Source: an optimization exercise on an open RTL-to-GDS flow (aim: small area). Production flows keep margins and buffers that such runs may drop.
The RTL was checked by simulation tests, not by an equivalence proof against the original design.
Not every run is shown, and edits may drop behaviour that the tests do not exercise.

<file path="flow/design.v">
`timescale 1ns / 1ps
module ee354_2048(Clk, Reset, q_I, q_Wait, q_Up, q_Down, q_Right, q_Left, q_Win, q_Lose, up, down, left, right, hCount, vCount, rgb, background, bright);
input Clk, Reset;
input up, down, left, right;
input [9:0] hCount, vCount;
input bright;
output q_I, q_Wait, q_Up, q_Down, q_Right, q_Left, q_Win, q_Lose;
output reg [11:0] rgb;
output reg [11:0] background;
reg[7:0] state;
assign {q_Lose, q_Win, q_Left, q_Right, q_Down, q_Up, q_Wait, q_I} = state;
localparam
I = 8'b00000001, WAIT = 8'b00000010, UP = 8'b00000100, DOWN = 8'b00001000, 
RIGHT = 8'b00010000, LEFT = 8'b00100000, WIN = 8'b01000000, LOSE = 8'b10000000;
reg[10:0] board [3:0][3:0];
integer i, j;
integer m, n;
reg placeable, found_11;
reg place;
reg enter_loop;
task BLOCK_COLOR;
    input[1:0] k, l;
    begin
    rgb = 12'b0000_0000_0000;  
    if (board[k][l] == 11'b00000000000)  
        rgb = 12'b0110_0110_0110;
    if (board[k][l] == 11'b00000000001)  
        rgb = 12'b1110_1101_1100;
    if (board[k][l] == 11'b00000000010)  
        rgb = 12'b1100_1001_1000;
    if (board[k][l] == 11'b00000000100)  
        rgb = 12'b1101_1001_0101;
    if (board[k][l] == 11'b00000001000)  
        rgb = 12'b1111_1000_0100;
    if (board[k][l] == 11'b00000010000)  
        rgb = 12'b1111_0110_0101;
    if (board[k][l] == 11'b00000100000)  
        rgb = 12'b1111_0011_0011;
    if (board[k][l] == 11'b00001000000)  
        rgb = 12'b1110_1011_0100;
    if (board[k][l] == 11'b00010000000)  
        rgb = 12'b1111_1011_0000;
    if (board[k][l] == 11'b00100000000)  
        rgb = 12'b1000_1011_0101;
    if (board[k][l] == 11'b01000000000)  
        rgb = 12'b0100_1010_1101;
    if (board[k][l] == 11'b10000000000)  
        rgb = 12'b0001_0101_1101;
    end
endtask
always @ (*) begin
    if (~bright)
        rgb = 12'b0000_0000_0000;
    else if ( (vCount >= 40) && (vCount <= 80) && (hCount >= 180) && (hCount <= 220) )
        rgb = 12'b1110_1101_1100;    
    else if ( (vCount >= 40) && (vCount <= 80) && (hCount >= 230) && (hCount <= 270) )
        rgb = 12'b1100_1001_1000;    
    else if ( (vCount >= 40) && (vCount <= 80) && (hCount >= 280) && (hCount <= 320) )
        rgb = 12'b1101_1001_0101;    
    else if ( (vCount >= 40) && (vCount <= 80) && (hCount >= 330) && (hCount <= 370) )
        rgb = 12'b1111_1000_0100;    
    else if ( (vCount >= 40) && (vCount <= 80) && (hCount >= 380) && (hCount <= 420) )
        rgb = 12'b1111_0110_0101;    
    else if ( (vCount >= 40) && (vCount <= 80) && (hCount >= 430) && (hCount <= 470) )
        rgb = 12'b1111_0011_0011;    
    else if ( (vCount >= 40) && (vCount <= 80) && (hCount >= 480) && (hCount <= 520) )
        rgb = 12'b1110_1011_0100;    
    else if ( (vCount >= 40) && (vCount <= 80) && (hCount >= 530) && (hCount <= 570) )
        rgb = 12'b1111_1011_0000;    
    else if ( (vCount >= 40) && (vCount <= 80) && (hCount >= 580) && (hCount <= 620) )
        rgb = 12'b1000_1011_0101;    
    else if ( (vCount >= 40) && (vCount <= 80) && (hCount >= 630) && (hCount <= 670) )
        rgb = 12'b0100_1010_1101;    
    else if ( (vCount >= 40) && (vCount <= 80) && (hCount >= 680) && (hCount <= 720) )
        rgb = 12'b0001_0101_1101;    
    else if ( (vCount >= 180) && (vCount <= 220) && (hCount >= 380) && (hCount <= 420) )
        BLOCK_COLOR(0,0);
    else if ( (vCount >= 180) && (vCount <= 220) && (hCount >= 425) && (hCount <= 465) )
        BLOCK_COLOR(0,1);
    else if ( (vCount >= 180) && (vCount <= 220) && (hCount >= 470) && (hCount <= 510) )
        BLOCK_COLOR(0,2);
    else if ( (vCount >= 180) && (vCount <= 220) && (hCount >= 515) && (hCount <= 555) )
        BLOCK_COLOR(0,3);
    else if ( (vCount >= 225) && (vCount <= 265) && (hCount >= 380) && (hCount <= 420) )
        BLOCK_COLOR(1,0);
    else if ( (vCount >= 225) && (vCount <= 265) && (hCount >= 425) && (hCount <= 465) )
        BLOCK_COLOR(1,1);
    else if ( (vCount >= 225) && (vCount <= 265) && (hCount >= 470) && (hCount <= 510) )
        BLOCK_COLOR(1,2);
    else if ( (vCount >= 225) && (vCount <= 265) && (hCount >= 515) && (hCount <= 555) )
        BLOCK_COLOR(1,3);
    else if ( (vCount >= 270) && (vCount <= 310) && (hCount >= 380) && (hCount <= 420) )
        BLOCK_COLOR(2,0);
    else if ( (vCount >= 270) && (vCount <= 310) && (hCount >= 425) && (hCount <= 465) )
        BLOCK_COLOR(2,1);
    else if ( (vCount >= 270) && (vCount <= 310) && (hCount >= 470) && (hCount <= 510) )
        BLOCK_COLOR(2,2);
    else if ( (vCount >= 270) && (vCount <= 310) && (hCount >= 515) && (hCount <= 555) )
        BLOCK_COLOR(2,3);
    else if ( (vCount >= 315) && (vCount <= 355) && (hCount >= 380) && (hCount <= 420) )
        BLOCK_COLOR(3,0);
    else if ( (vCount >= 315) && (vCount <= 355) && (hCount >= 425) && (hCount <= 465) )
        BLOCK_COLOR(3,1);
    else if ( (vCount >= 315) && (vCount <= 355) && (hCount >= 470) && (hCount <= 510) )
        BLOCK_COLOR(3,2);
    else if ( (vCount >= 315) && (vCount <= 355) && (hCount >= 515) && (hCount <= 555) )
        BLOCK_COLOR(3,3);
    else
        rgb=background;
end
always @ (*) begin
    placeable = 0;
    found_11 = 0;
    for (m = 0; m < 4; m = m+1) begin
        for (n = 0; n < 4; n = n+1) begin
            if (board[m][n] == 0)
                placeable = 1;
            else if (board[m][n] == 11'b10000000000)
                found_11 = 1;
        end
    end
end
always @ (posedge Clk, posedge Reset)
begin
    if(Reset)
    begin
        state <= I;
        background <= 12'b1111_1111_1111;
    end
    else
        case(state)
            I:
                state <= WAIT;
            WAIT:
            begin
                if (up)
                    state <= UP;
                else if (down)
                    state <= DOWN;
                else if (left)
                    state <= LEFT;
                else if (right)
                    state <= RIGHT;
                if (found_11)
                    state <= WIN;
                else if (!placeable)
                    state <= LOSE;
            end
            UP, DOWN, RIGHT, LEFT:
                state <= WAIT;
            WIN:
            begin
                background <= 12'b0000_1000_0000;
            end
            LOSE:
            begin
                background <= 12'b1000_0000_0000;
            end
            default: ;
        endcase
end
always @ (posedge Clk)
begin
    if(!Reset)
        case(state)
            I:
            begin
            enter_loop <= 1;
                for (i = 0; i < 4; i = i+1) begin
                    for (j = 0; j < 4; j = j+1) begin
                        board[i][j] = 11'b00000000000;
                    end
                end
                board[0][0] = 11'b00000000001;
            end
            WAIT:
            begin
                place = enter_loop;
                for (i = 0; i < 4; i = i+1) begin
                    for (j = 0; j < 4; j = j+1) begin
                        if (board[i][j] == 0) begin
                            if (place) begin
                                board[i][j] = 11'b00000000001;
                                place = 0;
                            end
                        end
                        else if (board[i][j] == 11'b10000000000)
                            place = 0;
                    end
                end
                enter_loop <= place;
            end
            UP:
            begin
                enter_loop <= 1;
            for (j = 0; j<4; j=j+1) begin
                if(board[0][j] == 11'b00000000000) begin
                    board[0][j] = board[1][j];
                    board[1][j] = 11'b00000000000;
                end
                else if (board[0][j] == board[1][j]) begin
                    board[0][j] = board[0][j] << 1;
                    board[1][j] = 11'b00000000000;
                end
            end
            for (j = 0; j<4; j=j+1) begin
                if(board[1][j] == 11'b00000000000) begin
                    board[1][j] = board[2][j];
                    board[2][j] = 11'b00000000000;
                end
                else if (board[1][j] == board[2][j]) begin
                    board[1][j] = board[1][j] << 1;
                    board[2][j] = 11'b00000000000;
                end
                if(board[0][j] == 11'b00000000000) begin
                    board[0][j] = board[1][j];
                    board[1][j] = 11'b00000000000;
                end
                else if (board[0][j] == board[1][j]) begin
                    board[0][j] = board[0][j] << 1;
                    board[1][j] = 11'b00000000000;
                end
            end
            for (j = 0; j<4; j=j+1) begin
                if(board[2][j] == 11'b00000000000) begin
                    board[2][j] = board[3][j];
                    board[3][j] = 11'b00000000000;
                end
                else if (board[2][j] == board[3][j]) begin
                    board[2][j] = board[2][j] << 1;
                    board[3][j] = 11'b00000000000;
                end
                if(board[1][j] == 11'b00000000000) begin
                    board[1][j] = board[2][j];
                    board[2][j] = 11'b00000000000;
                end
                else if (board[1][j] == board[2][j]) begin
                    board[1][j] = board[1][j] << 1;
                    board[2][j] = 11'b00000000000;
                end
                if(board[0][j] == 11'b00000000000) begin
                    board[0][j] = board[1][j];
                    board[1][j] = 11'b00000000000;
                end
                else if (board[0][j] == board[1][j]) begin
                    board[0][j] = board[0][j] << 1;
                    board[1][j] = 11'b00000000000;
                end
            end
            end
            DOWN:
            begin
            enter_loop <= 1;
            for (j = 0; j<4; j=j+1) begin
                if(board[3][j] == 11'b00000000000) begin
                    board[3][j] = board[2][j];
                    board[2][j] = 11'b00000000000;
                end
                else if (board[3][j] == board[2][j]) begin
                    board[3][j] = board[3][j] << 1;
                    board[2][j] = 11'b00000000000;
                end
            end
            for (j = 0; j<4; j=j+1) begin
                if(board[2][j] == 11'b00000000000) begin
                    board[2][j] = board[1][j];
                    board[1][j] = 11'b00000000000;
                end
                else if (board[2][j] == board[1][j]) begin
                    board[2][j] = board[2][j] << 1;
                    board[1][j] = 11'b00000000000;
                end
                if(board[3][j] == 11'b00000000000) begin
                    board[3][j] = board[2][j];
                    board[2][j] = 11'b00000000000;
                end
                else if (board[3][j] == board[2][j]) begin
                    board[3][j] = board[3][j] << 1;
                    board[2][j] = 11'b00000000000;
                end
            end
            for (j = 0; j<4; j=j+1) begin
                if(board[1][j] == 11'b00000000000) begin
                    board[1][j] = board[0][j];
                    board[0][j] = 11'b00000000000;
                end
                else if (board[1][j] == board[0][j]) begin
                    board[1][j] = board[1][j] << 1;
                    board[0][j] = 11'b00000000000;
                end
                if(board[2][j] == 11'b00000000000) begin
                    board[2][j] = board[1][j];
                    board[1][j] = 11'b00000000000;
                end
                else if (board[2][j] == board[1][j]) begin
                    board[2][j] = board[2][j] << 1;
                    board[1][j] = 11'b00000000000;
                end
                if(board[3][j] == 11'b00000000000) begin
                    board[3][j] = board[2][j];
                    board[2][j] = 11'b00000000000;
                end
                else if (board[3][j] == board[2][j]) begin
                    board[3][j] = board[3][j] << 1;
                    board[2][j] = 11'b00000000000;
                end
            end
            end
            LEFT:
            begin
            enter_loop <= 1;
            for (i = 0; i<4; i=i+1) begin
                if(board[i][0] == 11'b00000000000) begin
                    board[i][0] = board[i][1];
                    board[i][1] = 11'b00000000000;
                end
                else if (board[i][0] == board[i][1]) begin
                    board[i][0] = board[i][0] << 1;
                    board[i][1] = 11'b00000000000;
                end
            end
            for (i = 0; i<4; i=i+1) begin
                if(board[i][1] == 11'b00000000000) begin
                    board[i][1] = board[i][2];
                    board[i][2] = 11'b00000000000;
                end
                else if (board[i][1] == board[i][2]) begin
                    board[i][1] = board[i][1] << 1;
                    board[i][2] = 11'b00000000000;
                end
                if(board[i][0] == 11'b00000000000) begin
                    board[i][0] = board[i][1];
                    board[i][1] = 11'b00000000000;
                end
                else if (board[i][0] == board[i][1]) begin
                    board[i][0] = board[i][0] << 1;
                    board[i][1] = 11'b00000000000;
                end
            end
            for (i = 0; i<4; i=i+1) begin
                if(board[i][2] == 11'b00000000000) begin
                    board[i][2] = board[i][3];
                    board[i][3] = 11'b00000000000;
                end
                else if (board[i][2] == board[i][3]) begin
                    board[i][2] = board[i][2] << 1;
                    board[i][3] = 11'b00000000000;
                end
                if(board[i][1] == 11'b00000000000) begin
                    board[i][1] = board[i][2];
                    board[i][2] = 11'b00000000000;
                end
                else if (board[i][1] == board[i][2]) begin
                    board[i][1] = board[i][1] << 1;
                    board[i][2] = 11'b00000000000;
                end
                if(board[i][0] == 11'b00000000000) begin
                    board[i][0] = board[i][1];
                    board[i][1] = 11'b00000000000;
                end
                else if (board[i][0] == board[i][1]) begin
                    board[i][0] = board[i][0] << 1;
                    board[i][1] = 11'b00000000000;
                end
            end
            end
            RIGHT:
            begin
            enter_loop <= 1;
            for (i = 0; i<4; i=i+1) begin
                if(board[i][3] == 11'b00000000000) begin
                    board[i][3] = board[i][2];
                    board[i][2] = 11'b00000000000;
                end
                else if (board[i][3] == board[i][2]) begin
                    board[i][3] = board[i][3] << 1;
                    board[i][2] = 11'b00000000000;
                end
            end
            for (i = 0; i<4; i=i+1) begin
                if(board[i][2] == 11'b00000000000) begin
                    board[i][2] = board[i][1];
                    board[i][1] = 11'b00000000000;
                end
                else if (board[i][2] == board[i][1]) begin
                    board[i][2] = board[i][2] << 1;
                    board[i][1] = 11'b00000000000;
                end
                if(board[i][3] == 11'b00000000000) begin
                    board[i][3] = board[i][2];
                    board[i][2] = 11'b00000000000;
                end
                else if (board[i][3] == board[i][2]) begin
                    board[i][3] = board[i][3] << 1;
                    board[i][2] = 11'b00000000000;
                end
            end
            for (i = 0; i<4; i=i+1) begin
                if(board[i][1] == 11'b00000000000) begin
                    board[i][1] = board[i][0];
                    board[i][0] = 11'b00000000000;
                end
                else if (board[i][1] == board[i][0]) begin
                    board[i][1] = board[i][1] << 1;
                    board[i][0] = 11'b00000000000;
                end
                if(board[i][2] == 11'b00000000000) begin
                    board[i][2] = board[i][1];
                    board[i][1] = 11'b00000000000;
                end
                else if (board[i][2] == board[i][1]) begin
                    board[i][2] = board[i][2] << 1;
                    board[i][1] = 11'b00000000000;
                end
                if(board[i][3] == 11'b00000000000) begin
                    board[i][3] = board[i][2];
                    board[i][2] = 11'b00000000000;
                end
                else if (board[i][3] == board[i][2]) begin
                    board[i][3] = board[i][3] << 1;
                    board[i][2] = 11'b00000000000;
                end
            end
            end
            default: ;
        endcase
end
endmodule
</file>
<file path="flow/run.sh">
#!/bin/bash
# synth_recipe.tcl (not shown) runs the flow's synth.tcl, then flattens the netlist and writes it again
# the make line also repeats each setting of config.mk as NAME=value (left out here)
make -C /OpenROAD-flow-scripts/flow DESIGN_CONFIG=/design/flow/config.mk WORK_HOME=/design/flow/orfs CLKGATE_MAP_FILE= SYNTH_SCRIPT=/design/flow/synth_recipe.tcl finish
</file>
<file path="flow/config.mk">
export PLATFORM = sky130hd
export DESIGN_NAME = ee354_2048
export DESIGN_NICKNAME = ee354_2048
export VERILOG_FILES = /design/flow/design.v
export SDC_FILE = /design/flow/constraint.sdc
export NUM_CORES = 4
export LEC_CHECK = 0
export CAP_MARGIN = 20
export CORE_MARGIN = 2
export CORE_UTILIZATION = 40
export SLEW_MARGIN = 20
</file>
<file path="flow/constraint.sdc">
create_clock -name core_clock -period 15.0 [get_ports {Clk}]
set_input_delay 3.0000 -clock core_clock [delete_from_list [all_inputs] [get_ports {Clk}]]
set_output_delay 3.0000 -clock core_clock [all_outputs]
set_load 0.01 [all_outputs]
</file>
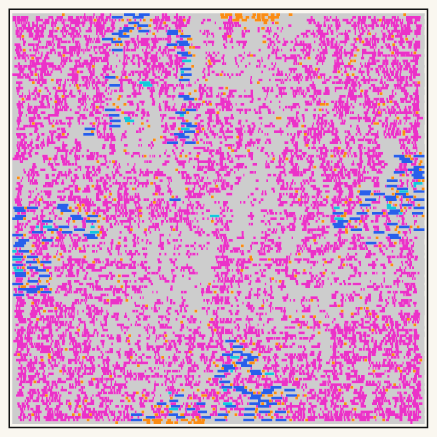
*Cell classes on the final placement, run 1*
(1 px per um) Fill, decap, tap and diode cells in gray.
[all other logic] magenta | cells: 9279 | share of their area: 85%
[flip-flops] blue | cells: 188 | share of their area: 8.1%
[clock drivers and dummy loads] cyan | cells: 32 | share of their area: 0.87%
[other buffers and delay cells] orange | cells: 514 | share of their area: 5.8%

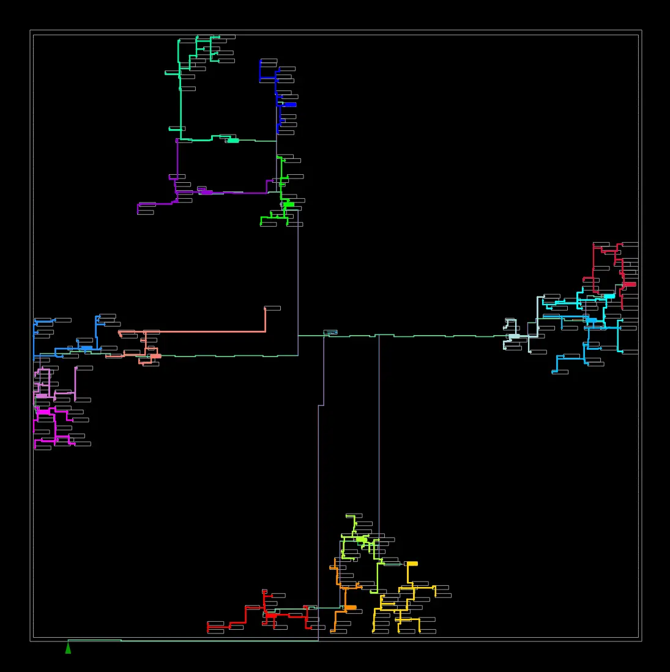
*The clock tree on the layout, run 1*
CTS sink cnt: 188
Root Driver: clkbuf_16
H-Tree Depth: 4
num sequential: 188

==> reports/results.ini, run 1 <==
[critical_path]
arrival_ns=10.10
r2r-start=board[3][10]
worstSetupStartpointType=input pin
rr_worst_depth=21
end_kind=output port
r2r_end=board[2][1]
r2r_slack_ns=4.12
worst-setup-path-type=in2out

[die]
die_w_um=416.8
io_pins=59

[sta]
fin_crit_ns=13.10
drv_slew=0
finalCritPeriodShare_pct=87.32
worst_pin_slew_ns=1.338
hold_viol_final=0
skew_ns=0.02202

[synth]
synth_cell_types=127
async_flop_share_pct=5.851
ys_warn_count=2
avgSynthCellArea_um2=6.532
syn-num-nets=10460
syn_area_um2=68160
synth_edf_count=177

[final_layout]
fillerInstances=17970
drive_gt1_share_pct=9.338
fin_nets=10030
syn2layout_area_growth_pct=5.423
layout_commonest_cell=nand2_1

[min_path]
hold_depth=1
hold_path_startpoint=state[0]
hold_path.class=reg2reg

[routing]
drt_iter0_drc=16270
vias_per_cell=7.684
ant_nets=0

[clock_tree]
cts-resized-gates=0
cts_setup_buffers=0

[place]
io_buffers=58

[run_status]
status=complete, no violations

[global_route]
top_usage_layer=met2
grt_pass1_wl_mm=629.5
met2_usage_pct=67.02

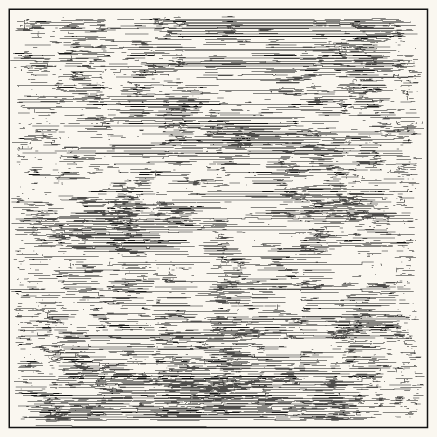
*Metal 3, run 1*
(1 px per um)
main direction: horizontal
longest straight run: 231 um
share of all routed wire: 15%
nets with wire on the layer: 2063
wire length on this layer: 66.8 mm

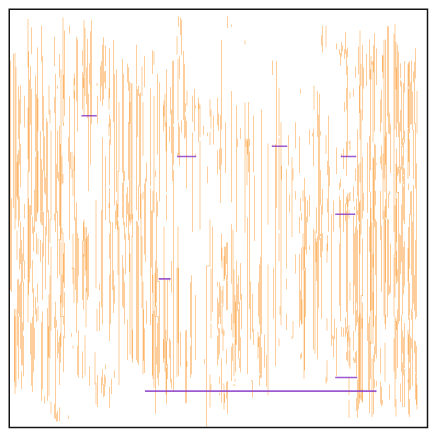
*Wiring by layer, run 1*
(1 px per um) Only two layers are drawn.
[met4] orange | wire length: 39.0 mm
[met5] purple | wire length: 338 um
Via Count: 94130
global-route usage over all layers: 49.27%
wire per inst: 37.03 um
Detailed Route WL: 453.6 mm

[run 1: per-layer routing]
layer | routed length, um | up-vias
li1 | - | 39390
met1 | 173900 | 44910
met2 | 173700 | 8055
met3 | 66760 | 1751
met4 | 38960 | 16
met5 | 337 | -
[run 1: worst max-delay path, stage by stage]
cell	delay, ns
clkdlybuf4s50_1	0.86
or4b_2	0.69
a221oi_1	0.23
buf_4	0.25
o2111a_1	0.64
and2_1	0.43
o21ai_0	0.18
a21oi_1	0.17
o21ai_0	0.16
a21oi_1	0.18
a31oi_1	0.08
a211oi_1	0.27
a311o_1	0.15
nand3_1	0.07
o21ai_0	0.22
a21oi_1	0.12
o21ai_0	0.44
o21ai_0	0.15
o21ai_0	0.25
nand2_1	0.10
a311oi_1	0.33
a2111oi_0	0.13
nor3_1	0.33
clkdlybuf4s50_1	0.62
[run 1: worst max-delay path by stage]
stage,start,end,cells past startpoint
finish,hCount[9],rgb[1],24
global route,hCount[9],rgb[1],24
CTS,hCount[9],rgb[1],24
detailed placement,hCount[9],rgb[1],24
global placement,hCount[9],rgb[1],24
floorplan,hCount[8],rgb[8],22
[run 1: cells by family (layout without fill, tap and decap cells)]
group | Yosys count | after routing | synth area share [%]
other | 0 | 18 | 0
XOR/XNOR | 703 | 703 | 9.034
AND/OR/NAND/NOR | 4418 | 4418 | 32.72
multiplexers | 447 | 447 | 6.724
flip-flops | 188 | 188 | 8.209
buffers and inverters | 1175 | 754 | 7.084
AO/OA/AOI/OAI | 3503 | 3503 | 36.23
[run 1: synthesized netlist by cell type (all sizes together), types with 112 or more instances]
cell / count / area [um^2]
edfxtp: 177 / 5315
nand3: 388 / 1957
nor2: 1049 / 3948
o31ai: 164 / 1275
xor2: 228 / 1997
and3: 142 / 893.4
o211ai: 119 / 898.4
a211oi: 112 / 878.3
nor4: 238 / 1627
nand4: 279 / 1764
xnor2: 475 / 4160
or3: 122 / 763.2
clkbuf: 607 / 2280
a22oi: 115 / 912.1
nand2: 1104 / 4149
o21ai: 655 / 3286
a31oi: 352 / 2240
mux2i: 363 / 3633
o22ai: 223 / 1420
inv: 195 / 732.0
buf: 360 / 1768
a21oi: 533 / 2675
nor3: 406 / 2143
[run 1: registers in the layout, indices dropped and copies added, names as in the netlist]
name and count:
board 176, enter_loop 1, background 3, state 8
[run 1: per-stage QoR]
stage	cell area, um^2	setup WS (ns)	cells	utilization (%)	hold WS (ns)
2_1_floorplan	68160	4.931	10430	-	0.5109
3_3_place_gp	71000	1.777	12190	41.94	0.5183
3_5_place_dp	71010	1.965	12190	41.95	0.5202
4_1_cts	71620	1.942	12220	42.31	0.5296
5_1_grt	71820	1.689	12230	42.42	0.5516
6_report	71860	1.902	12250	42.45	0.5301
[run 1: cell type report]
class	count	share of cell area (%)
clock buffer	17	0.5920
timing repair buffer	514	5.572
inverter	208	1.087
antenna	18	0.06269
tap	2218	3.862
multi-input combinational	9071	80.79
sequential	188	7.787
clock inverter	15	0.2473
==> run 2: a larger rewrite; changed files in full <==
==> flow/design.v <==
`timescale 1ns / 1ps
module step2048(input [3:0] a, input [3:0] b, output [3:0] ao, output [3:0] bo);
    wire z  = (a == 4'd0);
    wire eq = (a == b);
    wire [3:0] inc = (a == 4'd11) ? 4'd0 : a + 4'd1;
    assign ao = z ? b : (eq ? inc : a);
    assign bo = (z | eq) ? 4'd0 : b;
endmodule
module line2048(input [15:0] i, output [15:0] o);
    wire [3:0] a0 = i[3:0], a1 = i[7:4], a2 = i[11:8], a3 = i[15:12];
    wire [3:0] b0, b1, c1, c2, d1, e1, e2, e3, f1, f2, g0, g1;
    step2048 s1(a0, a1, b0, b1);    
    step2048 s2(b1, a2, c1, c2);    
    step2048 s3(b0, c1, d1, e1);    
    step2048 s4(c2, a3, e2, e3);    
    step2048 s5(e1, e2, f1, f2);    
    step2048 s6(d1, f1, g0, g1);    
    assign o = {e3, f2, g1, g0};
endmodule
module move_in(input [63:0] bd, input A, input B, input dU, input dD, input dL, input dR,
               output [31:0] uin);
    function [3:0] cellv(input [63:0] b, input integer r, input integer c);
        cellv = b[(4*r+c)*4 +: 4];
    endfunction
    genvar gu, gp;
    generate for (gu = 0; gu < 2; gu = gu + 1) begin : u
        for (gp = 0; gp < 4; gp = gp + 1) begin : ip
            assign uin[gu*16 + gp*4 +: 4] =
                ({4{A & dL}} & cellv(bd, gu, gp))     | ({4{B & dL}} & cellv(bd, gu+2, gp))   |
                ({4{A & dR}} & cellv(bd, gu, 3-gp))   | ({4{B & dR}} & cellv(bd, gu+2, 3-gp)) |
                ({4{A & dU}} & cellv(bd, gp, gu))     | ({4{B & dU}} & cellv(bd, gp, gu+2))   |
                ({4{A & dD}} & cellv(bd, 3-gp, gu))   | ({4{B & dD}} & cellv(bd, 3-gp, gu+2));
        end
    end endgenerate
endmodule
module move_out(input [63:0] bd, input [31:0] uout, input A, input B, input clr, input pl,
                input dU, input dD, input dL, input dR, input [15:0] place,
                output [63:0] cur, output [63:0] bd_next);
    genvar gi, gj;
    generate for (gi = 0; gi < 4; gi = gi + 1) begin : ni
        for (gj = 0; gj < 4; gj = gj + 1) begin : nj
            wire [3:0] cL = uout[(gi%2)*16 + gj*4 +: 4];
            wire [3:0] cR = uout[(gi%2)*16 + (3-gj)*4 +: 4];
            wire [3:0] cU = uout[(gj%2)*16 + gi*4 +: 4];
            wire [3:0] cD = uout[(gj%2)*16 + (3-gi)*4 +: 4];
            wire bL = ((gi >= 2) & B & dL) | clr;
            wire bR = (gi >= 2) & B & dR;
            wire bU = (gj >= 2) & B & dU;
            wire bD = (gj >= 2) & B & dD;
            wire bany = bL | bR | bU | bD;
            wire [3:0] cv = ({4{bL}} & cL) | ({4{bR}} & cR) | ({4{bU}} & cU) | ({4{bD}} & cD) |
                            ({4{~bany}} & bd[(4*gi+gj)*4 +: 4]);
            assign cur[(4*gi+gj)*4 +: 4] = cv;
            wire aL = (gi < 2) & A & dL;
            wire aR = (gi < 2) & A & dR;
            wire aU = (gj < 2) & A & dU;
            wire aD = (gj < 2) & A & dD;
            wire aany = aL | aR | aU | aD;
            wire [3:0] pv = (pl & place[4*gi+gj]) ? 4'd1 : cv;
            wire [3:0] nv = ({4{aL}} & cL) | ({4{aR}} & cR) | ({4{aU}} & cU) | ({4{aD}} & cD) |
                            ({4{~aany}} & pv);
            assign bd_next[(4*gi+gj)*4 +: 4] = (gi == 0 && gj == 0) ? (nv | {3'b000, clr}) : nv;
        end
    end endgenerate
endmodule
module placer(input [63:0] cur, output [15:0] place, output placeable, output found_11);
    wire [15:0] blank, is11;
    genvar gk;
    generate for (gk = 0; gk < 16; gk = gk + 1) begin : t
        assign blank[gk] = (cur[gk*4 +: 4] == 4'd0);
        assign is11[gk]  = (cur[gk*4 +: 4] == 4'd11);
    end endgenerate
    assign placeable = |blank;
    assign found_11  = |is11;
    wire [15:0] stop = blank | is11;
    generate for (gk = 0; gk < 16; gk = gk + 1) begin : p
        if (gk == 0) assign place[gk] = blank[gk];
        else assign place[gk] = blank[gk] & ~|stop[gk-1:0];
    end endgenerate
endmodule
module display(input [9:0] hCount, input [9:0] vCount, input bright, input [63:0] cur,
               input bgset, input win, output [11:0] rgb);
    wire [10:0] t, u;
    genvar i;
    generate for (i = 0; i < 11; i = i + 1) begin : k
        assign t[i] = hCount >= 180 + 50*i;
        assign u[i] = hCount >= 221 + 50*i;
    end endgenerate
    wire keyh = |(t & ~u);
    wire keyv = (vCount >= 40) && (vCount < 81);
    wire inkey = keyh & keyv;
    wire [3:0] kexp;
    assign kexp[0] = ~t[1] | (t[2] & ~t[3]) | (t[4] & ~t[5]) | (t[6] & ~t[7]) | (t[8] & ~t[9]) | t[10];
    assign kexp[1] = (t[1] & ~t[3]) | (t[5] & ~t[7]) | t[9];
    assign kexp[2] = t[3] & ~t[7];
    assign kexp[3] = t[7];
    wire [3:0] rt, ru, ct, cu;
    generate for (i = 0; i < 4; i = i + 1) begin : b
        assign rt[i] = vCount >= 180 + 45*i;
        assign ru[i] = vCount >= 221 + 45*i;
        assign ct[i] = hCount >= 380 + 45*i;
        assign cu[i] = hCount >= 421 + 45*i;
    end endgenerate
    wire inboard = |(rt & ~ru) & |(ct & ~cu);
    wire [1:0] br = {rt[2], (rt[1] & ~rt[2]) | rt[3]};
    wire [1:0] bc = {ct[2], (ct[1] & ~ct[2]) | ct[3]};
    wire [3:0] bexp = cur[{br, bc, 2'b00} +: 4];
    wire [3:0] e = inkey ? kexp : bexp;
    reg [11:0] color;
    always @(*)
        case (e)
            4'd0:  color = 12'h666;
            4'd1:  color = 12'hEDC;
            4'd2:  color = 12'hC98;
            4'd3:  color = 12'hD95;
            4'd4:  color = 12'hF84;
            4'd5:  color = 12'hF65;
            4'd6:  color = 12'hF33;
            4'd7:  color = 12'hEB4;
            4'd8:  color = 12'hFB0;
            4'd9:  color = 12'h8B5;
            4'd10: color = 12'h4AD;
            4'd11: color = 12'h15D;
            default: color = 12'h000;
        endcase
    wire [11:0] background = ~bgset ? 12'hFFF : (win ? 12'h080 : 12'h800);
    assign rgb = ~bright ? 12'h000 : (inkey | inboard) ? color : background;
endmodule
module ee354_2048(Clk, Reset, q_I, q_Wait, q_Up, q_Down, q_Right, q_Left, q_Win, q_Lose, up, down, left, right, hCount, vCount, rgb, background, bright);
input Clk, Reset;
input up, down, left, right;
input [9:0] hCount, vCount;
input bright;
output q_I, q_Wait, q_Up, q_Down, q_Right, q_Left, q_Win, q_Lose;
output [11:0] rgb;
output [11:0] background;
reg sI, sW, sM, sWin, sLose;
reg [1:0] dir;    
reg bgset;        
reg first;        
reg pend;         
wire dU = (dir == 2'd0), dD = (dir == 2'd1), dL = (dir == 2'd2), dR = (dir == 2'd3);
assign q_I = sI;
assign q_Wait = sW;
assign q_Up = sM & dU;
assign q_Down = sM & dD;
assign q_Left = sM & dL;
assign q_Right = sM & dR;
assign q_Win = sWin;
assign q_Lose = sLose;
assign background = ~bgset ? 12'hFFF : (sWin ? 12'h080 : 12'h800);
reg [63:0] bd;    
wire A = sM;            
wire B = sW & pend;     
wire [31:0] uin, uout;
wire [63:0] cur, bd_next;
wire [15:0] place;
wire placeable, found_11;
move_in mi(.bd(bd), .A(A), .B(B), .dU(dU), .dD(dD), .dL(dL), .dR(dR), .uin(uin));
line2048 ln0(uin[15:0], uout[15:0]);
line2048 ln1(uin[31:16], uout[31:16]);
move_out mo(.bd(bd), .uout(uout), .A(A), .B(B), .clr(sI), .pl(sW & first),
            .dU(dU), .dD(dD), .dL(dL), .dR(dR), .place(place), .cur(cur), .bd_next(bd_next));
placer pc(.cur(cur), .place(place), .placeable(placeable), .found_11(found_11));
display dp(.hCount(hCount), .vCount(vCount), .bright(bright), .cur(cur), .bgset(bgset),
           .win(sWin), .rgb(rgb));
always @(posedge Clk)
    bd <= bd_next;
wire go = ~found_11 & placeable & (up | down | left | right);
always @(posedge Clk) begin
    first <= ~sW;
    pend <= sM;
    if (sW)
        dir <= up ? 2'd0 : down ? 2'd1 : left ? 2'd2 : 2'd3;
end
always @(posedge Clk, posedge Reset)
begin
    if (Reset) begin
        sI <= 1'b1;
        sW <= 1'b0;
        sM <= 1'b0;
        sWin <= 1'b0;
        sLose <= 1'b0;
        bgset <= 1'b0;
    end else begin
        sI <= 1'b0;
        sW <= sI | sM | (sW & ~found_11 & placeable & ~go);
        sM <= sW & go;
        sWin <= sWin | (sW & found_11);
        sLose <= sLose | (sW & ~found_11 & ~placeable);
        bgset <= sWin | sLose;
    end
end
endmodule
==> flow/config.mk <==
export PLATFORM = sky130hd
export DESIGN_NAME = ee354_2048
export DESIGN_NICKNAME = ee354_2048
export VERILOG_FILES = /design/flow/design.v
export SDC_FILE = /design/flow/constraint.sdc
export NUM_CORES = 4
export LEC_CHECK = 0
export CAP_MARGIN = 20
export CORE_MARGIN = 2
export CORE_UTILIZATION = 40
export SLEW_MARGIN = 20
export SYNTH_HIERARCHICAL = 1
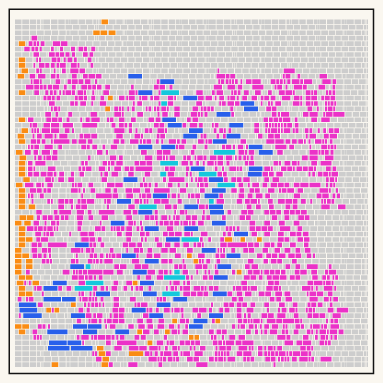
*Cell classes on the final placement, run 2*
(2 px per um) Fill, decap, tap and diode cells in gray.
[flip-flops] blue | cells: 74 | share of their area: 12%
[clock drivers and dummy loads] cyan | cells: 16 | share of their area: 2.6%
[all other logic] magenta | cells: 1440 | share of their area: 80%
[other buffers and delay cells] orange | cells: 78 | share of their area: 5.9%
final core utilization: 43.03%
Rows: 64
final instance area: 13230 um^2

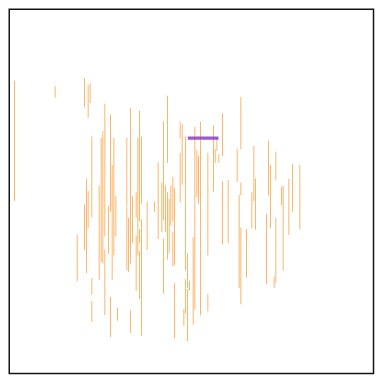
*Wiring by layer, run 2*
(2 px per um) Only two layers are drawn.
[met5] purple | wire length: 13.8 um
[met4] orange | wire length: 2850 um

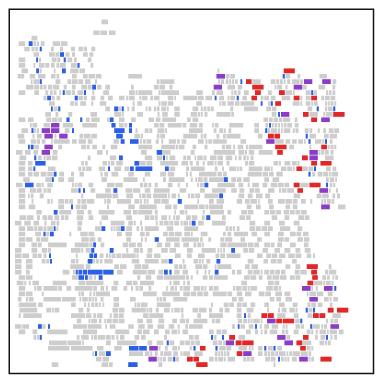
*Gate families picked out, run 2*
(2 px per um)
[NOR gates] blue | cells: 129 | most used: nor2_1 | where: widely spread
[adder and majority cells] purple | cells: 31 | most used: ha_1 | where: widely spread
[XOR/XNOR gates] red | cells: 48 | most used: xnor2_1 | where: a column on the right
final non-filler cell total: 2005
commonest non-fill, non-tap cell in the layout: nand2_1
multi-input logic portion of the cell area: 74.24%

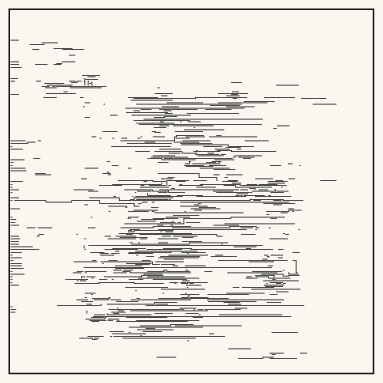
*Metal 3, run 2*
(2 px per um)
Via Count: 14330
Detailed Route WL: 50.11 mm
GR Util met3: 6.511%

==> run 2 against run 1 <==
  * Non-clock buffer count shrank 436
  * Register-to-register slack improved by 0.64 ns
  * Design area shrank 82%
  * Flip-flop and latch count fell by 114
  * Critical path depth up 10
  * Via count is 85% lower
  * Wire length decreased by 89%
  * Count of clock-buffer cells in the layout down 8
  * Maximum frequency shrank 6.9%
  * Die area shrank 81%
  * Worst setup slack got worse by 0.97 ns
  * Critical endpoint is now rgb[7]
  * Largest cell class unchanged
  * Highest routed layer unchanged
==> reports/results.ini, run 2 <==
[synth]
synth_top_area_cell=dfxtp_1
synth.most_common_cell=nand2_1
syn-num-nets=1733  ; -83%
ys_warn_count=9  ; +7
avgSynthCellArea_um2=7.512  ; +15%
synth_top_area_share_pct=10.50  ; +2.7 points
synth_common_cells=nand2_1 (186), a22o_1 (104), inv_1 (80)
synthTopCellsByArea=dfxtp_1 (11%), a22o_1 (7.2%), nand2_1 (5.5%), a22oi_1 (4.7%), o21ai_0 (3.1%)

[routing]
drt_iter0_drc=1990  ; -88%
ant_nets=0  ; unchanged
avgRoutedWirePerCell_um=24.99  ; -33%

[sta]
worst_pin_slew_ns=1.102  ; -0.2355 ns
skew_ns=0.01033  ; -0.01168 ns
finalCritPeriodShare_pct=93.77  ; +6.5 points
finalWorstSetupSlack_ns=0.9340  ; -0.9678 ns
holdWs_ns=0.5097  ; -0.02046 ns
fin_crit_ns=14.07  ; +0.9678 ns

[critical_path]
arrival_ns=11.07  ; +0.97 ns
r2r_slack_ns=4.76  ; +0.64 ns
cpPeakStageDelay_ns=0.70  ; -0.16 ns
path_common_cell=nand4_2
critPathSlowestCell=and2_2
worst-setup-path-type=reg2out
end_kind=output port
crit_start=dir[0]

[final_layout]
syn2layout_area_growth_pct=5.150
largest_reg_flops=64  ; -64%
drive_gt1_share_pct=11.50  ; +2.2 points
fin_nets=1661  ; -83%

[clock_tree]
clock-sinks=74  ; -61%
root_buffer=clkbuf_16
cts-resized-gates=0  ; unchanged

[run_status]
status=complete, no violations

[place]
io_buffers=58  ; unchanged
dp_slack_ns=1.577  ; -0.3878 ns

[global_route]
grt_pass1_wl_mm=76.96  ; -88%
grt_usage_pct=29.38  ; -20 points

[die]
io_pins=59  ; unchanged
die_w_um=181.4  ; -56%

[min_path]
hold_path_startpoint=sLose

-- run 2: path summary, 6_finish.rpt --
| check | endpoint | cells after the start |
|---|---|---|
| worst min register to register | bgset | 1 |
| worst max register to register | bd[37] | 31 |
| worst max-delay path | rgb[7] | 34 |
| worst min-delay path | bgset | 1 |
| min in group asynchronous | sLose | 2 |
| max in group asynchronous | sI | 2 |
-- run 2: kinds of logic after synthesis --
| group | count (synthesis) | share of synthesized area, % |
|---|---|---|
| flip-flops | 74 | 12.18 |
| adder cells (fa/ha/maj) | 31 | 3.082 |
| multiplexers | 45 | 4.295 |
| XOR/XNOR | 48 | 4.057 |
| buffers and inverters | 241 | 9.983 |
| other | 1 | 0.02980 |
| AND/OR/NAND/NOR | 602 | 27.16 |
| AO/OA/AOI/OAI | 633 | 39.22 |
-- run 2: cell type report --
class / count / area [um^2] / area share, %
Tap cell: 396 / 495.5 / 3.745
Clock inverter: 7 / 101.3 / 0.7660
Multi-Input combinational cell: 1360 / 9823 / 74.24
Sequential cell: 74 / 1536 / 11.61
Timing Repair Buffer: 78 / 747.0 / 5.645
Clock buffer: 9 / 225.2 / 1.702
Inverter: 80 / 300.3 / 2.270
Antenna cell: 1 / 2.502 / 0.01891
-- run 2: layer usage --
metal | part of all wire, % | wire length [um] | vias up | track usage, %
met5 | 0.026 | 13 | - | 0
met4 | 5.7 | 2845 | 2 | 15.12
met3 | 12 | 5972 | 208 | 6.511
met2 | 42 | 21260 | 1003 | 44.17
met1 | 40 | 20020 | 6681 | 39.28
li1 | - | - | 6439 | -
-- run 2: Yosys stat by module (local to each module, per instance), excerpt --
module      cells  cell area, um^2  copies in the design  flip-flops and latches
move_in       204             1529                     1                       0
step2048       37            266.5                    12                       0
placer         78            594.3                     1                       0
ee354_2048    112             1758                     1                      74
move_out      507             3198                     1                       0
display       330             2306                     1                       0
-- run 2: stage by stage --
step	util (%)	instances	cell area (um^2)
finish	43.03	2005	13230
global route	43.02	2004	13230
CTS	42.99	2003	13220
detailed placement	41.92	1987	12890
global placement	41.92	1987	12890
floorplan	-	1675	12580
-- run 2: worst max-delay path: cells and delay by family (launching register included) --
family                     cells  cell delay (ns)
adders and majority gates      1             0.28
and+or+nand+nor               13             4.17
DFF                            1             0.58
xor gates and xnor gates       5             0.93
muxes                          1             0.18
buffers and inverters          1             0.57
AOI/OAI and AO/OA             13             3.93
==> run 3: a larger rewrite; changed files in full <==
removed: flow/run.sh
==> flow/design.v <==
`timescale 1ns / 1ps
module step2048(input [3:0] a, input [3:0] b, output [3:0] ao, output [3:0] bo);
    wire z  = ~|a;
    wire eq = ~|(a ^ b);
    wire f = (~a[3] & ~(a[2] & a[1])) | (a[3] & a[1] & ~a[0]);
    wire m = z | eq;
    assign ao = m ? (z ? b : {a[2:0], f}) : a;
    assign bo = m ? 4'd0 : b;
endmodule
module line2048(input [15:0] i, output [15:0] o);
    wire [3:0] a0 = i[3:0], a1 = i[7:4], a2 = i[11:8], a3 = i[15:12];
    wire [3:0] b0, b1, c1, c2, d1, e1, e2, e3, f1, f2, g0, g1;
    step2048 s1(a0, a1, b0, b1);    
    step2048 s2(b1, a2, c1, c2);    
    step2048 s3(b0, c1, d1, e1);    
    step2048 s4(c2, a3, e2, e3);    
    step2048 s5(e1, e2, f1, f2);    
    step2048 s6(d1, f1, g0, g1);    
    assign o = {e3, f2, g1, g0};
endmodule
module move_in(input [63:0] bd, input A, input B, input ax, input fr, output [31:0] uin);
    function [3:0] cellv(input [63:0] b, input integer r, input integer c);
        cellv = b[(4*r+c)*4 +: 4];
    endfunction
    wire rn = ~ax & ~fr, rf = ~ax & fr, cn = ax & ~fr, cf = ax & fr;
    genvar gu, gp;
    generate for (gu = 0; gu < 2; gu = gu + 1) begin : u
        for (gp = 0; gp < 4; gp = gp + 1) begin : ip
            assign uin[gu*16 + gp*4 +: 4] =
                ({4{A & rn}} & cellv(bd, gu, gp))     | ({4{B & rn}} & cellv(bd, gu+2, gp))   |
                ({4{A & rf}} & cellv(bd, gu, 3-gp))   | ({4{B & rf}} & cellv(bd, gu+2, 3-gp)) |
                ({4{A & cn}} & cellv(bd, gp, gu))     | ({4{B & cn}} & cellv(bd, gp, gu+2))   |
                ({4{A & cf}} & cellv(bd, 3-gp, gu))   | ({4{B & cf}} & cellv(bd, 3-gp, gu+2));
        end
    end endgenerate
endmodule
module move_out(input [63:0] bd, input [31:0] uout, input A, input B, input clr, input pl,
                input ax, input [15:0] place, output [63:0] cur, output [63:0] bd_next);
    genvar gi, gj;
    generate for (gi = 0; gi < 4; gi = gi + 1) begin : ni
        for (gj = 0; gj < 4; gj = gj + 1) begin : nj
            wire [3:0] cR = uout[(gi%2)*16 + gj*4 +: 4];    
            wire [3:0] cC = uout[(gj%2)*16 + gi*4 +: 4];    
            wire bR = ((gi >= 2) & B & ~ax) | clr;
            wire bC = (gj >= 2) & B & ax;
            wire [3:0] cv = ({4{bR}} & cR) | ({4{bC}} & cC) | ({4{~(bR | bC)}} & bd[(4*gi+gj)*4 +: 4]);
            assign cur[(4*gi+gj)*4 +: 4] = cv;
            wire aR = (gi < 2) & A & ~ax;
            wire aC = (gj < 2) & A & ax;
            wire [3:0] pv = (pl & place[4*gi+gj]) ? 4'd1 : cv;
            wire [3:0] nv = ({4{aR}} & cR) | ({4{aC}} & cC) | ({4{~(aR | aC)}} & pv);
            assign bd_next[(4*gi+gj)*4 +: 4] = (gi == 0 && gj == 0) ? (nv | {3'b000, clr}) : nv;
        end
    end endgenerate
endmodule
module placer(input [63:0] cur, input hf, input vf, output [15:0] place, output placeable,
              output found_11);
    wire [15:0] blank, is11;
    genvar gi, gj;
    generate for (gi = 0; gi < 16; gi = gi + 1) begin : t
        assign blank[gi] = (cur[gi*4 +: 4] == 4'd0);
        assign is11[gi]  = (cur[gi*4 +: 4] == 4'b1000);
    end endgenerate
    assign placeable = |blank;
    assign found_11  = |is11;
    wire [15:0] stop = blank | is11;
    wire [3:0] rs = {|stop[15:12], |stop[11:8], |stop[7:4], |stop[3:0]};
    generate for (gi = 0; gi < 4; gi = gi + 1) begin : pr
        wire rb = vf ? |(rs >> (gi + 1)) : |(rs << (4 - gi));
        for (gj = 0; gj < 4; gj = gj + 1) begin : pc
            wire [3:0] rw = stop[4*gi +: 4];
            wire cb = hf ? |(rw >> (gj + 1)) : |(rw << (4 - gj));
            assign place[4*gi+gj] = blank[4*gi+gj] & ~rb & ~cb;
        end
    end endgenerate
endmodule
module display(input [9:0] hCount, input [9:0] vCount, input bright, input [63:0] cur,
               input hf, input vf, input bgset, input win, output [11:0] rgb);
    wire [10:0] t, u;
    genvar i;
    generate for (i = 0; i < 11; i = i + 1) begin : k
        assign t[i] = hCount >= 180 + 50*i;
        assign u[i] = hCount >= 221 + 50*i;
    end endgenerate
    wire keyh = |(t & ~u);
    wire keyv = (vCount >= 40) && (vCount < 81);
    wire inkey = keyh & keyv;
    wire [3:0] kexp;
    assign kexp[0] = ~t[3] | (t[4] & ~t[5]) | (t[6] & ~t[8]);
    assign kexp[1] = (t[1] & ~t[4]) | (t[5] & ~t[6]) | (t[7] & ~t[9]);
    assign kexp[2] = (t[2] & ~t[5]) | (t[6] & ~t[7]) | (t[8] & ~t[10]);
    assign kexp[3] = (t[3] & ~t[6]) | (t[7] & ~t[8]) | t[9];
    wire [3:0] rt, ru, ct, cu;
    generate for (i = 0; i < 4; i = i + 1) begin : b
        assign rt[i] = vCount >= 180 + 45*i;
        assign ru[i] = vCount >= 221 + 45*i;
        assign ct[i] = hCount >= 380 + 45*i;
        assign cu[i] = hCount >= 421 + 45*i;
    end endgenerate
    wire inboard = |(rt & ~ru) & |(ct & ~cu);
    wire [1:0] br = {rt[2], (rt[1] & ~rt[2]) | rt[3]};
    wire [1:0] bc = {ct[2], (ct[1] & ~ct[2]) | ct[3]};
    wire [3:0] bexp = cur[{br ^ {vf, vf}, bc ^ {hf, hf}, 2'b00} +: 4];
    wire [3:0] e = inkey ? kexp : bexp;
    reg [11:0] color;
    always @(*)
        case (e)
            4'b0000: color = 12'h666;    
            4'b0001: color = 12'hEDC;    
            4'b0010: color = 12'hC23;    
            4'b0011: color = 12'hC98;    
            4'b0100: color = 12'h2B4;    
            4'b0101: color = 12'hEB4;    
            4'b0110: color = 12'h8B5;    
            4'b0111: color = 12'hD95;    
            4'b1000: color = 12'h15D;    
            4'b1001: color = 12'hBD4;    
            4'b1010: color = 12'hF33;    
            4'b1011: color = 12'hFB0;    
            4'b1100: color = 12'h4AD;    
            4'b1101: color = 12'hF65;    
            4'b1110: color = 12'hF84;    
            4'b1111: color = 12'hF44;    
        endcase
    wire [11:0] background = ~bgset ? 12'hFFF : (win ? 12'h080 : 12'h800);
    assign rgb = ~bright ? 12'h000 : (inkey | inboard) ? color : background;
endmodule
module ee354_2048(Clk, Reset, q_I, q_Wait, q_Up, q_Down, q_Right, q_Left, q_Win, q_Lose, up, down, left, right, hCount, vCount, rgb, background, bright);
input Clk, Reset;
input up, down, left, right;
input [9:0] hCount, vCount;
input bright;
output q_I, q_Wait, q_Up, q_Down, q_Right, q_Left, q_Win, q_Lose;
output [11:0] rgb;
output [11:0] background;
reg sI, sW, sM, sWin, sLose;
reg ax;           
reg fr;           
reg hf, vf;       
reg bgset;        
reg first;        
reg pend;         
wire far = fr ^ (ax ? vf : hf);
assign q_I = sI;
assign q_Wait = sW;
assign q_Up = sM & ax & ~far;
assign q_Down = sM & ax & far;
assign q_Left = sM & ~ax & ~far;
assign q_Right = sM & ~ax & far;
assign q_Win = sWin;
assign q_Lose = sLose;
assign background = ~bgset ? 12'hFFF : (sWin ? 12'h080 : 12'h800);
reg [63:0] bd;    
wire A = sM;            
wire B = sW & pend;     
wire [31:0] uin, uout;
wire [63:0] cur, bd_next;
wire [15:0] place;
wire placeable, found_11;
move_in mi(.bd(bd), .A(A), .B(B), .ax(ax), .fr(fr), .uin(uin));
line2048 ln0(uin[15:0], uout[15:0]);
line2048 ln1(uin[31:16], uout[31:16]);
move_out mo(.bd(bd), .uout(uout), .A(A), .B(B), .clr(sI), .pl(sW & first), .ax(ax),
            .place(place), .cur(cur), .bd_next(bd_next));
placer pc(.cur(cur), .hf(hf), .vf(vf), .place(place), .placeable(placeable), .found_11(found_11));
display dp(.hCount(hCount), .vCount(vCount), .bright(bright), .cur(cur), .hf(hf), .vf(vf),
           .bgset(bgset), .win(sWin), .rgb(rgb));
always @(posedge Clk)
    bd <= bd_next;
wire go = ~found_11 & placeable & (up | down | left | right);
always @(posedge Clk) begin
    first <= ~sW;
    pend <= sM;
    if (sW) begin
        ax <= up | down;
        fr <= (up | down) ? (~up ^ vf) : (~left ^ hf);
    end
    if (sI) begin
        hf <= 1'b0;
        vf <= 1'b0;
    end else if (sM & fr) begin
        hf <= hf ^ ~ax;
        vf <= vf ^ ax;
    end
end
always @(posedge Clk, posedge Reset)
begin
    if (Reset) begin
        sI <= 1'b1;
        sW <= 1'b0;
        sM <= 1'b0;
        sWin <= 1'b0;
        sLose <= 1'b0;
        bgset <= 1'b0;
    end else begin
        sI <= 1'b0;
        sW <= sI | sM | (sW & ~found_11 & placeable & ~go);
        sM <= sW & go;
        sWin <= sWin | (sW & found_11);
        sLose <= sLose | (sW & ~found_11 & ~placeable);
        bgset <= sWin | sLose;
    end
end
endmodule
==> flow/flow/run.sh <==
#!/bin/bash
# Layout flow: the standard layout, with the synthesis step run by the standard flow's own
# synthesis script but an area-oriented ABC mapping script (area.abc) in place of
# ORFS's speed script. Everything before and after ABC (flip-flop mapping, flattening,
# renaming) is the standard flow's synthesis unchanged, so the registers keep their names and cells.
set -euo pipefail
W=$(pwd)
export AREA_ABC_SCRIPT="$W/flow/area.abc"
export FLOW_SYNTH_TCL="$W/synth_recipe.tcl"
make -C "$FLOW_HOME" DESIGN_CONFIG="$W/config.mk" WORK_HOME="$W/orfs" CLKGATE_MAP_FILE= \
    SYNTH_SCRIPT="$W/flow/synth_area.tcl" synth > "$W/synth.log" 2>&1
bash "$W/standard.sh" > "$W/layout.log" 2>&1
==> flow/flow/area.abc <==
strash
&get -n
&fraig -x
&put
scorr
dc2
dretime
strash
dc2
balance
rewrite
refactor
balance
rewrite
rewrite -z
balance
refactor -z
rewrite -z
balance
dc2
balance
rewrite
refactor
balance
rewrite
rewrite -z
balance
refactor -z
rewrite -z
balance
&get -n
&dch -f
&nf -R 1000
&put
==> flow/flow/synth_area.tcl <==
# synth_recipe.tcl with ORFS's ABC call redirected to the area script in AREA_ABC_SCRIPT
proc abc {args} {
  set i [lsearch -exact $args -script]
  if { $i >= 0 } {
    set args [lreplace $args [expr { $i + 1 }] [expr { $i + 1 }] $::env(AREA_ABC_SCRIPT)]
  }
  puts "area abc: $args"
  yosys abc {*}$args
}
source $::env(FLOW_SYNTH_TCL)
==> flow/standard.sh <==
#!/bin/bash
# synth_recipe.tcl (not shown) runs the flow's synth.tcl, then flattens the netlist and writes it again
# the make line also repeats each setting of config.mk as NAME=value (left out here)
make -C /OpenROAD-flow-scripts/flow DESIGN_CONFIG=/design/flow/config.mk WORK_HOME=/design/flow/orfs CLKGATE_MAP_FILE= SYNTH_SCRIPT=/design/flow/synth_recipe.tcl "${@:-finish}"
==> flow/config.mk <==
export PLATFORM = sky130hd
export DESIGN_NAME = ee354_2048
export DESIGN_NICKNAME = ee354_2048
export VERILOG_FILES = /design/flow/design.v
export SDC_FILE = /design/flow/constraint.sdc
export NUM_CORES = 4
export LEC_CHECK = 0
export CAP_MARGIN = 20
export CORE_MARGIN = 2
export CORE_UTILIZATION = 40
export SLEW_MARGIN = 20
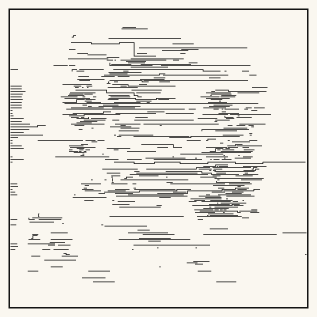
*Metal 3, run 3*
(2 px per um)
Via Count: 11060
Detailed Route WL: 36.53 mm

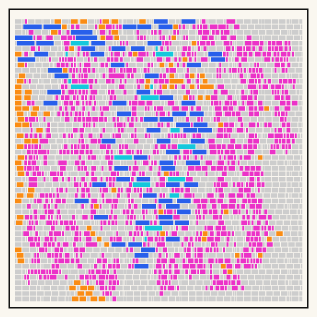
*Cell classes on the final placement, run 3*
(2 px per um) Fill, decap, tap and diode cells in gray.
[other buffers and delay cells] orange | cells: 104 | share of their area: 9.9%
[flip-flops] blue | cells: 76 | share of their area: 16%
[all other logic] magenta | cells: 1169 | share of their area: 71%
[clock drivers and dummy loads] cyan | cells: 16 | share of their area: 2.9%
final instance area: 9911 um^2
core area: 20360 um^2

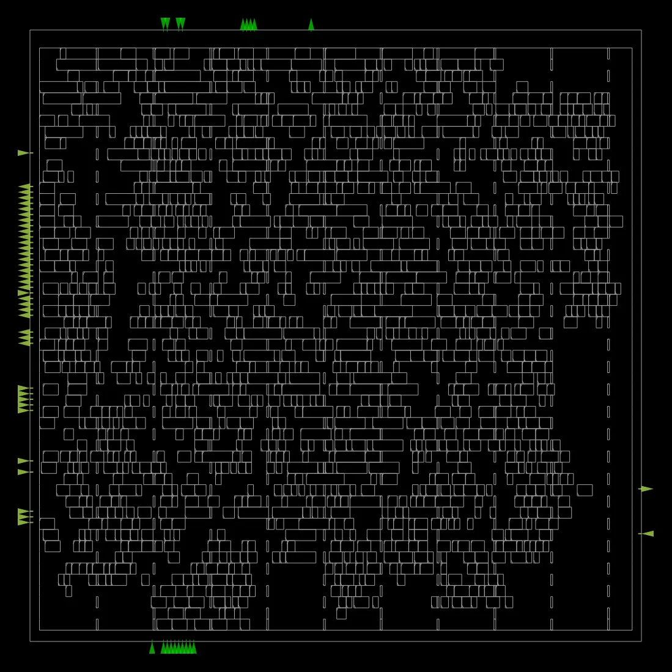
*Placement view, run 3*
final non-filler cell total: 1635
Rows: 52
Seq area share: 15.87%
num sequential: 76
Tap Count: 270

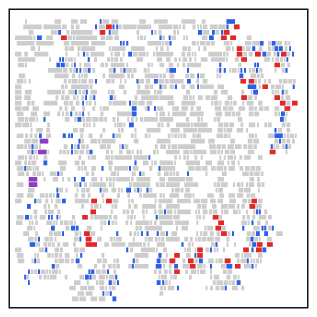
*Gate families picked out, run 3*
(2 px per um)
[adder and majority cells] purple | cells: 4 | most used: ha_1 | where: left middle
[NOR gates] blue | cells: 199 | most used: nor2_1 | where: widely spread
[XOR/XNOR gates] red | cells: 48 | most used: xnor2_1 | where: widely spread

==> run 3 against run 2 <==
  * Register-to-register slack gained 0.08 ns
  * Via count shrank 23%
  * Non-clock buffer count grew 26
  * Largest cell class unchanged
  * Cell count shrank 18%
  * Worst hold slack gained 0.0022 ns
  * Still clean on timing, DRC and antenna
  * Critical endpoint is now rgb[1]
  * Sequential share of layout area grew 4.3 points
  * Die area shrank 33%
  * Synthesized cell count shrank 25%
  * Design area shrank 25%
==> reports/results.ini, run 3 <==
[sta]
fin_crit_ns=14.08  ; +0.01334 ns
finalWorstSetupSlack_ns=0.9207  ; -0.01334 ns
worst_pin_slew_ns=1.054  ; -0.04761 ns
setup-violations-final=0
skew_ns=0.007263  ; -0.003071 ns
holdWs_ns=0.5119  ; +0.002185 ns
finalCritPeriodShare_pct=93.86  ; about the same

[final_layout]
largest_reg_flops=64  ; unchanged
regArea_um2=1573  ; +2.4%
multi_input_comb_area_um2=6610  ; -33%
drive_gt1_share_pct=5.495  ; -6.0 points
fin_nets=1391  ; -16%
diodes=0  ; -1
syn2layout_area_growth_pct=18.61
layout_commonest_cell=nand2_1

[critical_path]
crit_start=sW
end_kind=output port
r2r_slack_ns=4.84  ; +0.08 ns
worst-setup-path-type=reg2out
arrival_ns=11.08  ; about the same
cpPeakStageDelay_ns=0.56  ; -0.14 ns
critPathSlowestCell=clkdlybuf4s50_1

[routing]
avgRoutedWirePerCell_um=22.34  ; -11%
ant_nets=0  ; unchanged
vias_per_cell=6.761
drt_iter0_drc=1710  ; -14%

[place]
place_area_um2=9573  ; -26%
dp_slack_ns=0.6233  ; -0.9539 ns
io_buffers=58  ; unchanged

[synth]
synth_top_area_cell=dfxtp_1
avgSynthCellArea_um2=6.663  ; -11%
synth_top_family_by_area=compound AO/OA/AOI/OAI gates
synthTopCellsByArea=dfxtp_1 (16%), nand2_1 (9.6%), o21ai_0 (7.7%), a21oi_1 (7.5%), nor2_1 (6.2%)
synth_top_area_share_pct=16.29  ; +5.8 points
synth_xor_area_share_pct=5.031  ; +0.97 points
ys_warn_count=3  ; -6
yosys.area_share.adder_pct=0.5990  ; -2.5 points
synth_common_cells=nand2_1 (214), nor2_1 (138), o21ai_0 (128)
syn_area_um2=8356
syn-num-nets=1285  ; -26%
synth_compound_area_share_pct=40.30  ; +1.1 points
synth.most_common_cell=nand2_1
synthMuxAreaShare_pct=2.576  ; -1.7 points
yosys.area_share.simple_pct=29.84  ; +2.7 points

[die]
die_w_um=148.5  ; -18%
io_pins=59  ; unchanged
die_area_um2=22060
initial_utilization_pct=41.03

[job]
drv_cap=0

[clock_tree]
clockBufferDepth=2
clk_pin_slew_ns=0.06
clock-sinks=76  ; +2.7%
root_buffer=clkbuf_16

[min_path]
hold_path.class=reg2reg
hold_path_startpoint=sLose

[run_status]
status=complete, no violations

==> run 3: logic make-up after synthesis <==
group	after synthesis
flip-flops	76
multiplexers	20
XOR/XNOR	48
AND/OR/NAND/NOR	542
AO/OA/AOI/OAI	510
buffers and inverters	53
other	1
adder cells (fa/ha/maj)	4
==> run 3: path summary, 6_finish.rpt <==
kind,to,cells after the start
max in group asynchronous,sI,2
worst min register to register,sLose,1
worst max-delay path,rgb[1],45
worst max register to register,bd[24],39
min in group asynchronous,bgset,2
worst min-delay path,sLose,1
==> run 3: per-layer routing <==
metal | GRT usage, % | vias to the layer above | part of all wire [%]
li1 | - | 5048 | -
met2 | 50.58 | 809 | 43
met3 | 6.902 | 134 | 12
met1 | 44.12 | 5064 | 41
met4 | 12.10 | 0 | 4.5
met5 | 0 | - | 0
==> run 3: critical path: cells and delay by family, from the launching register on <==
family	cells	cell delay, ns
AOI/OAI and AO/OA	12	3.23
xor gates and xnor gates	3	0.55
buffers and inverters	8	1.76
DFF	1	0.55
muxes	1	0.40
and+or+nand+nor	21	4.19
==> run 3: repair_timing <==
action / CTS / global route
setup endpoints to repair: 0 / 12
resized for setup: 0 / 12
hold buffers: 0 / 0
buffers inserted: 0 / 3
==> run 3: stage by stage <==
step                util (%)  std cells
finish                 48.67       1635
global route           48.67       1635
CTS                    48.35       1632
detailed placement     47.01       1616
global placement       47.01       1616
floorplan                  -       1254
==> run 3: layout make-up <==
cell class / instances / share of cell area, %
repair buffers: 104 / 9.595
multi-input cells: 1125 / 66.70
flip-flops and latches: 76 / 15.87
inverters: 44 / 1.666
clock inverters: 2 / 0.1010
clock buffers: 14 / 2.664
well taps: 270 / 3.409
==> run 3 -> run 4 <==
--- a/flow/design.v
+++ b/flow/design.v
@@ -41,9 +41,9 @@
         for (gj = 0; gj < 4; gj = gj + 1) begin : nj
             wire [3:0] cR = uout[(gi%2)*16 + gj*4 +: 4];    
             wire [3:0] cC = uout[(gj%2)*16 + gi*4 +: 4];    
-            wire bR = ((gi >= 2) & B & ~ax) | clr;
+            wire bR = (gi >= 2) & B & ~ax;
             wire bC = (gj >= 2) & B & ax;
-            wire [3:0] cv = ({4{bR}} & cR) | ({4{bC}} & cC) | ({4{~(bR | bC)}} & bd[(4*gi+gj)*4 +: 4]);
+            wire [3:0] cv = ({4{bR}} & cR) | ({4{bC}} & cC) | ({4{~(bR | bC | clr)}} & bd[(4*gi+gj)*4 +: 4]);
             assign cur[(4*gi+gj)*4 +: 4] = cv;
             wire aR = (gi < 2) & A & ~ax;
             wire aC = (gj < 2) & A & ax;
@@ -97,10 +97,22 @@
         assign ct[i] = hCount >= 380 + 45*i;
         assign cu[i] = hCount >= 421 + 45*i;
     end endgenerate
-    wire inboard = |(rt & ~ru) & |(ct & ~cu);
-    wire [1:0] br = {rt[2], (rt[1] & ~rt[2]) | rt[3]};
-    wire [1:0] bc = {ct[2], (ct[1] & ~ct[2]) | ct[3]};
-    wire [3:0] bexp = cur[{br ^ {vf, vf}, bc ^ {hf, hf}, 2'b00} +: 4];
+    wire [3:0] ir = rt & ~ru, ic = ct & ~cu;    
+    wire inboard = |ir & |ic;
+    wire [3:0] pr = vf ? {ir[0], ir[1], ir[2], ir[3]} : ir;
+    wire [3:0] pc = hf ? {ic[0], ic[1], ic[2], ic[3]} : ic;
+    reg [3:0] bexp;
+    reg [3:0] colv;
+    integer r, c;
+    always @(*) begin
+        bexp = 4'd0;
+        for (c = 0; c < 4; c = c + 1) begin
+            colv = 4'd0;
+            for (r = 0; r < 4; r = r + 1)
+                colv = colv | ({4{pr[r]}} & cur[(4*r+c)*4 +: 4]);
+            bexp = bexp | ({4{pc[c]}} & colv);
+        end
+    end
     wire [3:0] e = inkey ? kexp : bexp;
     reg [11:0] color;
     always @(*)
@@ -138,8 +150,7 @@
 reg fr;           
 reg hf, vf;       
 reg bgset;        
-reg first;        
-reg pend;         
+reg pend;
 wire far = fr ^ (ax ? vf : hf);
 assign q_I = sI;
 assign q_Wait = sW;
@@ -160,7 +171,7 @@
 move_in mi(.bd(bd), .A(A), .B(B), .ax(ax), .fr(fr), .uin(uin));
 line2048 ln0(uin[15:0], uout[15:0]);
 line2048 ln1(uin[31:16], uout[31:16]);
-move_out mo(.bd(bd), .uout(uout), .A(A), .B(B), .clr(sI), .pl(sW & first), .ax(ax),
+move_out mo(.bd(bd), .uout(uout), .A(A), .B(B), .clr(sI), .pl(B), .ax(ax),
             .place(place), .cur(cur), .bd_next(bd_next));
 placer pc(.cur(cur), .hf(hf), .vf(vf), .place(place), .placeable(placeable), .found_11(found_11));
 display dp(.hCount(hCount), .vCount(vCount), .bright(bright), .cur(cur), .hf(hf), .vf(vf),
@@ -169,8 +180,7 @@
     bd <= bd_next;
 wire go = ~found_11 & placeable & (up | down | left | right);
 always @(posedge Clk) begin
-    first <= ~sW;
-    pend <= sM;
+    pend <= ~sW;
     if (sW) begin
         ax <= up | down;
         fr <= (up | down) ? (~up ^ vf) : (~left ^ hf);
==> flow/flow/run.sh (replaced) <==
#!/bin/bash
# Layout flow: the standard layout, with the synthesis step run by the standard flow's own
# synthesis script but an area-oriented ABC mapping script (area.abc) in place of
# ORFS's speed script. Everything before and after ABC (flip-flop mapping, flattening,
# renaming) is the standard flow's synthesis unchanged, so the registers keep their names and cells.
# The later steps are standard.sh with smaller port buffers, no timing-driven
# global placement and smaller clock-tree buffers (clkbuf_8).
set -euo pipefail
W=$(pwd)
export AREA_ABC_SCRIPT="$W/flow/area.abc"
export FLOW_SYNTH_TCL="$W/synth_recipe.tcl"
make -C "$FLOW_HOME" DESIGN_CONFIG="$W/config.mk" WORK_HOME="$W/orfs" CLKGATE_MAP_FILE= \
    SYNTH_SCRIPT="$W/flow/synth_area.tcl" synth > "$W/synth.log" 2>&1
bash "$W/standard.sh" \
    "BUFFER_PORTS_ARGS=-buffer_cell sky130_fd_sc_hd__buf_1" \
    GPL_TIMING_DRIVEN=0 \
    "CTS_ARGS=-sink_clustering_enable -repair_clock_nets -dont_use_dummy_load -buf_list sky130_fd_sc_hd__clkbuf_8" \
    CAP_MARGIN=10 SLEW_MARGIN=10 \
    finish > "$W/layout.log" 2>&1
--- a/flow/flow/area.abc
+++ b/flow/flow/area.abc
@@ -29,6 +29,7 @@
 rewrite -z
 balance
 &get -n
-&dch -f
-&nf -R 1000
+&deepsyn -T 300
+&dch -f -C 32
+&nf -R 1000 -p -C 32
 &put
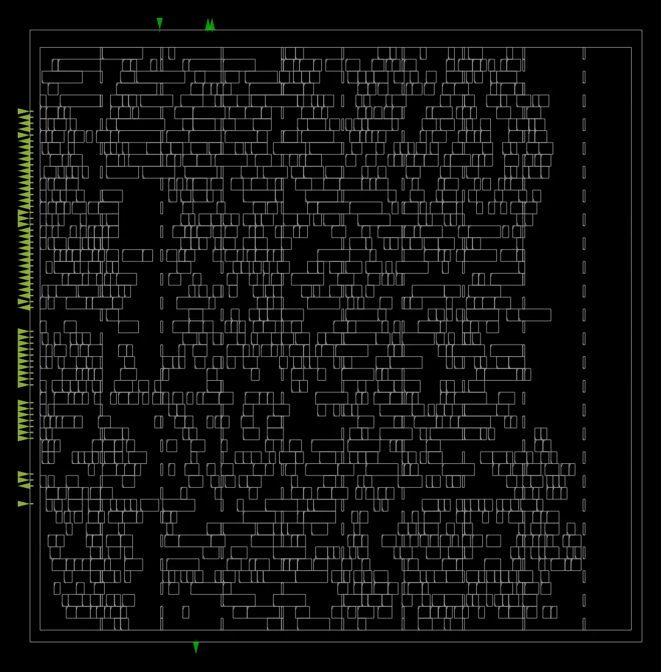
*Placement view, run 4*
final core utilization: 45.80%
final non-filler cell total: 1393

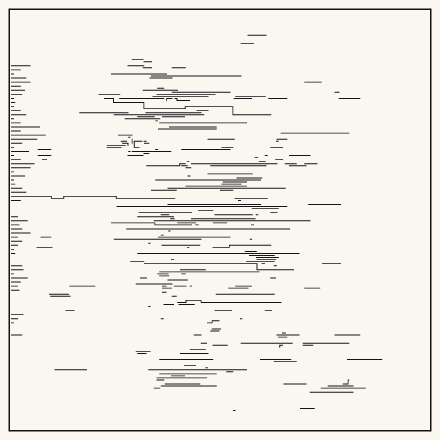
*Metal 3, run 4*
(3 px per um)
main direction: horizontal
wire length on this layer: 2130 um
longest straight run: 56.6 um
nets with wire on the layer: 187
share of all routed wire: 7.6%

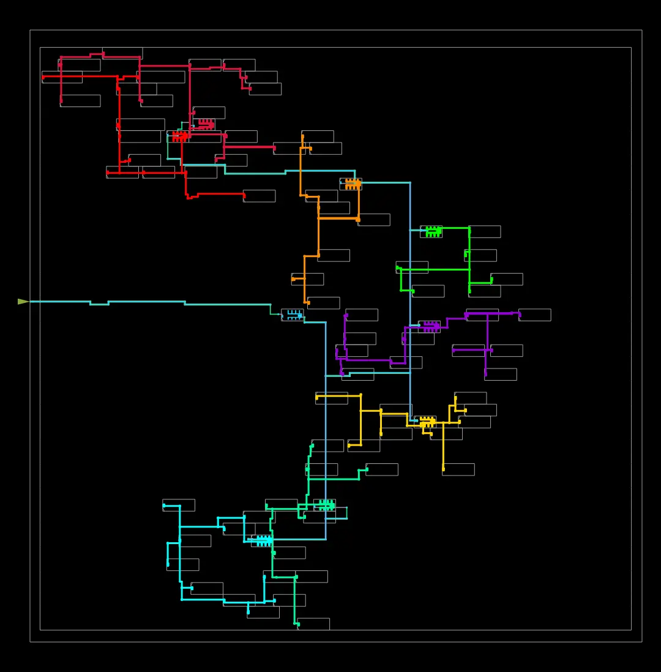
*The clock tree on the layout, run 4*
CTS sink cnt: 75
H-Tree Depth: 3

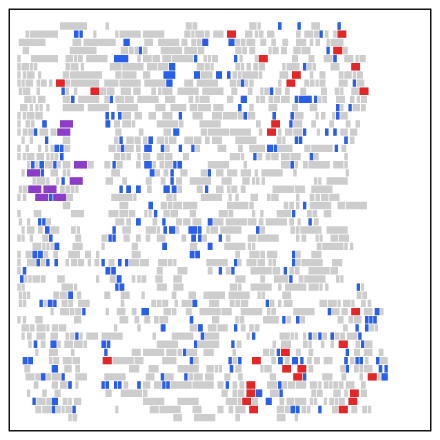
*Gate families picked out, run 4*
(3 px per um)
commonest non-fill, non-tap cell in the layout: nor2_1
multi-input logic portion of the cell area: 69.45%

==> run 4 against run 3 <==
  * Flip-flop and latch count down 1
  * Utilization down 2.9 points
  * Synthesized cell count down 13%
  * Cell count down 15%
  * Synthesized area down 11%
  * Worst setup slack better by 0.11 ns
  * Maximum frequency up 0.79%
  * Wire length down 24%
  * Sequential share of layout area up 3.0 points
  * Die area down 11%
  * Count of clock-buffer cells in the layout down 5
  * Critical path depth down 4
  * Critical endpoint is now rgb[8]
  * Largest cell class unchanged
==> reports/results.ini, run 4 <==
[routing]
dr_wl_met3_mm=2.132  ; -50%
ant_nets=0  ; unchanged
wl_met2_mm=12.66  ; -20%
drt_iter0_drc=1266  ; -26%
dr.pass1.iters=10
vias_per_cell=6.467  ; -4.4%
routed_wl_mm=27.91  ; -24%
avgRoutedWirePerCell_um=20.04  ; -10%
wl_met1_mm=12.19  ; -18%
highest_layer=met4

[final_layout]
diodes=0  ; unchanged
fin_nets=1202  ; -14%
drive_gt1_share_pct=4.296  ; -1.2 points
syn2layout_area_growth_pct=11.62
largest_reg_flops=64  ; unchanged

[critical_path]
cpPeakStageDelay_ns=0.71  ; +0.15 ns
arrival_ns=10.97  ; -0.11 ns
critPathSlowestCell=a222oi_1
end_kind=output port
rr_worst_depth=39  ; unchanged
r2r_slack_ns=4.04  ; -0.80 ns
r2r_end=bd[12]

[synth]
ys_warn_count=3  ; unchanged
syn-num-nets=1122  ; -13%
avgSynthCellArea_um2=6.810  ; +2.2%
syn_area_um2=7396  ; -11%
synth_top_area_share_pct=18.14  ; +1.8 points
synth_common_cells=nor2_1 (164), nand2_1 (152), a21oi_1 (98)
synthTopCellsByArea=dfxtp_1 (18%), nor2_1 (8.3%), nand2_1 (7.7%), a21oi_1 (6.6%), o21ai_0 (5.8%)
synth_top_area_cell=dfxtp_1

[min_path]
hold_path.class=reg2reg
hold_path_startpoint=sLose
hold_depth=1  ; unchanged
whs_endpoint=sLose

[place]
io_buffers=58  ; unchanged

[die]
die_w_um=140.0  ; -5.8%
io_pins=59  ; unchanged
fp.dieH_um=140.0
core_um2=18020  ; -11%
initial_utilization_pct=41.03  ; about the same
die_area_um2=19590  ; -11%
fp-row-count=49  ; -5.8%

[sta]
fin_crit_ns=13.97  ; -0.1105 ns
worst_pin_slew_ns=1.115  ; +0.06053 ns
skew_ns=0.03013  ; +0.02286 ns
setup-violations-final=0  ; unchanged
drv_slew=0
finalCritPeriodShare_pct=93.13  ; -0.74 points

[clock_tree]
clockBufferDepth=2  ; unchanged

[job]
drv_cap=0  ; unchanged

[run_status]
status=complete, no violations

[global_route]
grt_usage_pct=27.69

## run 4: layer usage
metal / track usage [%] / up-vias
li1: - / 4329
met1: 37.54 / 4189
met2: 44.29 / 423
met3: 4.889 / 68
met4: 9.947 / 0
met5: 0 / -
## run 4: how the worst max path moves through the flow
| stage | endpoint | start | slack [ns] |
|---|---|---|---|
| after floorplan | rgb[10] | sM | 1.05 |
| after global placement | rgb[10] | sM | -2.52 |
| after detailed placement | rgb[10] | sM | -0.32 |
| after CTS | rgb[10] | ax | 0.14 |
| after global routing | rgb[8] | sW | -0.07 |
| final | rgb[8] | sM | 1.03 |
## run 4: per-stage QoR
| stage | setup slack, ns | cells | instance area (um^2) |
|---|---|---|---|
| after detailed placement | -0.3175 | 1379 | 8028 |
| after global placement | -2.525 | 1373 | 7900 |
| final | 1.031 | 1393 | 8255 |
| after CTS | 0.1418 | 1389 | 8174 |
| after global routing | -0.07379 | 1393 | 8255 |
| after floorplan | 1.050 | 1086 | 7396 |
## run 4: cells by family after synthesis
kind of cell    after synthesis  share of synthesized area (%)
flops                        75                          20.99
other cells                   1                        0.05070
buf+inv                      45                          2.741
fa+ha+maj                     9                          1.523
compound gates              419                          38.83
simple gates                494                          30.43
xor+xnor                     28                          3.316
mux                          15                          2.115
## run 4: layout make-up
cell class | instances | area, um^2 | area share [%]
Timing Repair Buffer | 69 | 355.3 | 4.304
Inverter | 36 | 135.1 | 1.637
Multi-Input combinational cell | 966 | 5733 | 69.45
Buffer | 9 | 67.56 | 0.8184
Sequential cell | 75 | 1554 | 18.82
Tap cell | 229 | 286.5 | 3.471
Clock buffer | 9 | 123.9 | 1.500
## run 4: worst max-delay path, delay by kind of cell (launching register included)
family / cells / cell delay (ns)
DFF: 1 / 0.60
buffers and inverters: 2 / 0.41
AOI/OAI and AO/OA: 17 / 4.83
xor gates and xnor gates: 2 / 0.26
and+or+nand+nor: 20 / 4.48
## run 4: what timing repair did
action / CTS / global route
endpoints found under the hold margin: 0 / 0
cloned: 0 / 0
endpoints found under the setup margin: 11 / 12
gates resized for setup: 4 / 16
pin swaps: 1 / 2
hold buffers: 0 / 0
buffers inserted: 1 / 4
==> run 4 -> run 5 <==
--- a/flow/design.v
+++ b/flow/design.v
@@ -2,9 +2,9 @@
 module step2048(input [3:0] a, input [3:0] b, output [3:0] ao, output [3:0] bo);
     wire z  = ~|a;
     wire eq = ~|(a ^ b);
-    wire f = (~a[3] & ~(a[2] & a[1])) | (a[3] & a[1] & ~a[0]);
+    wire f = (~b[3] & ~(b[2] & b[1])) | (b[3] & b[1] & ~b[0]);
     wire m = z | eq;
-    assign ao = m ? (z ? b : {a[2:0], f}) : a;
+    assign ao = m ? (z ? b : {b[2:0], f}) : a;
     assign bo = m ? 4'd0 : b;
 endmodule
 module line2048(input [15:0] i, output [15:0] o);
@@ -163,7 +163,7 @@
 assign background = ~bgset ? 12'hFFF : (sWin ? 12'h080 : 12'h800);
 reg [63:0] bd;    
 wire A = sM;            
-wire B = sW & pend;     
+wire B = pend;          
 wire [31:0] uin, uout;
 wire [63:0] cur, bd_next;
 wire [15:0] place;
@@ -180,7 +180,6 @@
     bd <= bd_next;
 wire go = ~found_11 & placeable & (up | down | left | right);
 always @(posedge Clk) begin
-    pend <= ~sW;
     if (sW) begin
         ax <= up | down;
         fr <= (up | down) ? (~up ^ vf) : (~left ^ hf);
@@ -202,7 +201,9 @@
         sWin <= 1'b0;
         sLose <= 1'b0;
         bgset <= 1'b0;
+        pend <= 1'b0;
     end else begin
+        pend <= sI | sM;
         sI <= 1'b0;
         sW <= sI | sM | (sW & ~found_11 & placeable & ~go);
         sM <= sW & go;
==> flow/flow/synth_area.tcl (replaced) <==
# synth_recipe.tcl with ORFS's ABC call redirected to the area script in AREA_ABC_SCRIPT,
# and no extraction of half and full adders (ABC maps that logic with the rest)
proc abc {args} {
  set i [lsearch -exact $args -script]
  if { $i >= 0 } {
    set args [lreplace $args [expr { $i + 1 }] [expr { $i + 1 }] $::env(AREA_ABC_SCRIPT)]
  }
  puts "area abc: $args"
  yosys abc {*}$args
}
# leave half and full adders to ABC
proc extract_fa {args} { puts "extract_fa skipped" }
# the smallest buffer for output ports that share a net (they get port buffers later)
set ::env(MIN_BUF_CELL_AND_PORTS) "sky130_fd_sc_hd__buf_1 A X"
source $::env(FLOW_SYNTH_TCL)
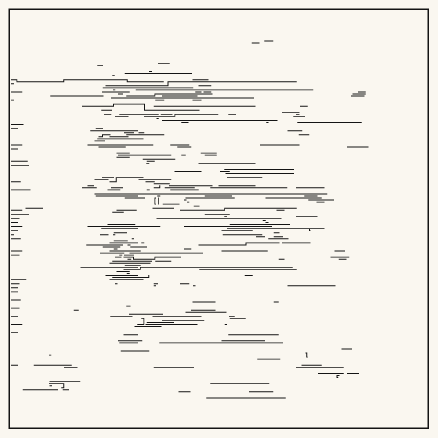
*Metal 3, run 5*
(3 px per um)
Via Count: 9074
GR Util met3: 4.213%

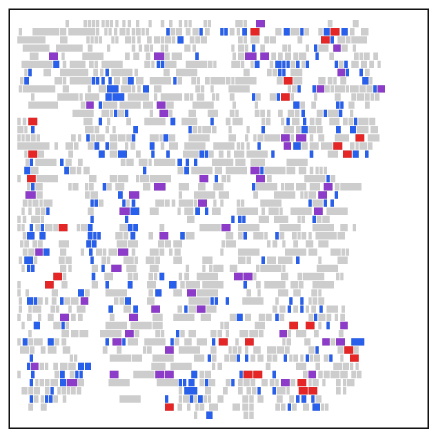
*Gate families picked out, run 5*
(3 px per um)
[XOR/XNOR gates] red | cells: 26 | most used: xnor2_1 | where: widely spread
[NOR gates] blue | cells: 226 | most used: nor2_1 | where: widely spread
[AND-OR and OR-AND gates] purple | cells: 53 | most used: a22o_1 | where: widely spread

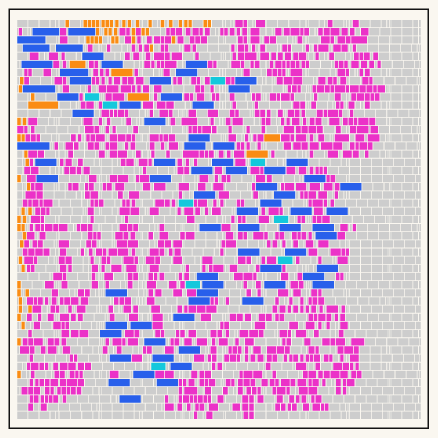
*Cell classes on the final placement, run 5*
(3 px per um) Fill, decap, tap and diode cells in gray.
final core utilization: 45.26%
Seq area share: 19.22%
core area: 17960 um^2
Rows: 49

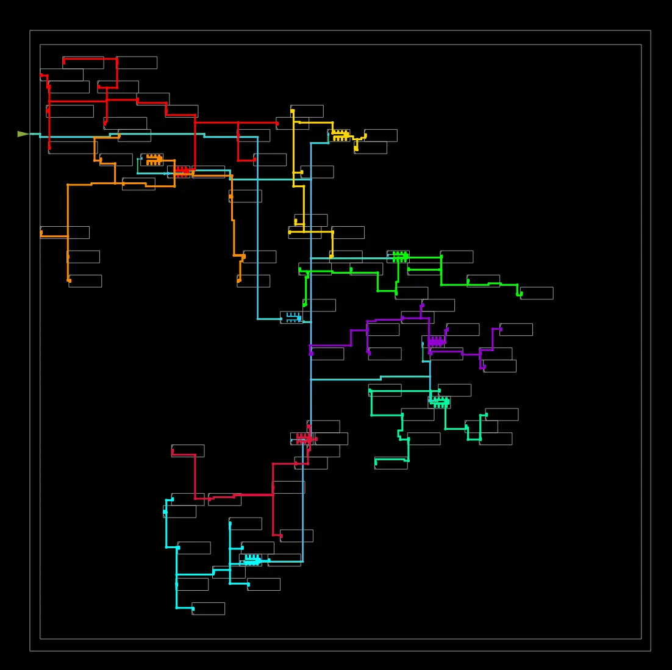
*The clock tree on the layout, run 5*
num sequential: 75
Root Driver: clkbuf_8

==> run 5 against run 4 <==
  * Design area fell by 1.5%
  * Cell count barely moved
  * Critical path type unchanged
  * Largest cell class unchanged
  * Register-to-register slack worse by 0.38 ns
  * Highest routed layer unchanged
  * Worst setup slack worse by 0.068 ns
  * Clock skew shrank 0.0058 ns
  * Critical endpoint unchanged
  * Critical path depth did not move
  * Synthesized cell count rose by 0.55%
  * Synthesized area decreased by 1.2%
  * Die area fell by 1.1%
==> reports/results.ini, run 5 <==
[run_status]
status=complete, no violations

[critical_path]
critPathSlowestCell=dfrtp_2
arrival_ns=11.04  ; +0.07 ns
cpPeakStageDelay_ns=0.64  ; -0.07 ns
critPathBufInv=3  ; +1

[clock_tree]
clockBufferDepth=2  ; unchanged
cts_setup_buffers=0  ; -1
clock-sinks=75  ; unchanged
cts.htree.levels=3  ; unchanged

[die]
fp.dieH_um=139.2  ; -0.58%
die_w_um=139.2  ; -0.58%
io_pins=59  ; unchanged
initial_utilization_pct=40.68  ; -0.35 points
die_area_um2=19370  ; -1.1%

[sta]
finalWorstSetupSlack_ns=0.9633  ; -0.06792 ns
setup-violations-final=0  ; unchanged
drv_slew=0  ; unchanged
skew_ns=0.02436  ; -0.005761 ns
fin_crit_ns=14.04  ; +0.06792 ns

[routing]
wl_met2_mm=12.70  ; +0.31%
dr.pass1.iters=9  ; -1
vias_per_cell=6.509  ; +0.65%
avgRoutedWirePerCell_um=20.21  ; +0.85%
wl_met1_mm=12.24  ; +0.42%
highest_layer=met4
dr_wl_met3_mm=2.316  ; +8.6%
routed_wl_mm=28.17  ; +0.92%
ant_nets=0  ; unchanged

[synth]
synth_top_area_cell=dfxtp_1
synthTopCellsByArea=dfxtp_1 (18%), nor2_1 (8.2%), nand2_1 (8.2%), o21ai_0 (7.3%), a21oi_1 (6.6%)
syn_area_um2=7308  ; -1.2%
synth_top_area_share_pct=18.08  ; -0.057 points
syn-num-nets=1119  ; -0.27%

[place]
io_buffers=58  ; unchanged
place_area_um2=7955  ; -0.90%
dp_slack_ns=0.08437  ; +0.4019 ns

[job]
drv_cap=0  ; unchanged

[final_layout]
layout_commonest_cell=nand2_1
drive_gt1_share_pct=3.004  ; -1.3 points
fin_nets=1194  ; -0.67%
syn2layout_area_growth_pct=11.25

[min_path]
hold_path.class=reg2reg

[global_route]
grt_usage_pct=28.28  ; +0.60 points

[run 5: cell types whose count changed in the layout (fill, tap and decap cells not counted), sizes merged, moves of 7 or more]
| cell | delta |
|---|---|
| o21ai | +21 |
| nand2 | +7 |
| nor3 | -8 |
| ha | -9 |
| nor4 | +8 |
[run 5: per-layer routing]
metal	GRT usage, %	vias to the layer above
met2	44.96	454
met1	39.23	4234
met5	0	-
met3	4.213	73
met4	9.676	0
li1	-	4313
[run 5: final cells by class]
type | instances | area [um^2] | share of cell area, %
plain buffers | 9 | 33.78 | 0.4155
repair buffers | 64 | 335.3 | 4.124
clock buffers | 9 | 123.9 | 1.524
multi-input cells | 968 | 5638 | 69.34
flip-flops and latches | 75 | 1563 | 19.22
well taps | 229 | 286.5 | 3.524
inverters | 40 | 150.1 | 1.847
[run 5: what timing repair did]
| action | CTS | global route |
|---|---|---|
| gates resized for setup | 3 | 12 |
| setup endpoints to repair | 6 | 12 |
| hold endpoints to repair | 0 | 0 |
[run 5: path summary, 6_finish.rpt]
path                            startpoint     end  slack [ns]  cells after the start
worst min register to register       sLose   sLose        0.50                      1
worst max register to register        pend  bd[48]        3.66                     41
worst max-delay path                  pend  rgb[8]        0.96                     41
worst min-delay path                 sLose   sLose        0.50                      1
min in group asynchronous            Reset      sM        2.47                      2
max in group asynchronous            Reset      sI       12.30                      2
[run 5: metrics by stage]
step	setup TNS, ns	hold WS [ns]
after detailed placement	0	0.4887
after global routing	-0.04685	0.5457
after global placement	-18.92	0.4779
after floorplan	0	0.4656
final	0	0.5049
after CTS	0	0.5093
[run 5: cells by family after synthesis]
| group | after synthesis | synth area share, % |
|---|---|---|
| xor gates and xnor gates | 26 | 3.116 |
| muxes | 17 | 2.414 |
| AOI/OAI and AO/OA | 421 | 38.95 |
| buffers and inverters | 49 | 2.517 |
| other | 1 | 0.05131 |
| and+or+nand+nor | 503 | 31.64 |
| DFF | 75 | 21.31 |
==> run 5 -> run 6 <==
--- a/flow/flow/run.sh
+++ b/flow/flow/run.sh
@@ -4,7 +4,7 @@
 # ORFS's speed script. Everything before and after ABC (flip-flop mapping, flattening,
 # renaming) is the standard flow's synthesis unchanged, so the registers keep their names and cells.
 # The later steps are standard.sh with smaller port buffers, no timing-driven
-# global placement and smaller clock-tree buffers (clkbuf_8).
+# global placement and smaller clock-tree buffers (clkbuf_8) and a denser floorplan.
 set -euo pipefail
 W=$(pwd)
 export AREA_ABC_SCRIPT="$W/flow/area.abc"
@@ -15,5 +15,5 @@
     "BUFFER_PORTS_ARGS=-buffer_cell sky130_fd_sc_hd__buf_1" \
     GPL_TIMING_DRIVEN=0 \
     "CTS_ARGS=-sink_clustering_enable -repair_clock_nets -dont_use_dummy_load -buf_list sky130_fd_sc_hd__clkbuf_8" \
-    CAP_MARGIN=10 SLEW_MARGIN=10 \
+    CAP_MARGIN=10 SLEW_MARGIN=10 CORE_UTILIZATION=60 \
     finish > "$W/layout.log" 2>&1
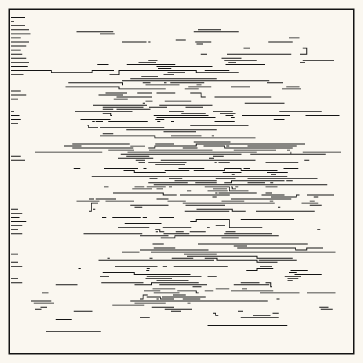
*Metal 3, run 6*
(3 px per um)
nets with wire on the layer: 222
main direction: horizontal

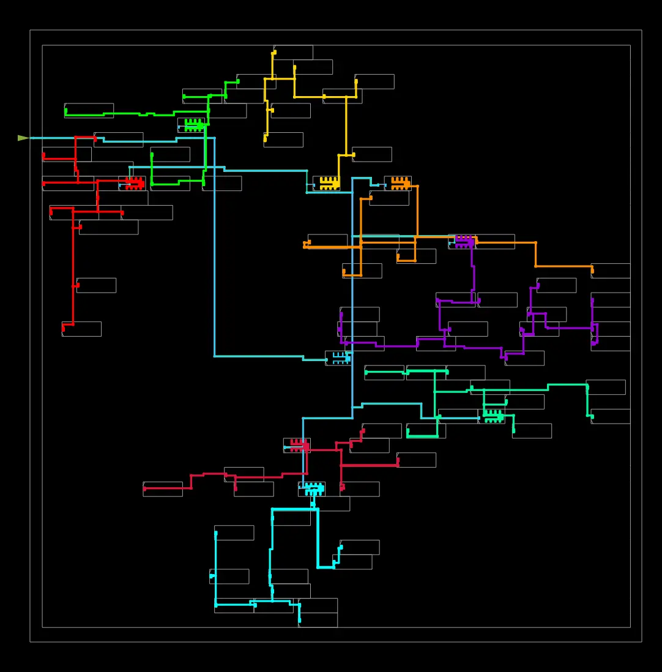
*The clock tree on the layout, run 6*
cts bufs inserted: 9

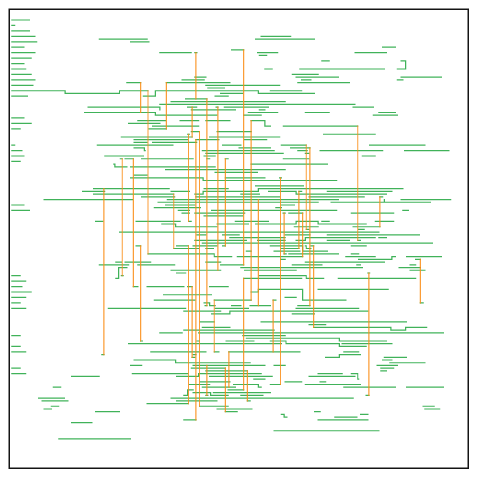
*Wiring by layer, run 6*
(4 px per um) Only two layers are drawn.
Detailed Route WL: 27.00 mm
Via Count: 9316
wire per inst: 20.55 um

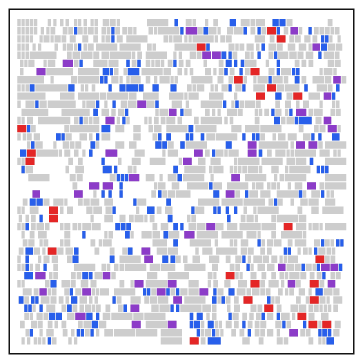
*Gate families picked out, run 6*
(3 px per um)
multi-input logic portion of the cell area: 70.34%
commonest non-fill, non-tap cell in the layout: nand2_1

==> run 6 against run 5 <==
  * Still clean on timing, DRC and antenna
  * Wire length down 4.1%
  * Non-clock buffer count unchanged
  * Cell count shrank 5.7%
  * Critical path type unchanged
  * Largest cell class unchanged
==> reports/results.ini, run 6 <==
[routing]
ant_nets=0  ; unchanged
dr.pass1.iters=10  ; +1
vias_per_cell=7.090  ; +8.9%

[final_layout]
fin_nets=1196  ; +0.17%
syn2layout_area_growth_pct=9.827
fin_util_pct=67.10  ; +22 points
drive_gt1_share_pct=3.085  ; +0.081 points

[sta]
drv_slew=0  ; unchanged
setup_tns_ns=0  ; unchanged
skew_ns=0.02941  ; +0.005047 ns
holdWs_ns=0.4899  ; -0.01501 ns
fin_crit_ns=14.32  ; +0.2875 ns
setup-violations-final=0  ; unchanged

[die]
io_pins=59  ; unchanged
die_area_um2=13080  ; -32%
initial_utilization_pct=61.10  ; +20 points
fp-row-count=40  ; -18%
die_w_um=114.4  ; -18%
core_um2=11960  ; -33%

[clock_tree]
clock-sinks=75  ; unchanged
clockBufferDepth=2  ; unchanged

[global_route]
grt_usage_pct=40.06  ; +12 points

[critical_path]
arrival_ns=11.32  ; +0.28 ns
critPathSlowestCell=dfrtp_2
cpPeakStageDelay_ns=0.63  ; about the same

[synth]
syn_area_um2=7308  ; unchanged
synth_top_area_cell=dfxtp_1
synth_top_area_share_pct=18.08  ; unchanged
synthTopCellsByArea=dfxtp_1 (18%), nor2_1 (8.2%), nand2_1 (8.2%), o21ai_0 (7.3%), a21oi_1 (6.6%)

[job]
drv_cap=0  ; unchanged

[place]
io_buffers=58  ; unchanged

[run_status]
status=complete, no violations

[run 6: cell counts after synthesis]
Identical to the previous run, type by type.
[run 6: layer usage]
metal | share of wire (%) | global-route usage, %
met1 | 41 | 56.02
met2 | 43 | 60.16
met3 | 12 | 8.947
met4 | 3.7 | 15.28
met5 | 0 | 0
[run 6: logic make-up after synthesis]
logic type      share of synthesized area [%]
mux                                     2.414
buf+inv                                 2.517
compound gates                          38.95
flops                                   21.31
xor+xnor                                3.116
other cells                           0.05131
simple gates                            31.64
[run 6: area by class of cell]
cell class / count / area [um^2] / share of cell area (%)
Clock buffer: 9 / 123.9 / 1.543
Inverter: 40 / 151.4 / 1.886
Tap cell: 147 / 183.9 / 2.291
Multi-Input combinational cell: 970 / 5645 / 70.34
Timing Repair Buffer: 64 / 327.8 / 4.084
Buffer: 9 / 33.78 / 0.4209
Sequential cell: 75 / 1560 / 19.44
[run 6: metrics by stage]
step	setup slack [ns]
3_5_place_dp	-0.2661
5_1_grt	0.05594
4_1_cts	0.01675
6_report	0.6758
2_1_floorplan	1.585
3_3_place_gp	-1.576
[run 6: what timing repair did]
action / 4_1_cts / 5_1_grt
hold buffers: 0 / 0
pin swaps: 1 / 2
gates cloned: 1 / 1
setup buffers: 0 / 2
endpoints found under the setup margin: 12 / 12
gates resized for setup: 4 / 11
[run 6: worst max-delay path: cells and delay by family, from the launching register on]
kind	cells	cell delay (ns)
AO/OA/AOI/OAI	17	4.83
buffers and inverters	3	0.76
flip-flops	1	0.63
AND/OR/NAND/NOR	17	3.92
XOR/XNOR	1	0.25
multiplexers	2	0.52
[run 6: worst paths after layout]
check                            from  cells past startpoint      to
worst max-delay path               sM                     40  rgb[8]
worst min register to register  sLose                      1   sLose
worst max register to register     sM                     40  bd[28]
min in group asynchronous       Reset                      2   sLose
max in group asynchronous       Reset                      2      sI
worst min-delay path            sLose                      1   sLose
==> run 6 -> run 7 <==
--- a/flow/flow/area.abc
+++ b/flow/flow/area.abc
@@ -31,5 +31,5 @@
 &get -n
 &deepsyn -T 300
 &dch -f -C 32
-&nf -R 1000 -p -C 32
+&nf -R 1000 -p -C 32 -F 8 -A 4 -E 10
 &put
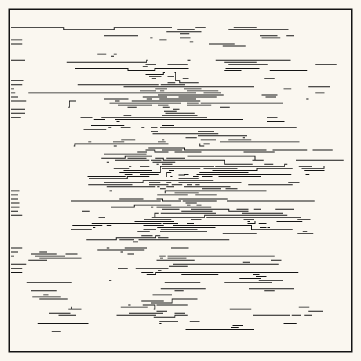
*Metal 3, run 7*
(3 px per um)
nets with wire on the layer: 227
wire length on this layer: 3010 um
main direction: horizontal

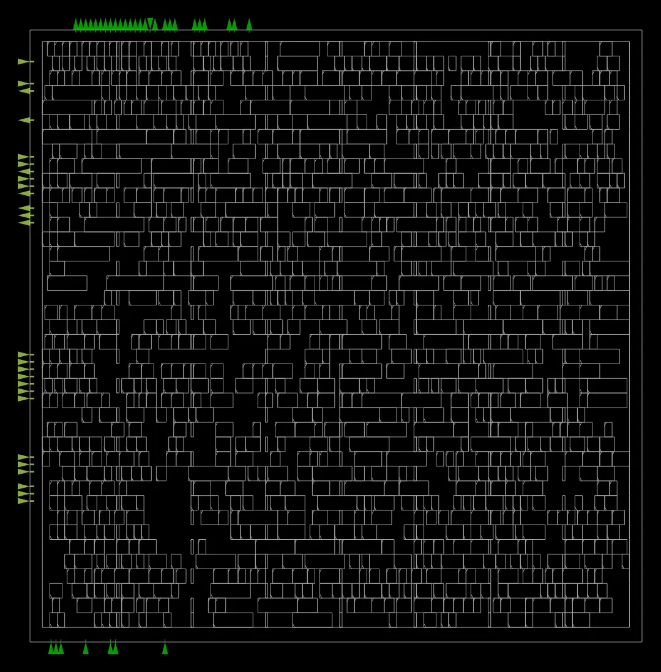
*Placement view, run 7*
final non-filler cell total: 1269
layout filler cell count: 1141
final core utilization: 66.64%

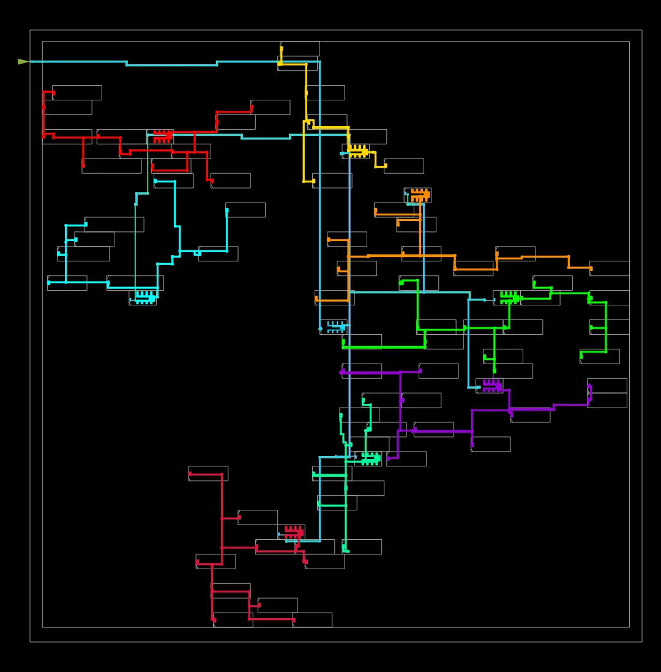
*The clock tree on the layout, run 7*

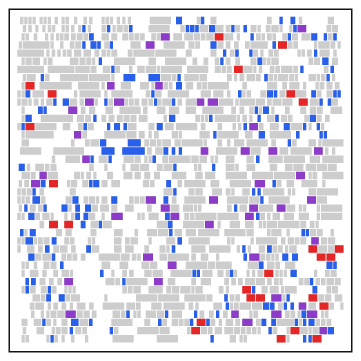
*Gate families picked out, run 7*
(3 px per um)
[AND-OR and OR-AND gates] purple | cells: 45 | most used: a22o_1 | where: widely spread
[XOR/XNOR gates] red | cells: 26 | most used: xor2_1 | where: widely spread
[NOR gates] blue | cells: 196 | most used: nor2_1 | where: widely spread
multi-input logic portion of the cell area: 69.80%

==> run 7 against run 6 <==
  * Still clean
  * First-iteration DRC count down 12%
  * Synthesized area down 1.3%
  * Die area down 1.2%
  * Via count down 2.3%
  * Global-route usage down 0.93 points
  * Flip-flop and latch count unchanged
  * Critical path depth up 2
==> reports/results.ini, run 7 <==
[run_status]
status=complete, no violations

[final_layout]
syn2layout_area_growth_pct=9.556
drive_gt1_share_pct=2.941  ; -0.14 points

[clock_tree]
clock-sinks=75  ; unchanged
cts_setup_buffers=0  ; unchanged

[sta]
setup_tns_ns=0  ; unchanged
skew_ns=0.02750  ; -0.001910 ns
fin_crit_ns=14.25  ; -0.06931 ns
setup-violations-final=0  ; unchanged
holdWs_ns=0.5086  ; +0.01867 ns

[critical_path]
arrival_ns=11.25  ; -0.07 ns
rr_worst_depth=38  ; -5.0%
r2r-start=sM
crit_start=sM
setup.worst_path.end=rgb[8]
critPathSlowestCell=dfrtp_2

[synth]
synth_top_area_share_pct=18.31  ; +0.24 points
syn_area_um2=7214  ; -1.3%
synth_top_area_cell=dfxtp_1
synthTopCellsByArea=dfxtp_1 (18%), a21oi_1 (7.2%), nor2_1 (6.8%), nand2_1 (6.5%), o21ai_0 (5.9%)

[routing]
routed_wl_mm=25.83  ; -4.4%
dr.pass1.iters=8  ; -2
vias=9101  ; -2.3%
avgRoutedWirePerCell_um=20.35  ; -0.97%

[die]
die_w_um=113.7  ; -0.62%
core_um2=11860  ; -0.84%

[place]
io_buffers=58  ; unchanged

[global_route]
grt_usage_pct=39.13  ; -0.93 points

[job]
drv_cap=0  ; unchanged

## run 7: cell types whose count changed in the layout (fill, tap and decap cells not counted), sizes merged, moves of 11 or more
cell	change
clkinv	+12
nand2	-35
nor2	-32
o21ai	-21
o22ai	+11
## run 7: critical path, delay by kind of cell, from the launching register on
family | cells | cell delay, ns
flops | 1 | 0.66
mux | 1 | 0.39
simple gates | 16 | 3.37
buf+inv | 4 | 1.06
compound gates | 21 | 5.36
## run 7: logic make-up after synthesis
| kind of cell | share of synthesized area, % |
|---|---|
| mux | 2.601 |
| other cells | 0.05198 |
| xor+xnor | 3.156 |
| flops | 21.59 |
| simple gates | 28.77 |
| fa+ha+maj | 0.1387 |
| buf+inv | 3.174 |
| compound gates | 40.51 |
## run 7: per-stage QoR
| stage | cells | worst slack, ns | util, % | cell area [um^2] |
|---|---|---|---|---|
| final | 1269 | 0.7451 | 66.64 | 7904 |
| after global placement | 1255 | -2.157 | 64.21 | 7616 |
| after CTS | 1268 | 0.09625 | 66.18 | 7850 |
| after floorplan | 1050 | 1.220 | - | 7214 |
| after global routing | 1269 | 0.02154 | 66.64 | 7904 |
| after detailed placement | 1259 | -0.1849 | 64.96 | 7705 |
## run 7: metal layers
layer  GRT usage, %  vias to the layer above  routed length [um]
li1               -                     4229                   -
met1          54.73                     4150               10610
met2          58.92                      619               10970
met3          8.980                      103                3012
met4          14.72                        0                1237
met5              0                        -                   0
## run 7: how the worst min path moves through the flow
| stage | start | cells past startpoint | endpoint |
|---|---|---|---|
| after floorplan | bd[60] | 2 | bd[60] |
| after global placement | sLose | 1 | bgset |
| after global routing | bd[41] | 1 | bd[41] |
| final | sLose | 1 | bgset |
| after detailed placement | sLose | 1 | sLose |
| after CTS | sLose | 1 | sLose |
## run 7: what timing repair did
| action | in CTS | in global routing |
|---|---|---|
| pin swaps | 0 | 0 |
| setup endpoints to repair | 11 | 12 |
| gates resized for setup | 4 | 12 |
| hold endpoints to repair | 0 | 0 |
## run 7: area by class of cell
| cell class | instances | area [um^2] |
|---|---|---|
| Multi-Input combinational cell | 914 | 5517 |
| Timing Repair Buffer | 63 | 287.8 |
| Inverter | 52 | 195.2 |
| Buffer | 9 | 33.78 |
| Tap cell | 147 | 183.9 |
| Clock buffer | 9 | 123.9 |
| Fill cell | 1141 | 3958 |
| Sequential cell | 75 | 1563 |
==> run 7 -> run 8 <==
--- a/flow/design.v
+++ b/flow/design.v
@@ -145,7 +145,8 @@
 output q_I, q_Wait, q_Up, q_Down, q_Right, q_Left, q_Win, q_Lose;
 output [11:0] rgb;
 output [11:0] background;
-reg sI, sW, sM, sWin, sLose;
+reg sW, sM, sWin, sLose;
+wire sI = ~(sW | sM | sWin | sLose);
 reg ax;           
 reg fr;           
 reg hf, vf;       
@@ -195,7 +196,6 @@
 always @(posedge Clk, posedge Reset)
 begin
     if (Reset) begin
-        sI <= 1'b1;
         sW <= 1'b0;
         sM <= 1'b0;
         sWin <= 1'b0;
@@ -204,7 +204,6 @@
         pend <= 1'b0;
     end else begin
         pend <= sI | sM;
-        sI <= 1'b0;
         sW <= sI | sM | (sW & ~found_11 & placeable & ~go);
         sM <= sW & go;
         sWin <= sWin | (sW & found_11);
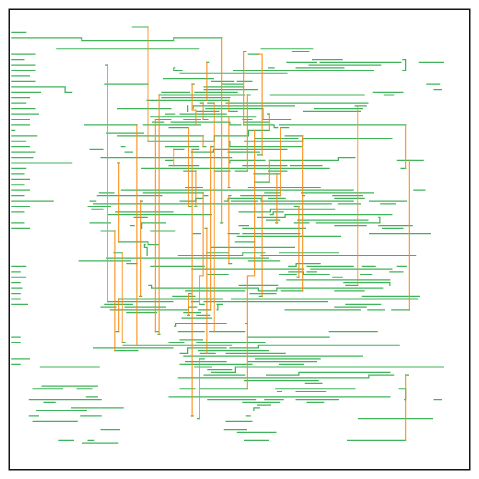
*Wiring by layer, run 8*
(4 px per um) Only two layers are drawn.
[met3] green | wire length: 3450 um
[met4] orange | wire length: 1110 um
wire per inst: 19.95 um
Via Count: 9353
Detailed Route WL: 26.65 mm

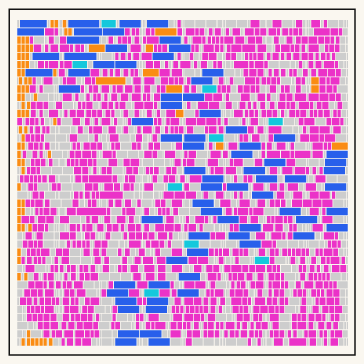
*Cell classes on the final placement, run 8*
(3 px per um) Fill, decap, tap and diode cells in gray.
[other buffers and delay cells] orange | cells: 78 | share of their area: 5.0%
[cells driving clock nets] cyan | cells: 9 | share of their area: 1.6%
[flip-flops] blue | cells: 74 | share of their area: 19%
[all other logic] magenta | cells: 1028 | share of their area: 74%
Seq area share: 18.85%
final instance area: 8153 um^2
core area: 12010 um^2
Rows: 40
final core utilization: 67.88%

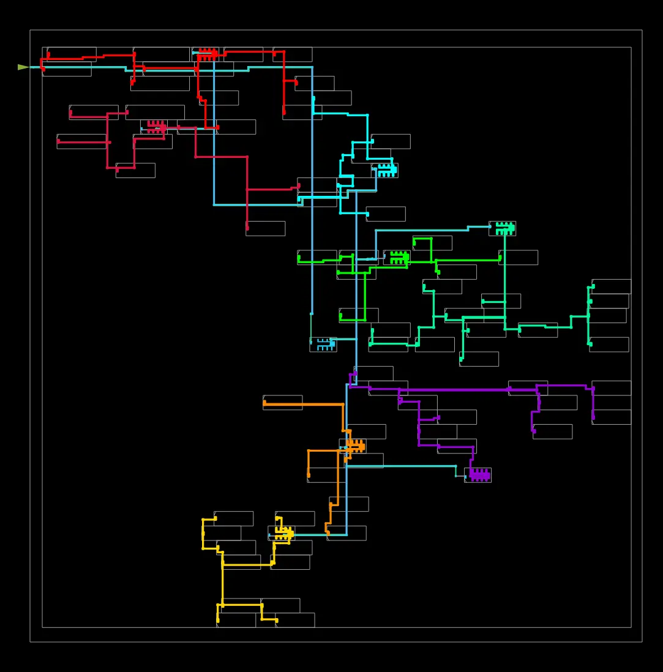
*The clock tree on the layout, run 8*
num sequential: 74
CTS sink cnt: 74

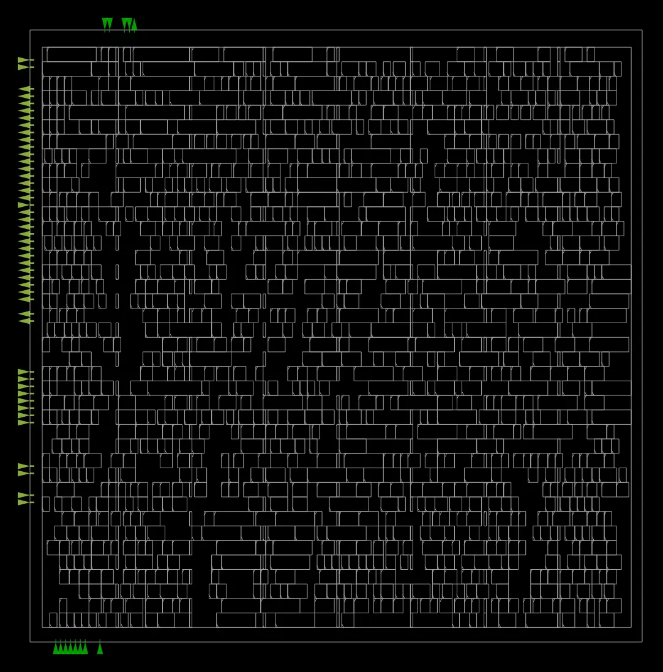
*Placement view, run 8*
Tap Count: 147
layout filler cell count: 1134

==> run 8 against run 7 <==
  * Still clean on timing, DRC and antenna
  * Design area increased by 3.2%
  * Clock skew decreased by 0.0020 ns
  * Global-route usage increased by 0.79 points
  * Via count increased by 2.8%
  * Worst setup slack improved by 0.15 ns
  * Flip-flop and latch count decreased by 1
  * Register-to-register slack got worse by 0.18 ns
  * Critical path type unchanged
==> reports/results.ini, run 8 <==
[place]
routabilityCongestion=1.028
hpwlAfterDp_mm=20.40
dp_slack_ns=0.1372  ; +0.3221 ns
io_buffers=58  ; unchanged

[critical_path]
critPathBufInv=2  ; -2
cp_data_required_time_ns=12.00
rr_worst_depth=40  ; +5.3%
arrival_ns=11.10  ; -0.15 ns
r2r-start=sM
critPathSlowestCell=dfrtp_4
cpPeakStageDelay_ns=0.61
crit_family=compound AO/OA/AOI/OAI gates
crit_cells=42  ; unchanged
r2r_end=bd[44]
worst-setup-path-type=reg2out
crit_start=sM

[run_status]
status=complete, no violations

[final_layout]
final_cell_mix=nand2_1 (149), nor2_1 (146), a21oi_1 (123)
fin_nets=1218
drive_gt1_share_pct=3.448  ; +0.51 points
syn2layout_area_growth_pct=10.78

[clock_tree]
clock_latency_ns=0.38
cts_tree=built
clockBufferDepth=2
cts_hold_buf=0
numCtsBuffers=9
clk_pin_slew_ns=0.07

[sta]
setup_tns_ns=0  ; unchanged
skew_ns=0.02546  ; -0.002040 ns
setup-violations-final=0  ; unchanged
drv_slew=0
finalWorstSetupSlack_ns=0.8954  ; +0.1503 ns
worst_pin_slew_ns=1.199
fin_crit_ns=14.10  ; -0.1503 ns
slew_headroom_pct=20.09

[synth]
synth_top_area_cell=dfxtp_1
synth_common_cells=nor2_1 (151), nand2_1 (149), a21oi_1 (124)
synthTopCellsByArea=dfxtp_1 (18%), a21oi_1 (8.4%), nor2_1 (7.7%), nand2_1 (7.6%), o21ai_0 (6.1%)
syn_area_um2=7360  ; +2.0%
synth.most_common_cell=nor2_1
synth_edf_count=2
async_flop_share_pct=8.108
synth_top_area_share_pct=17.95  ; -0.36 points

[routing]
ant_nets=0
drt_iter0_drc=1622
dr.pass1.iters=11  ; +3

[global_route]
grt_usage_pct=39.92  ; +0.79 points
grt_pass1_vias=8128

[min_path]
hold_path_startpoint=sLose
whs_endpoint=sLose
hold_depth=1  ; unchanged

[die]
die_w_um=114.8  ; +0.96%

[job]
drv_cap=0  ; unchanged

run 8: cell types whose count changed after synthesis, sizes merged, moves of 7 or more:
cell,change
nand2b,+11
a21oi,+20
nand2,+25
a221oi,-8
a22oi,-8
nor2b,-7
and2,+7
nor2,+21
xnor2,+8
run 8: cell families (layout without fill, tap and decap cells):
group                      count (synthesis)  after routing  share of synthesized area (%)
and+or+nand+nor                          498            498                          31.35
AOI/OAI and AO/OA                        426            426                          38.54
DFF                                       74             74                          20.81
buffers and inverters                     66            144                          3.366
xor gates and xnor gates                  28             28                          3.332
muxes                                     18             18                          2.465
adders and majority gates                  1              1                         0.1360
run 8: repair_timing:
item	CTS	global route
endpoints found under the hold margin	0	0
pin swaps	0	2
setup endpoints to repair	9	12
setup buffers	0	4
gates resized for setup	3	18
run 8: per-layer routing:
metal	wire length, um	up-vias	GRT usage [%]
li1	-	4381	-
met1	10810	4253	53.10
met2	11280	622	61.14
met3	3446	97	11.02
met4	1108	0	16.71
met5	0	-	1.111
run 8: worst max-delay path by stage:
stage	endpoint	slack, ns
after floorplan	rgb[8]	1.74
after global placement	rgb[8]	-1.42
after detailed placement	rgb[8]	0.14
after CTS	rgb[8]	0.07
after global routing	rgb[8]	0.03
final	rgb[8]	0.90
run 8: cell type report:
cell class / count / area, um^2 / area share [%]
buffer: 9 / 33.78 / 0.4144
clock buffer: 9 / 123.9 / 1.519
inverter: 57 / 214.0 / 2.624
multi-input combinational: 971 / 5698 / 69.89
sequential: 74 / 1536 / 18.85
tap: 147 / 183.9 / 2.256
timing repair buffer: 69 / 362.8 / 4.451
run 8: metrics by stage:
step           instance area, um^2  utilization, %  hold slack (ns)  cells
2_1_floorplan                 7360               -           0.4642   1111
3_3_place_gp                  7761           64.61           0.4769   1316
3_5_place_dp                  7894           65.72           0.4868   1323
4_1_cts                       8028           66.83           0.5162   1332
5_1_grt                       8153           67.88           0.5342   1336
6_report                      8153           67.88           0.5145   1336
==> run 8 -> run 9 <==
--- a/flow/design.v
+++ b/flow/design.v
@@ -145,13 +145,17 @@
 output q_I, q_Wait, q_Up, q_Down, q_Right, q_Left, q_Win, q_Lose;
 output [11:0] rgb;
 output [11:0] background;
-reg sW, sM, sWin, sLose;
-wire sI = ~(sW | sM | sWin | sLose);
+reg [2:0] st;
+wire sI = (st == 3'b000);
+wire sW = ~st[2] & st[0];
+wire sM = ~st[2] & st[1] & ~st[0];
+wire sWin = st[2] & ~st[1];
+wire sLose = st[2] & st[1];
+wire bgset = st[2] & st[0];
+wire pend = ~st[2] & ~st[1] & st[0];
 reg ax;           
 reg fr;           
 reg hf, vf;       
-reg bgset;        
-reg pend;
 wire far = fr ^ (ax ? vf : hf);
 assign q_I = sI;
 assign q_Wait = sW;
@@ -179,7 +183,6 @@
            .bgset(bgset), .win(sWin), .rgb(rgb));
 always @(posedge Clk)
     bd <= bd_next;
-wire go = ~found_11 & placeable & (up | down | left | right);
 always @(posedge Clk) begin
     if (sW) begin
         ax <= up | down;
@@ -195,20 +198,12 @@
 end
 always @(posedge Clk, posedge Reset)
 begin
-    if (Reset) begin
-        sW <= 1'b0;
-        sM <= 1'b0;
-        sWin <= 1'b0;
-        sLose <= 1'b0;
-        bgset <= 1'b0;
-        pend <= 1'b0;
-    end else begin
-        pend <= sI | sM;
-        sW <= sI | sM | (sW & ~found_11 & placeable & ~go);
-        sM <= sW & go;
-        sWin <= sWin | (sW & found_11);
-        sLose <= sLose | (sW & ~found_11 & ~placeable);
-        bgset <= sWin | sLose;
+    if (Reset)
+        st <= 3'b000;
+    else begin
+        st[2] <= st[2] | (sW & (found_11 | ~placeable));
+        st[1] <= st[2] ? st[1] : (sW & ~found_11);
+        st[0] <= st[2] | ~st[0] | (~found_11 & placeable & ~(up | down | left | right));
     end
 end
 endmodule
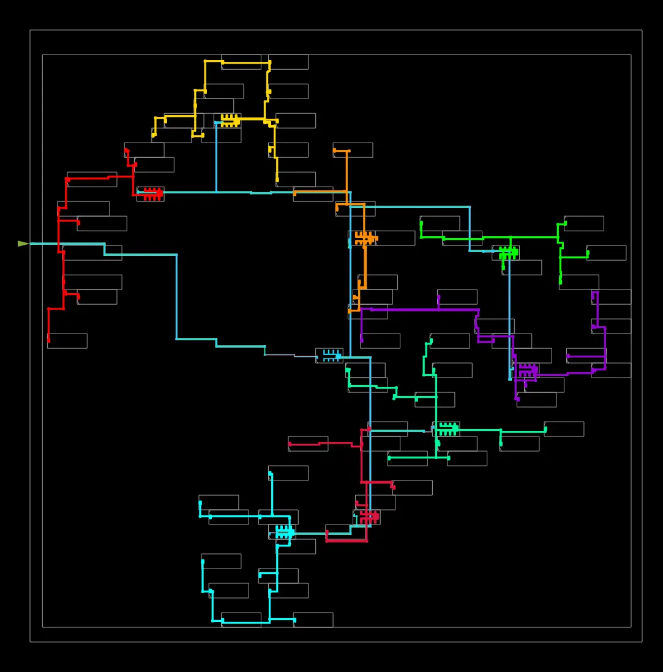
*The clock tree on the layout, run 9*
num sequential: 71
CTS sink cnt: 71

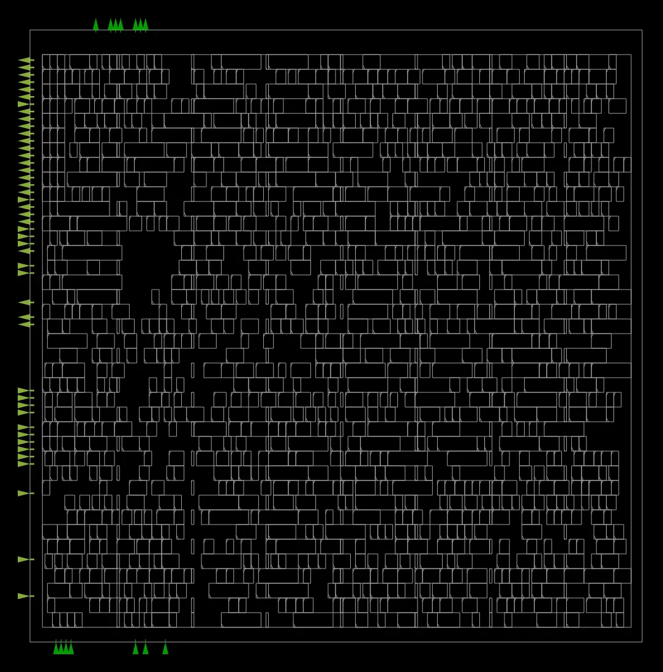
*Placement view, run 9*
Seq area share: 18.36%
Tap Count: 143
core area: 11560 um^2
final core utilization: 68.66%

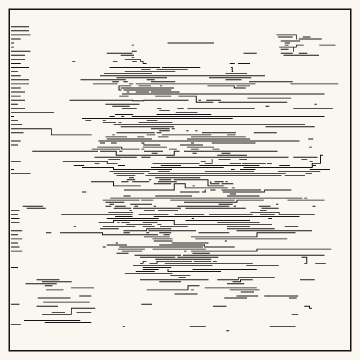
*Metal 3, run 9*
(3 px per um)
main direction: horizontal
wire length on this layer: 3710 um
longest straight run: 67.2 um
share of all routed wire: 14%
nets with wire on the layer: 266
Detailed Route WL: 26.17 mm
GR Util met3: 10.93%
Via Count: 9190

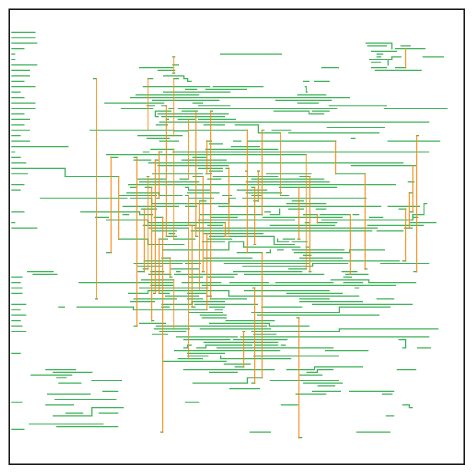
*Wiring by layer, run 9*
(4 px per um) Only two layers are drawn.
[met3] green | wire length: 3710 um
[met4] orange | wire length: 1040 um
wire per inst: 20.04 um
global-route usage over all layers: 39.79%

==> run 9 against run 8 <==
  * Still clean on timing, DRC and antenna
  * Global-route usage is 0.13 points lower
  * Utilization rose by 0.78 points
  * First-iteration DRC count shrank 2.0%
  * Wire length decreased by 1.8%
==> reports/results.ini, run 9 <==
[place]
routabilityCongestion=1.067  ; +3.8%
numPlacedInstances=1286  ; -2.8%
io_buffers=58  ; unchanged
hpwlAfterDp_mm=19.76  ; -3.1%

[critical_path]
rr_worst_depth=48  ; +20%
arrival_ns=11.19  ; +0.09 ns
critPathBufInv=4  ; +2
crit_family=simple AND/OR/NAND/NOR gates
r2r_end=bd[56]
critPathSlowestCell=dfrtp_1
crit_start=st[2]
cp_data_required_time_ns=12.00  ; about the same

[sta]
skew_ns=0.02478  ; -0.0006836 ns
setup-violations-final=0  ; unchanged
fin_crit_ns=14.19  ; +0.08091 ns
drv_slew=0  ; unchanged
worst_pin_slew_ns=1.099  ; -0.09989 ns

[routing]
dr.pass1.iters=14  ; +3

[min_path]
hold_path_startpoint=bd[21]
whs_endpoint=bd[21]

[synth]
synth_top_area_cell=dfxtp_1
synth_top_area_share_pct=18.41  ; +0.46 points
synth_common_cells=nand2_1 (163), nor2_1 (142), a21oi_1 (117)
synthTopCellsByArea=dfxtp_1 (18%), nand2_1 (8.5%), a21oi_1 (8.2%), nor2_1 (7.4%), o21ai_0 (7.0%)
syn_area_um2=7176  ; -2.5%

[clock_tree]
clockBufferDepth=2  ; unchanged
clock_latency_ns=0.37  ; about the same
cts_hold_buf=0  ; unchanged
clk_pin_slew_ns=0.07  ; about the same

[final_layout]
syn2layout_area_growth_pct=10.65
drive_gt1_share_pct=3.869  ; +0.42 points
final_cell_mix=nand2_1 (163), nor2_1 (135), a21oi_1 (117)
regArea_um2=1458  ; -5.1%

[die]
die_w_um=113.4  ; -1.2%
fp-row-count=39  ; -2.5%

[run_status]
status=complete, no violations

[run 9: cell types whose count changed in the layout (fill, tap and decap cells not counted), moves of 6 or more]
cell      delta
o21ai_0      +9
a22oi_1     -14
a22o_1       -7
nor2_1      -11
nand2b_1    -10
xor2_1       +7
a21oi_1      -6
clkinv_1    -12
and2_0       -8
nand2_1     +14
nor4_1       -8
[run 9: worst max-delay path by stage]
| stage | end | slack, ns | cells after the start |
|---|---|---|---|
| final | rgb[8] | 0.81 | 46 |
| after global routing | rgb[0] | -0.03 | 47 |
| after global placement | rgb[3] | -1.90 | 44 |
| after floorplan | rgb[3] | 1.49 | 43 |
| after detailed placement | rgb[3] | -0.68 | 39 |
| after CTS | rgb[7] | 0.01 | 45 |
[run 9: cells by family after synthesis]
group,after synthesis,share of synthesized area [%]
AOI/OAI and AO/OA,421,38.80
DFF,71,20.30
muxes,26,3.714
buffers and inverters,54,2.825
xor gates and xnor gates,33,4.028
and+or+nand+nor,475,30.34
[run 9: area by class of cell]
cell class	instances	area share, %
Multi-Input combinational cell	956	70.64
Inverter	45	2.127
Clock buffer	9	1.560
Timing Repair Buffer	73	4.633
Sequential cell	71	18.36
Buffer	9	0.4255
Tap cell	143	2.253
[run 9: metrics by stage]
| step | hold WS (ns) | cell area [um^2] | setup TNS (ns) | worst slack [ns] |
|---|---|---|---|---|
| after CTS | 0.5365 | 7809 | 0 | 0.01096 |
| after global placement | 0.5138 | 7572 | -20.87 | -1.901 |
| after detailed placement | 0.5251 | 7665 | -5.119 | -0.6792 |
| after global routing | 0.5633 | 7940 | -0.06767 | -0.03378 |
| final | 0.5432 | 7940 | 0 | 0.8145 |
| after floorplan | 0.4655 | 7176 | 0 | 1.490 |
[run 9: per-layer routing]
| metal | vias up | GRT usage (%) | routed length (um) |
|---|---|---|---|
| li1 | 4294 | - | - |
| met1 | 4071 | 55.34 | 10650 |
| met2 | 715 | 59.28 | 10770 |
| met3 | 110 | 10.93 | 3706 |
| met4 | 0 | 13.90 | 1042 |
| met5 | - | 0 | 0 |
[run 9: repair_timing]
item,4_1_cts,5_1_grt
gates resized for setup,7,20
setup endpoints to repair,12,12
buffers inserted,0,10
pin swaps,1,5
gates cloned,1,0
[run 9: worst min-delay path: cells and delay by family (launching register included)]
kind / cells / cell delay (ns)
AO/OA/AOI/OAI: 1 / 0.04
flip-flops: 1 / 0.35
AND/OR/NAND/NOR: 1 / 0.11
==> run 9 -> run 10 <==
--- a/flow/flow/run.sh
+++ b/flow/flow/run.sh
@@ -4,7 +4,7 @@
 # ORFS's speed script. Everything before and after ABC (flip-flop mapping, flattening,
 # renaming) is the standard flow's synthesis unchanged, so the registers keep their names and cells.
 # The later steps are standard.sh with smaller port buffers, no timing-driven
-# global placement and smaller clock-tree buffers (clkbuf_8) and a denser floorplan.
+# global placement and smaller clock-tree buffers (clkbuf_8).
 set -euo pipefail
 W=$(pwd)
 export AREA_ABC_SCRIPT="$W/flow/area.abc"
@@ -15,5 +15,5 @@
     "BUFFER_PORTS_ARGS=-buffer_cell sky130_fd_sc_hd__buf_1" \
     GPL_TIMING_DRIVEN=0 \
     "CTS_ARGS=-sink_clustering_enable -repair_clock_nets -dont_use_dummy_load -buf_list sky130_fd_sc_hd__clkbuf_8" \
-    CAP_MARGIN=10 SLEW_MARGIN=10 CORE_UTILIZATION=60 \
+    CAP_MARGIN=10 SLEW_MARGIN=10 \
     finish > "$W/layout.log" 2>&1
--- a/flow/flow/area.abc
+++ b/flow/flow/area.abc
@@ -31,5 +31,5 @@
 &get -n
 &deepsyn -T 300
 &dch -f -C 32
-&nf -R 1000 -p -C 32 -F 8 -A 4 -E 10
+&nf -R 1000 -p -C 32
 &put
--- a/flow/flow/synth_area.tcl
+++ b/flow/flow/synth_area.tcl
@@ -10,6 +10,4 @@
 }
 # leave half and full adders to ABC
 proc extract_fa {args} { puts "extract_fa skipped" }
-# the smallest buffer for output ports that share a net (they get port buffers later)
-set ::env(MIN_BUF_CELL_AND_PORTS) "sky130_fd_sc_hd__buf_1 A X"
 source $::env(FLOW_SYNTH_TCL)
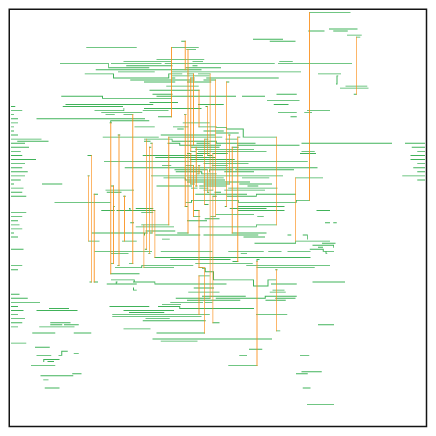
*Wiring by layer, run 10*
(3 px per um) Only two layers are drawn.
[met3] green | wire length: 3130 um
[met4] orange | wire length: 1260 um
Detailed Route WL: 29.93 mm
wire per inst: 21.00 um
Via Count: 9338
global-route usage over all layers: 29.27%

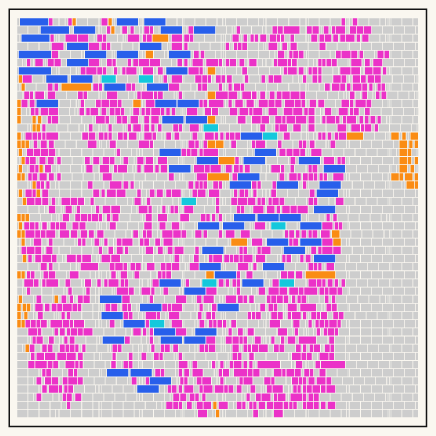
*Cell classes on the final placement, run 10*
(3 px per um) Fill, decap, tap and diode cells in gray.
[flip-flops] blue | cells: 71 | share of their area: 18%
[all other logic] magenta | cells: 1032 | share of their area: 74%
[cells driving clock nets] cyan | cells: 9 | share of their area: 1.6%
[other buffers and delay cells] orange | cells: 84 | share of their area: 6.2%
final instance area: 8267 um^2
final core utilization: 46.34%
Rows: 49
Seq area share: 17.66%

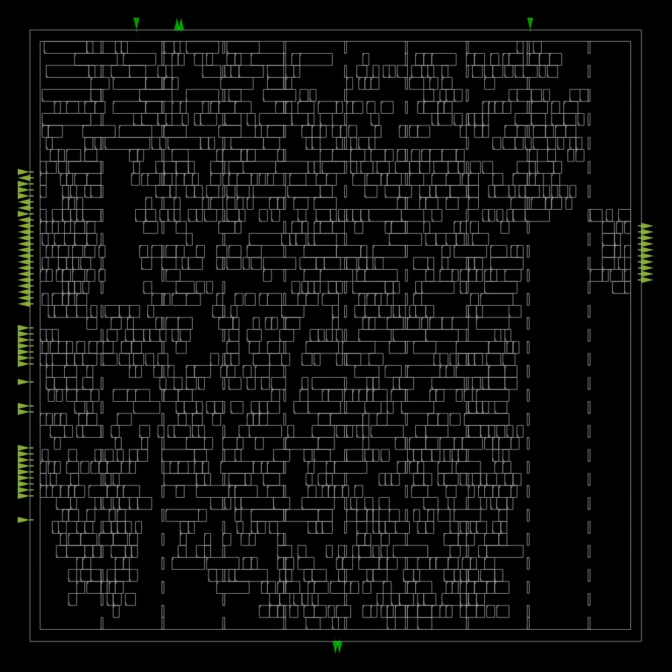
*Placement view, run 10*
layout filler cell count: 1872
final non-filler cell total: 1425

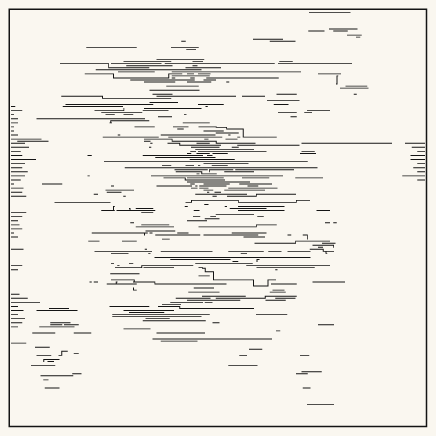
*Metal 3, run 10*
(3 px per um)
main direction: horizontal
longest straight run: 67.6 um
share of all routed wire: 10%

==> run 10 against run 9 <==
  * Still clean on timing, DRC and antenna
  * Utilization fell by 22 points
  * Wire length increased by 14%
  * Worst setup slack worse by 0.11 ns
  * Sequential share of layout area is 0.69 points lower
  * Non-clock buffer count rose by 2
  * Cell count up 9.1%
  * Largest cell class unchanged
  * Highest routed layer unchanged
==> reports/results.ini, run 10 <==
[critical_path]
arrival_ns=11.29  ; +0.10 ns
cp_data_required_time_ns=12.00  ; about the same

[final_layout]
final_cell_mix=nand2_1 (202), nor2_1 (134), o21ai_0 (109)
largest_reg_flops=64
drive_gt1_share_pct=5.435  ; +1.6 points
syn2layout_area_growth_pct=14.09

[routing]
dr.pass1.iters=13  ; -1
wl_met1_mm=12.41  ; +17%
wl_met2_mm=13.13  ; +22%

[die]
die_w_um=138.6  ; +22%
core_um2=17840  ; +54%

[synth]
synth_common_cells=nand2_1 (202), nor2_1 (141), o21ai_0 (115)
synth_top_area_share_pct=18.24  ; -0.18 points
syn_area_um2=7246  ; +0.98%
synthTopCellsByArea=dfxtp_1 (18%), nand2_1 (10%), o21ai_0 (7.9%), nor2_1 (7.3%), a21oi_1 (7.1%)

[sta]
fin_crit_ns=14.29  ; +0.1094 ns
worst_pin_slew_ns=1.229  ; +0.1298 ns
setup-violations-final=0  ; unchanged
drv_slew=0  ; unchanged
skew_ns=0.02089  ; -0.003892 ns

[clock_tree]
clock-sinks=71  ; unchanged
cts_hold_buf=0  ; unchanged
clk_pin_slew_ns=0.08  ; about the same
clock_latency_ns=0.38  ; about the same

[run_status]
status=complete, no violations

[place]
numPlacedInstances=1401  ; +8.9%
place_area_um2=7883  ; +2.8%
routabilityCongestion=0.9980  ; -6.5%
io_buffers=58  ; unchanged

-- run 10: cell types whose count changed after synthesis, sizes merged, moves of 13 or more --
cell and change:
nand2 +39, clkinv -17, o21ai +15, a21oi -14, nand3 +13
-- run 10: worst paths after layout --
check / from / end / depth (start not counted)
worst min-delay path: bd[1] / bd[1] / 2
worst min register to register: bd[1] / bd[1] / 2
max in group asynchronous: Reset / st[2] / 2
worst max-delay path: ax / rgb[7] / 45
worst max register to register: ax / bd[12] / 45
min in group asynchronous: Reset / st[0] / 2
-- run 10: per-layer routing --
metal	vias up	track usage [%]
met5	-	0
met4	0	11.82
met3	94	6.354
met2	587	46.53
met1	4260	38.72
li1	4397	-
-- run 10: what timing repair did --
action / in CTS / in global routing
pin swaps: 0 / 4
cloned: 1 / 3
setup endpoints to repair: 12 / 12
buffers inserted: 0 / 11
resized for setup: 11 / 28
-- run 10: kinds of logic (layout without fill, tap and decap cells) --
group	after synthesis	in the layout	synth area share, %
simple gates	539	543	34.07
compound gates	415	415	37.61
flops	71	71	20.10
buf+inv	37	121	2.383
xor+xnor	30	30	3.626
mux	16	16	2.210
-- run 10: cell type report --
type | count | area (um^2) | area share (%)
well taps | 229 | 286.5 | 3.466
multi-input cells | 1004 | 5796 | 70.11
inverters | 28 | 105.1 | 1.271
repair buffers | 75 | 427.9 | 5.176
flip-flops and latches | 71 | 1460 | 17.66
clock buffers | 9 | 123.9 | 1.498
plain buffers | 9 | 67.56 | 0.8173
-- run 10: metrics by stage --
step | utilization (%) | setup WS, ns | hold slack (ns) | TNS, ns
floorplan | - | 1.352 | 0.4655 | 0
global placement | 43.44 | -2.275 | 0.5132 | -24.96
detailed placement | 44.18 | -0.8511 | 0.5294 | -7.933
CTS | 45.06 | 0.004205 | 0.5391 | 0
global route | 46.34 | -0.04495 | 0.5712 | -0.04495
finish | 46.34 | 0.7051 | 0.5352 | 0

==> what the ideal ports hide <==
The results above use ideal ports. As a check the final layouts listed here were re-extracted and re-timed, cells and wires unchanged.
Step 1 sets driving cells, clkbuf_16 on the clock port and buf_2 on the other inputs (assumed; they add their load-dependent delay and slew).
Step 2, shift: input delay + t, output delay - t, t = (earliest + latest rising clock arrival at the registers) / 2. This alone moves slack from input paths to output paths.
a / b / c = no drivers / after step 1 / after step 2; a / b = the first two.
run	shift t [ns]	setup WS [ns]	worst hold slack (ns)	worst data-port slew with drivers (ns)
run 1	0.660	1.902 / 1.871 / 1.871	0.530 / 0.530 / 0.530	0.05
run 2	0.391	0.934 / 0.890 / 1.281	0.510 / 0.510 / 0.510	0.03
run 3	0.392	0.921 / 0.873 / 1.265	0.512 / 0.512 / 0.512	0.04
run 4	0.397	1.031 / 1.003 / 1.400	0.520 / 0.520 / 0.520	0.04
run 5	0.408	0.963 / 0.925 / 1.333	0.505 / 0.505 / 0.505	0.03
run 6	0.396	0.676 / 0.638 / 1.034	0.490 / 0.490 / 0.490	0.03
run 7	0.401	0.745 / 0.709 / 1.111	0.509 / 0.509 / 0.509	0.03
run 8	0.401	0.895 / 0.859 / 1.260	0.514 / 0.514 / 0.514	0.03
run 9	0.394	0.814 / 0.783 / 1.177	0.543 / 0.543 / 0.543	0.03
run 10	0.409	0.705 / 0.663 / 1.072	0.535 / 0.535 / 0.535	0.03
After both steps setup and hold are still met in every run listed. For run 1, which loses most, drivers alone change the setup slack by -0.031 ns; drivers and shift together by -0.031 ns.
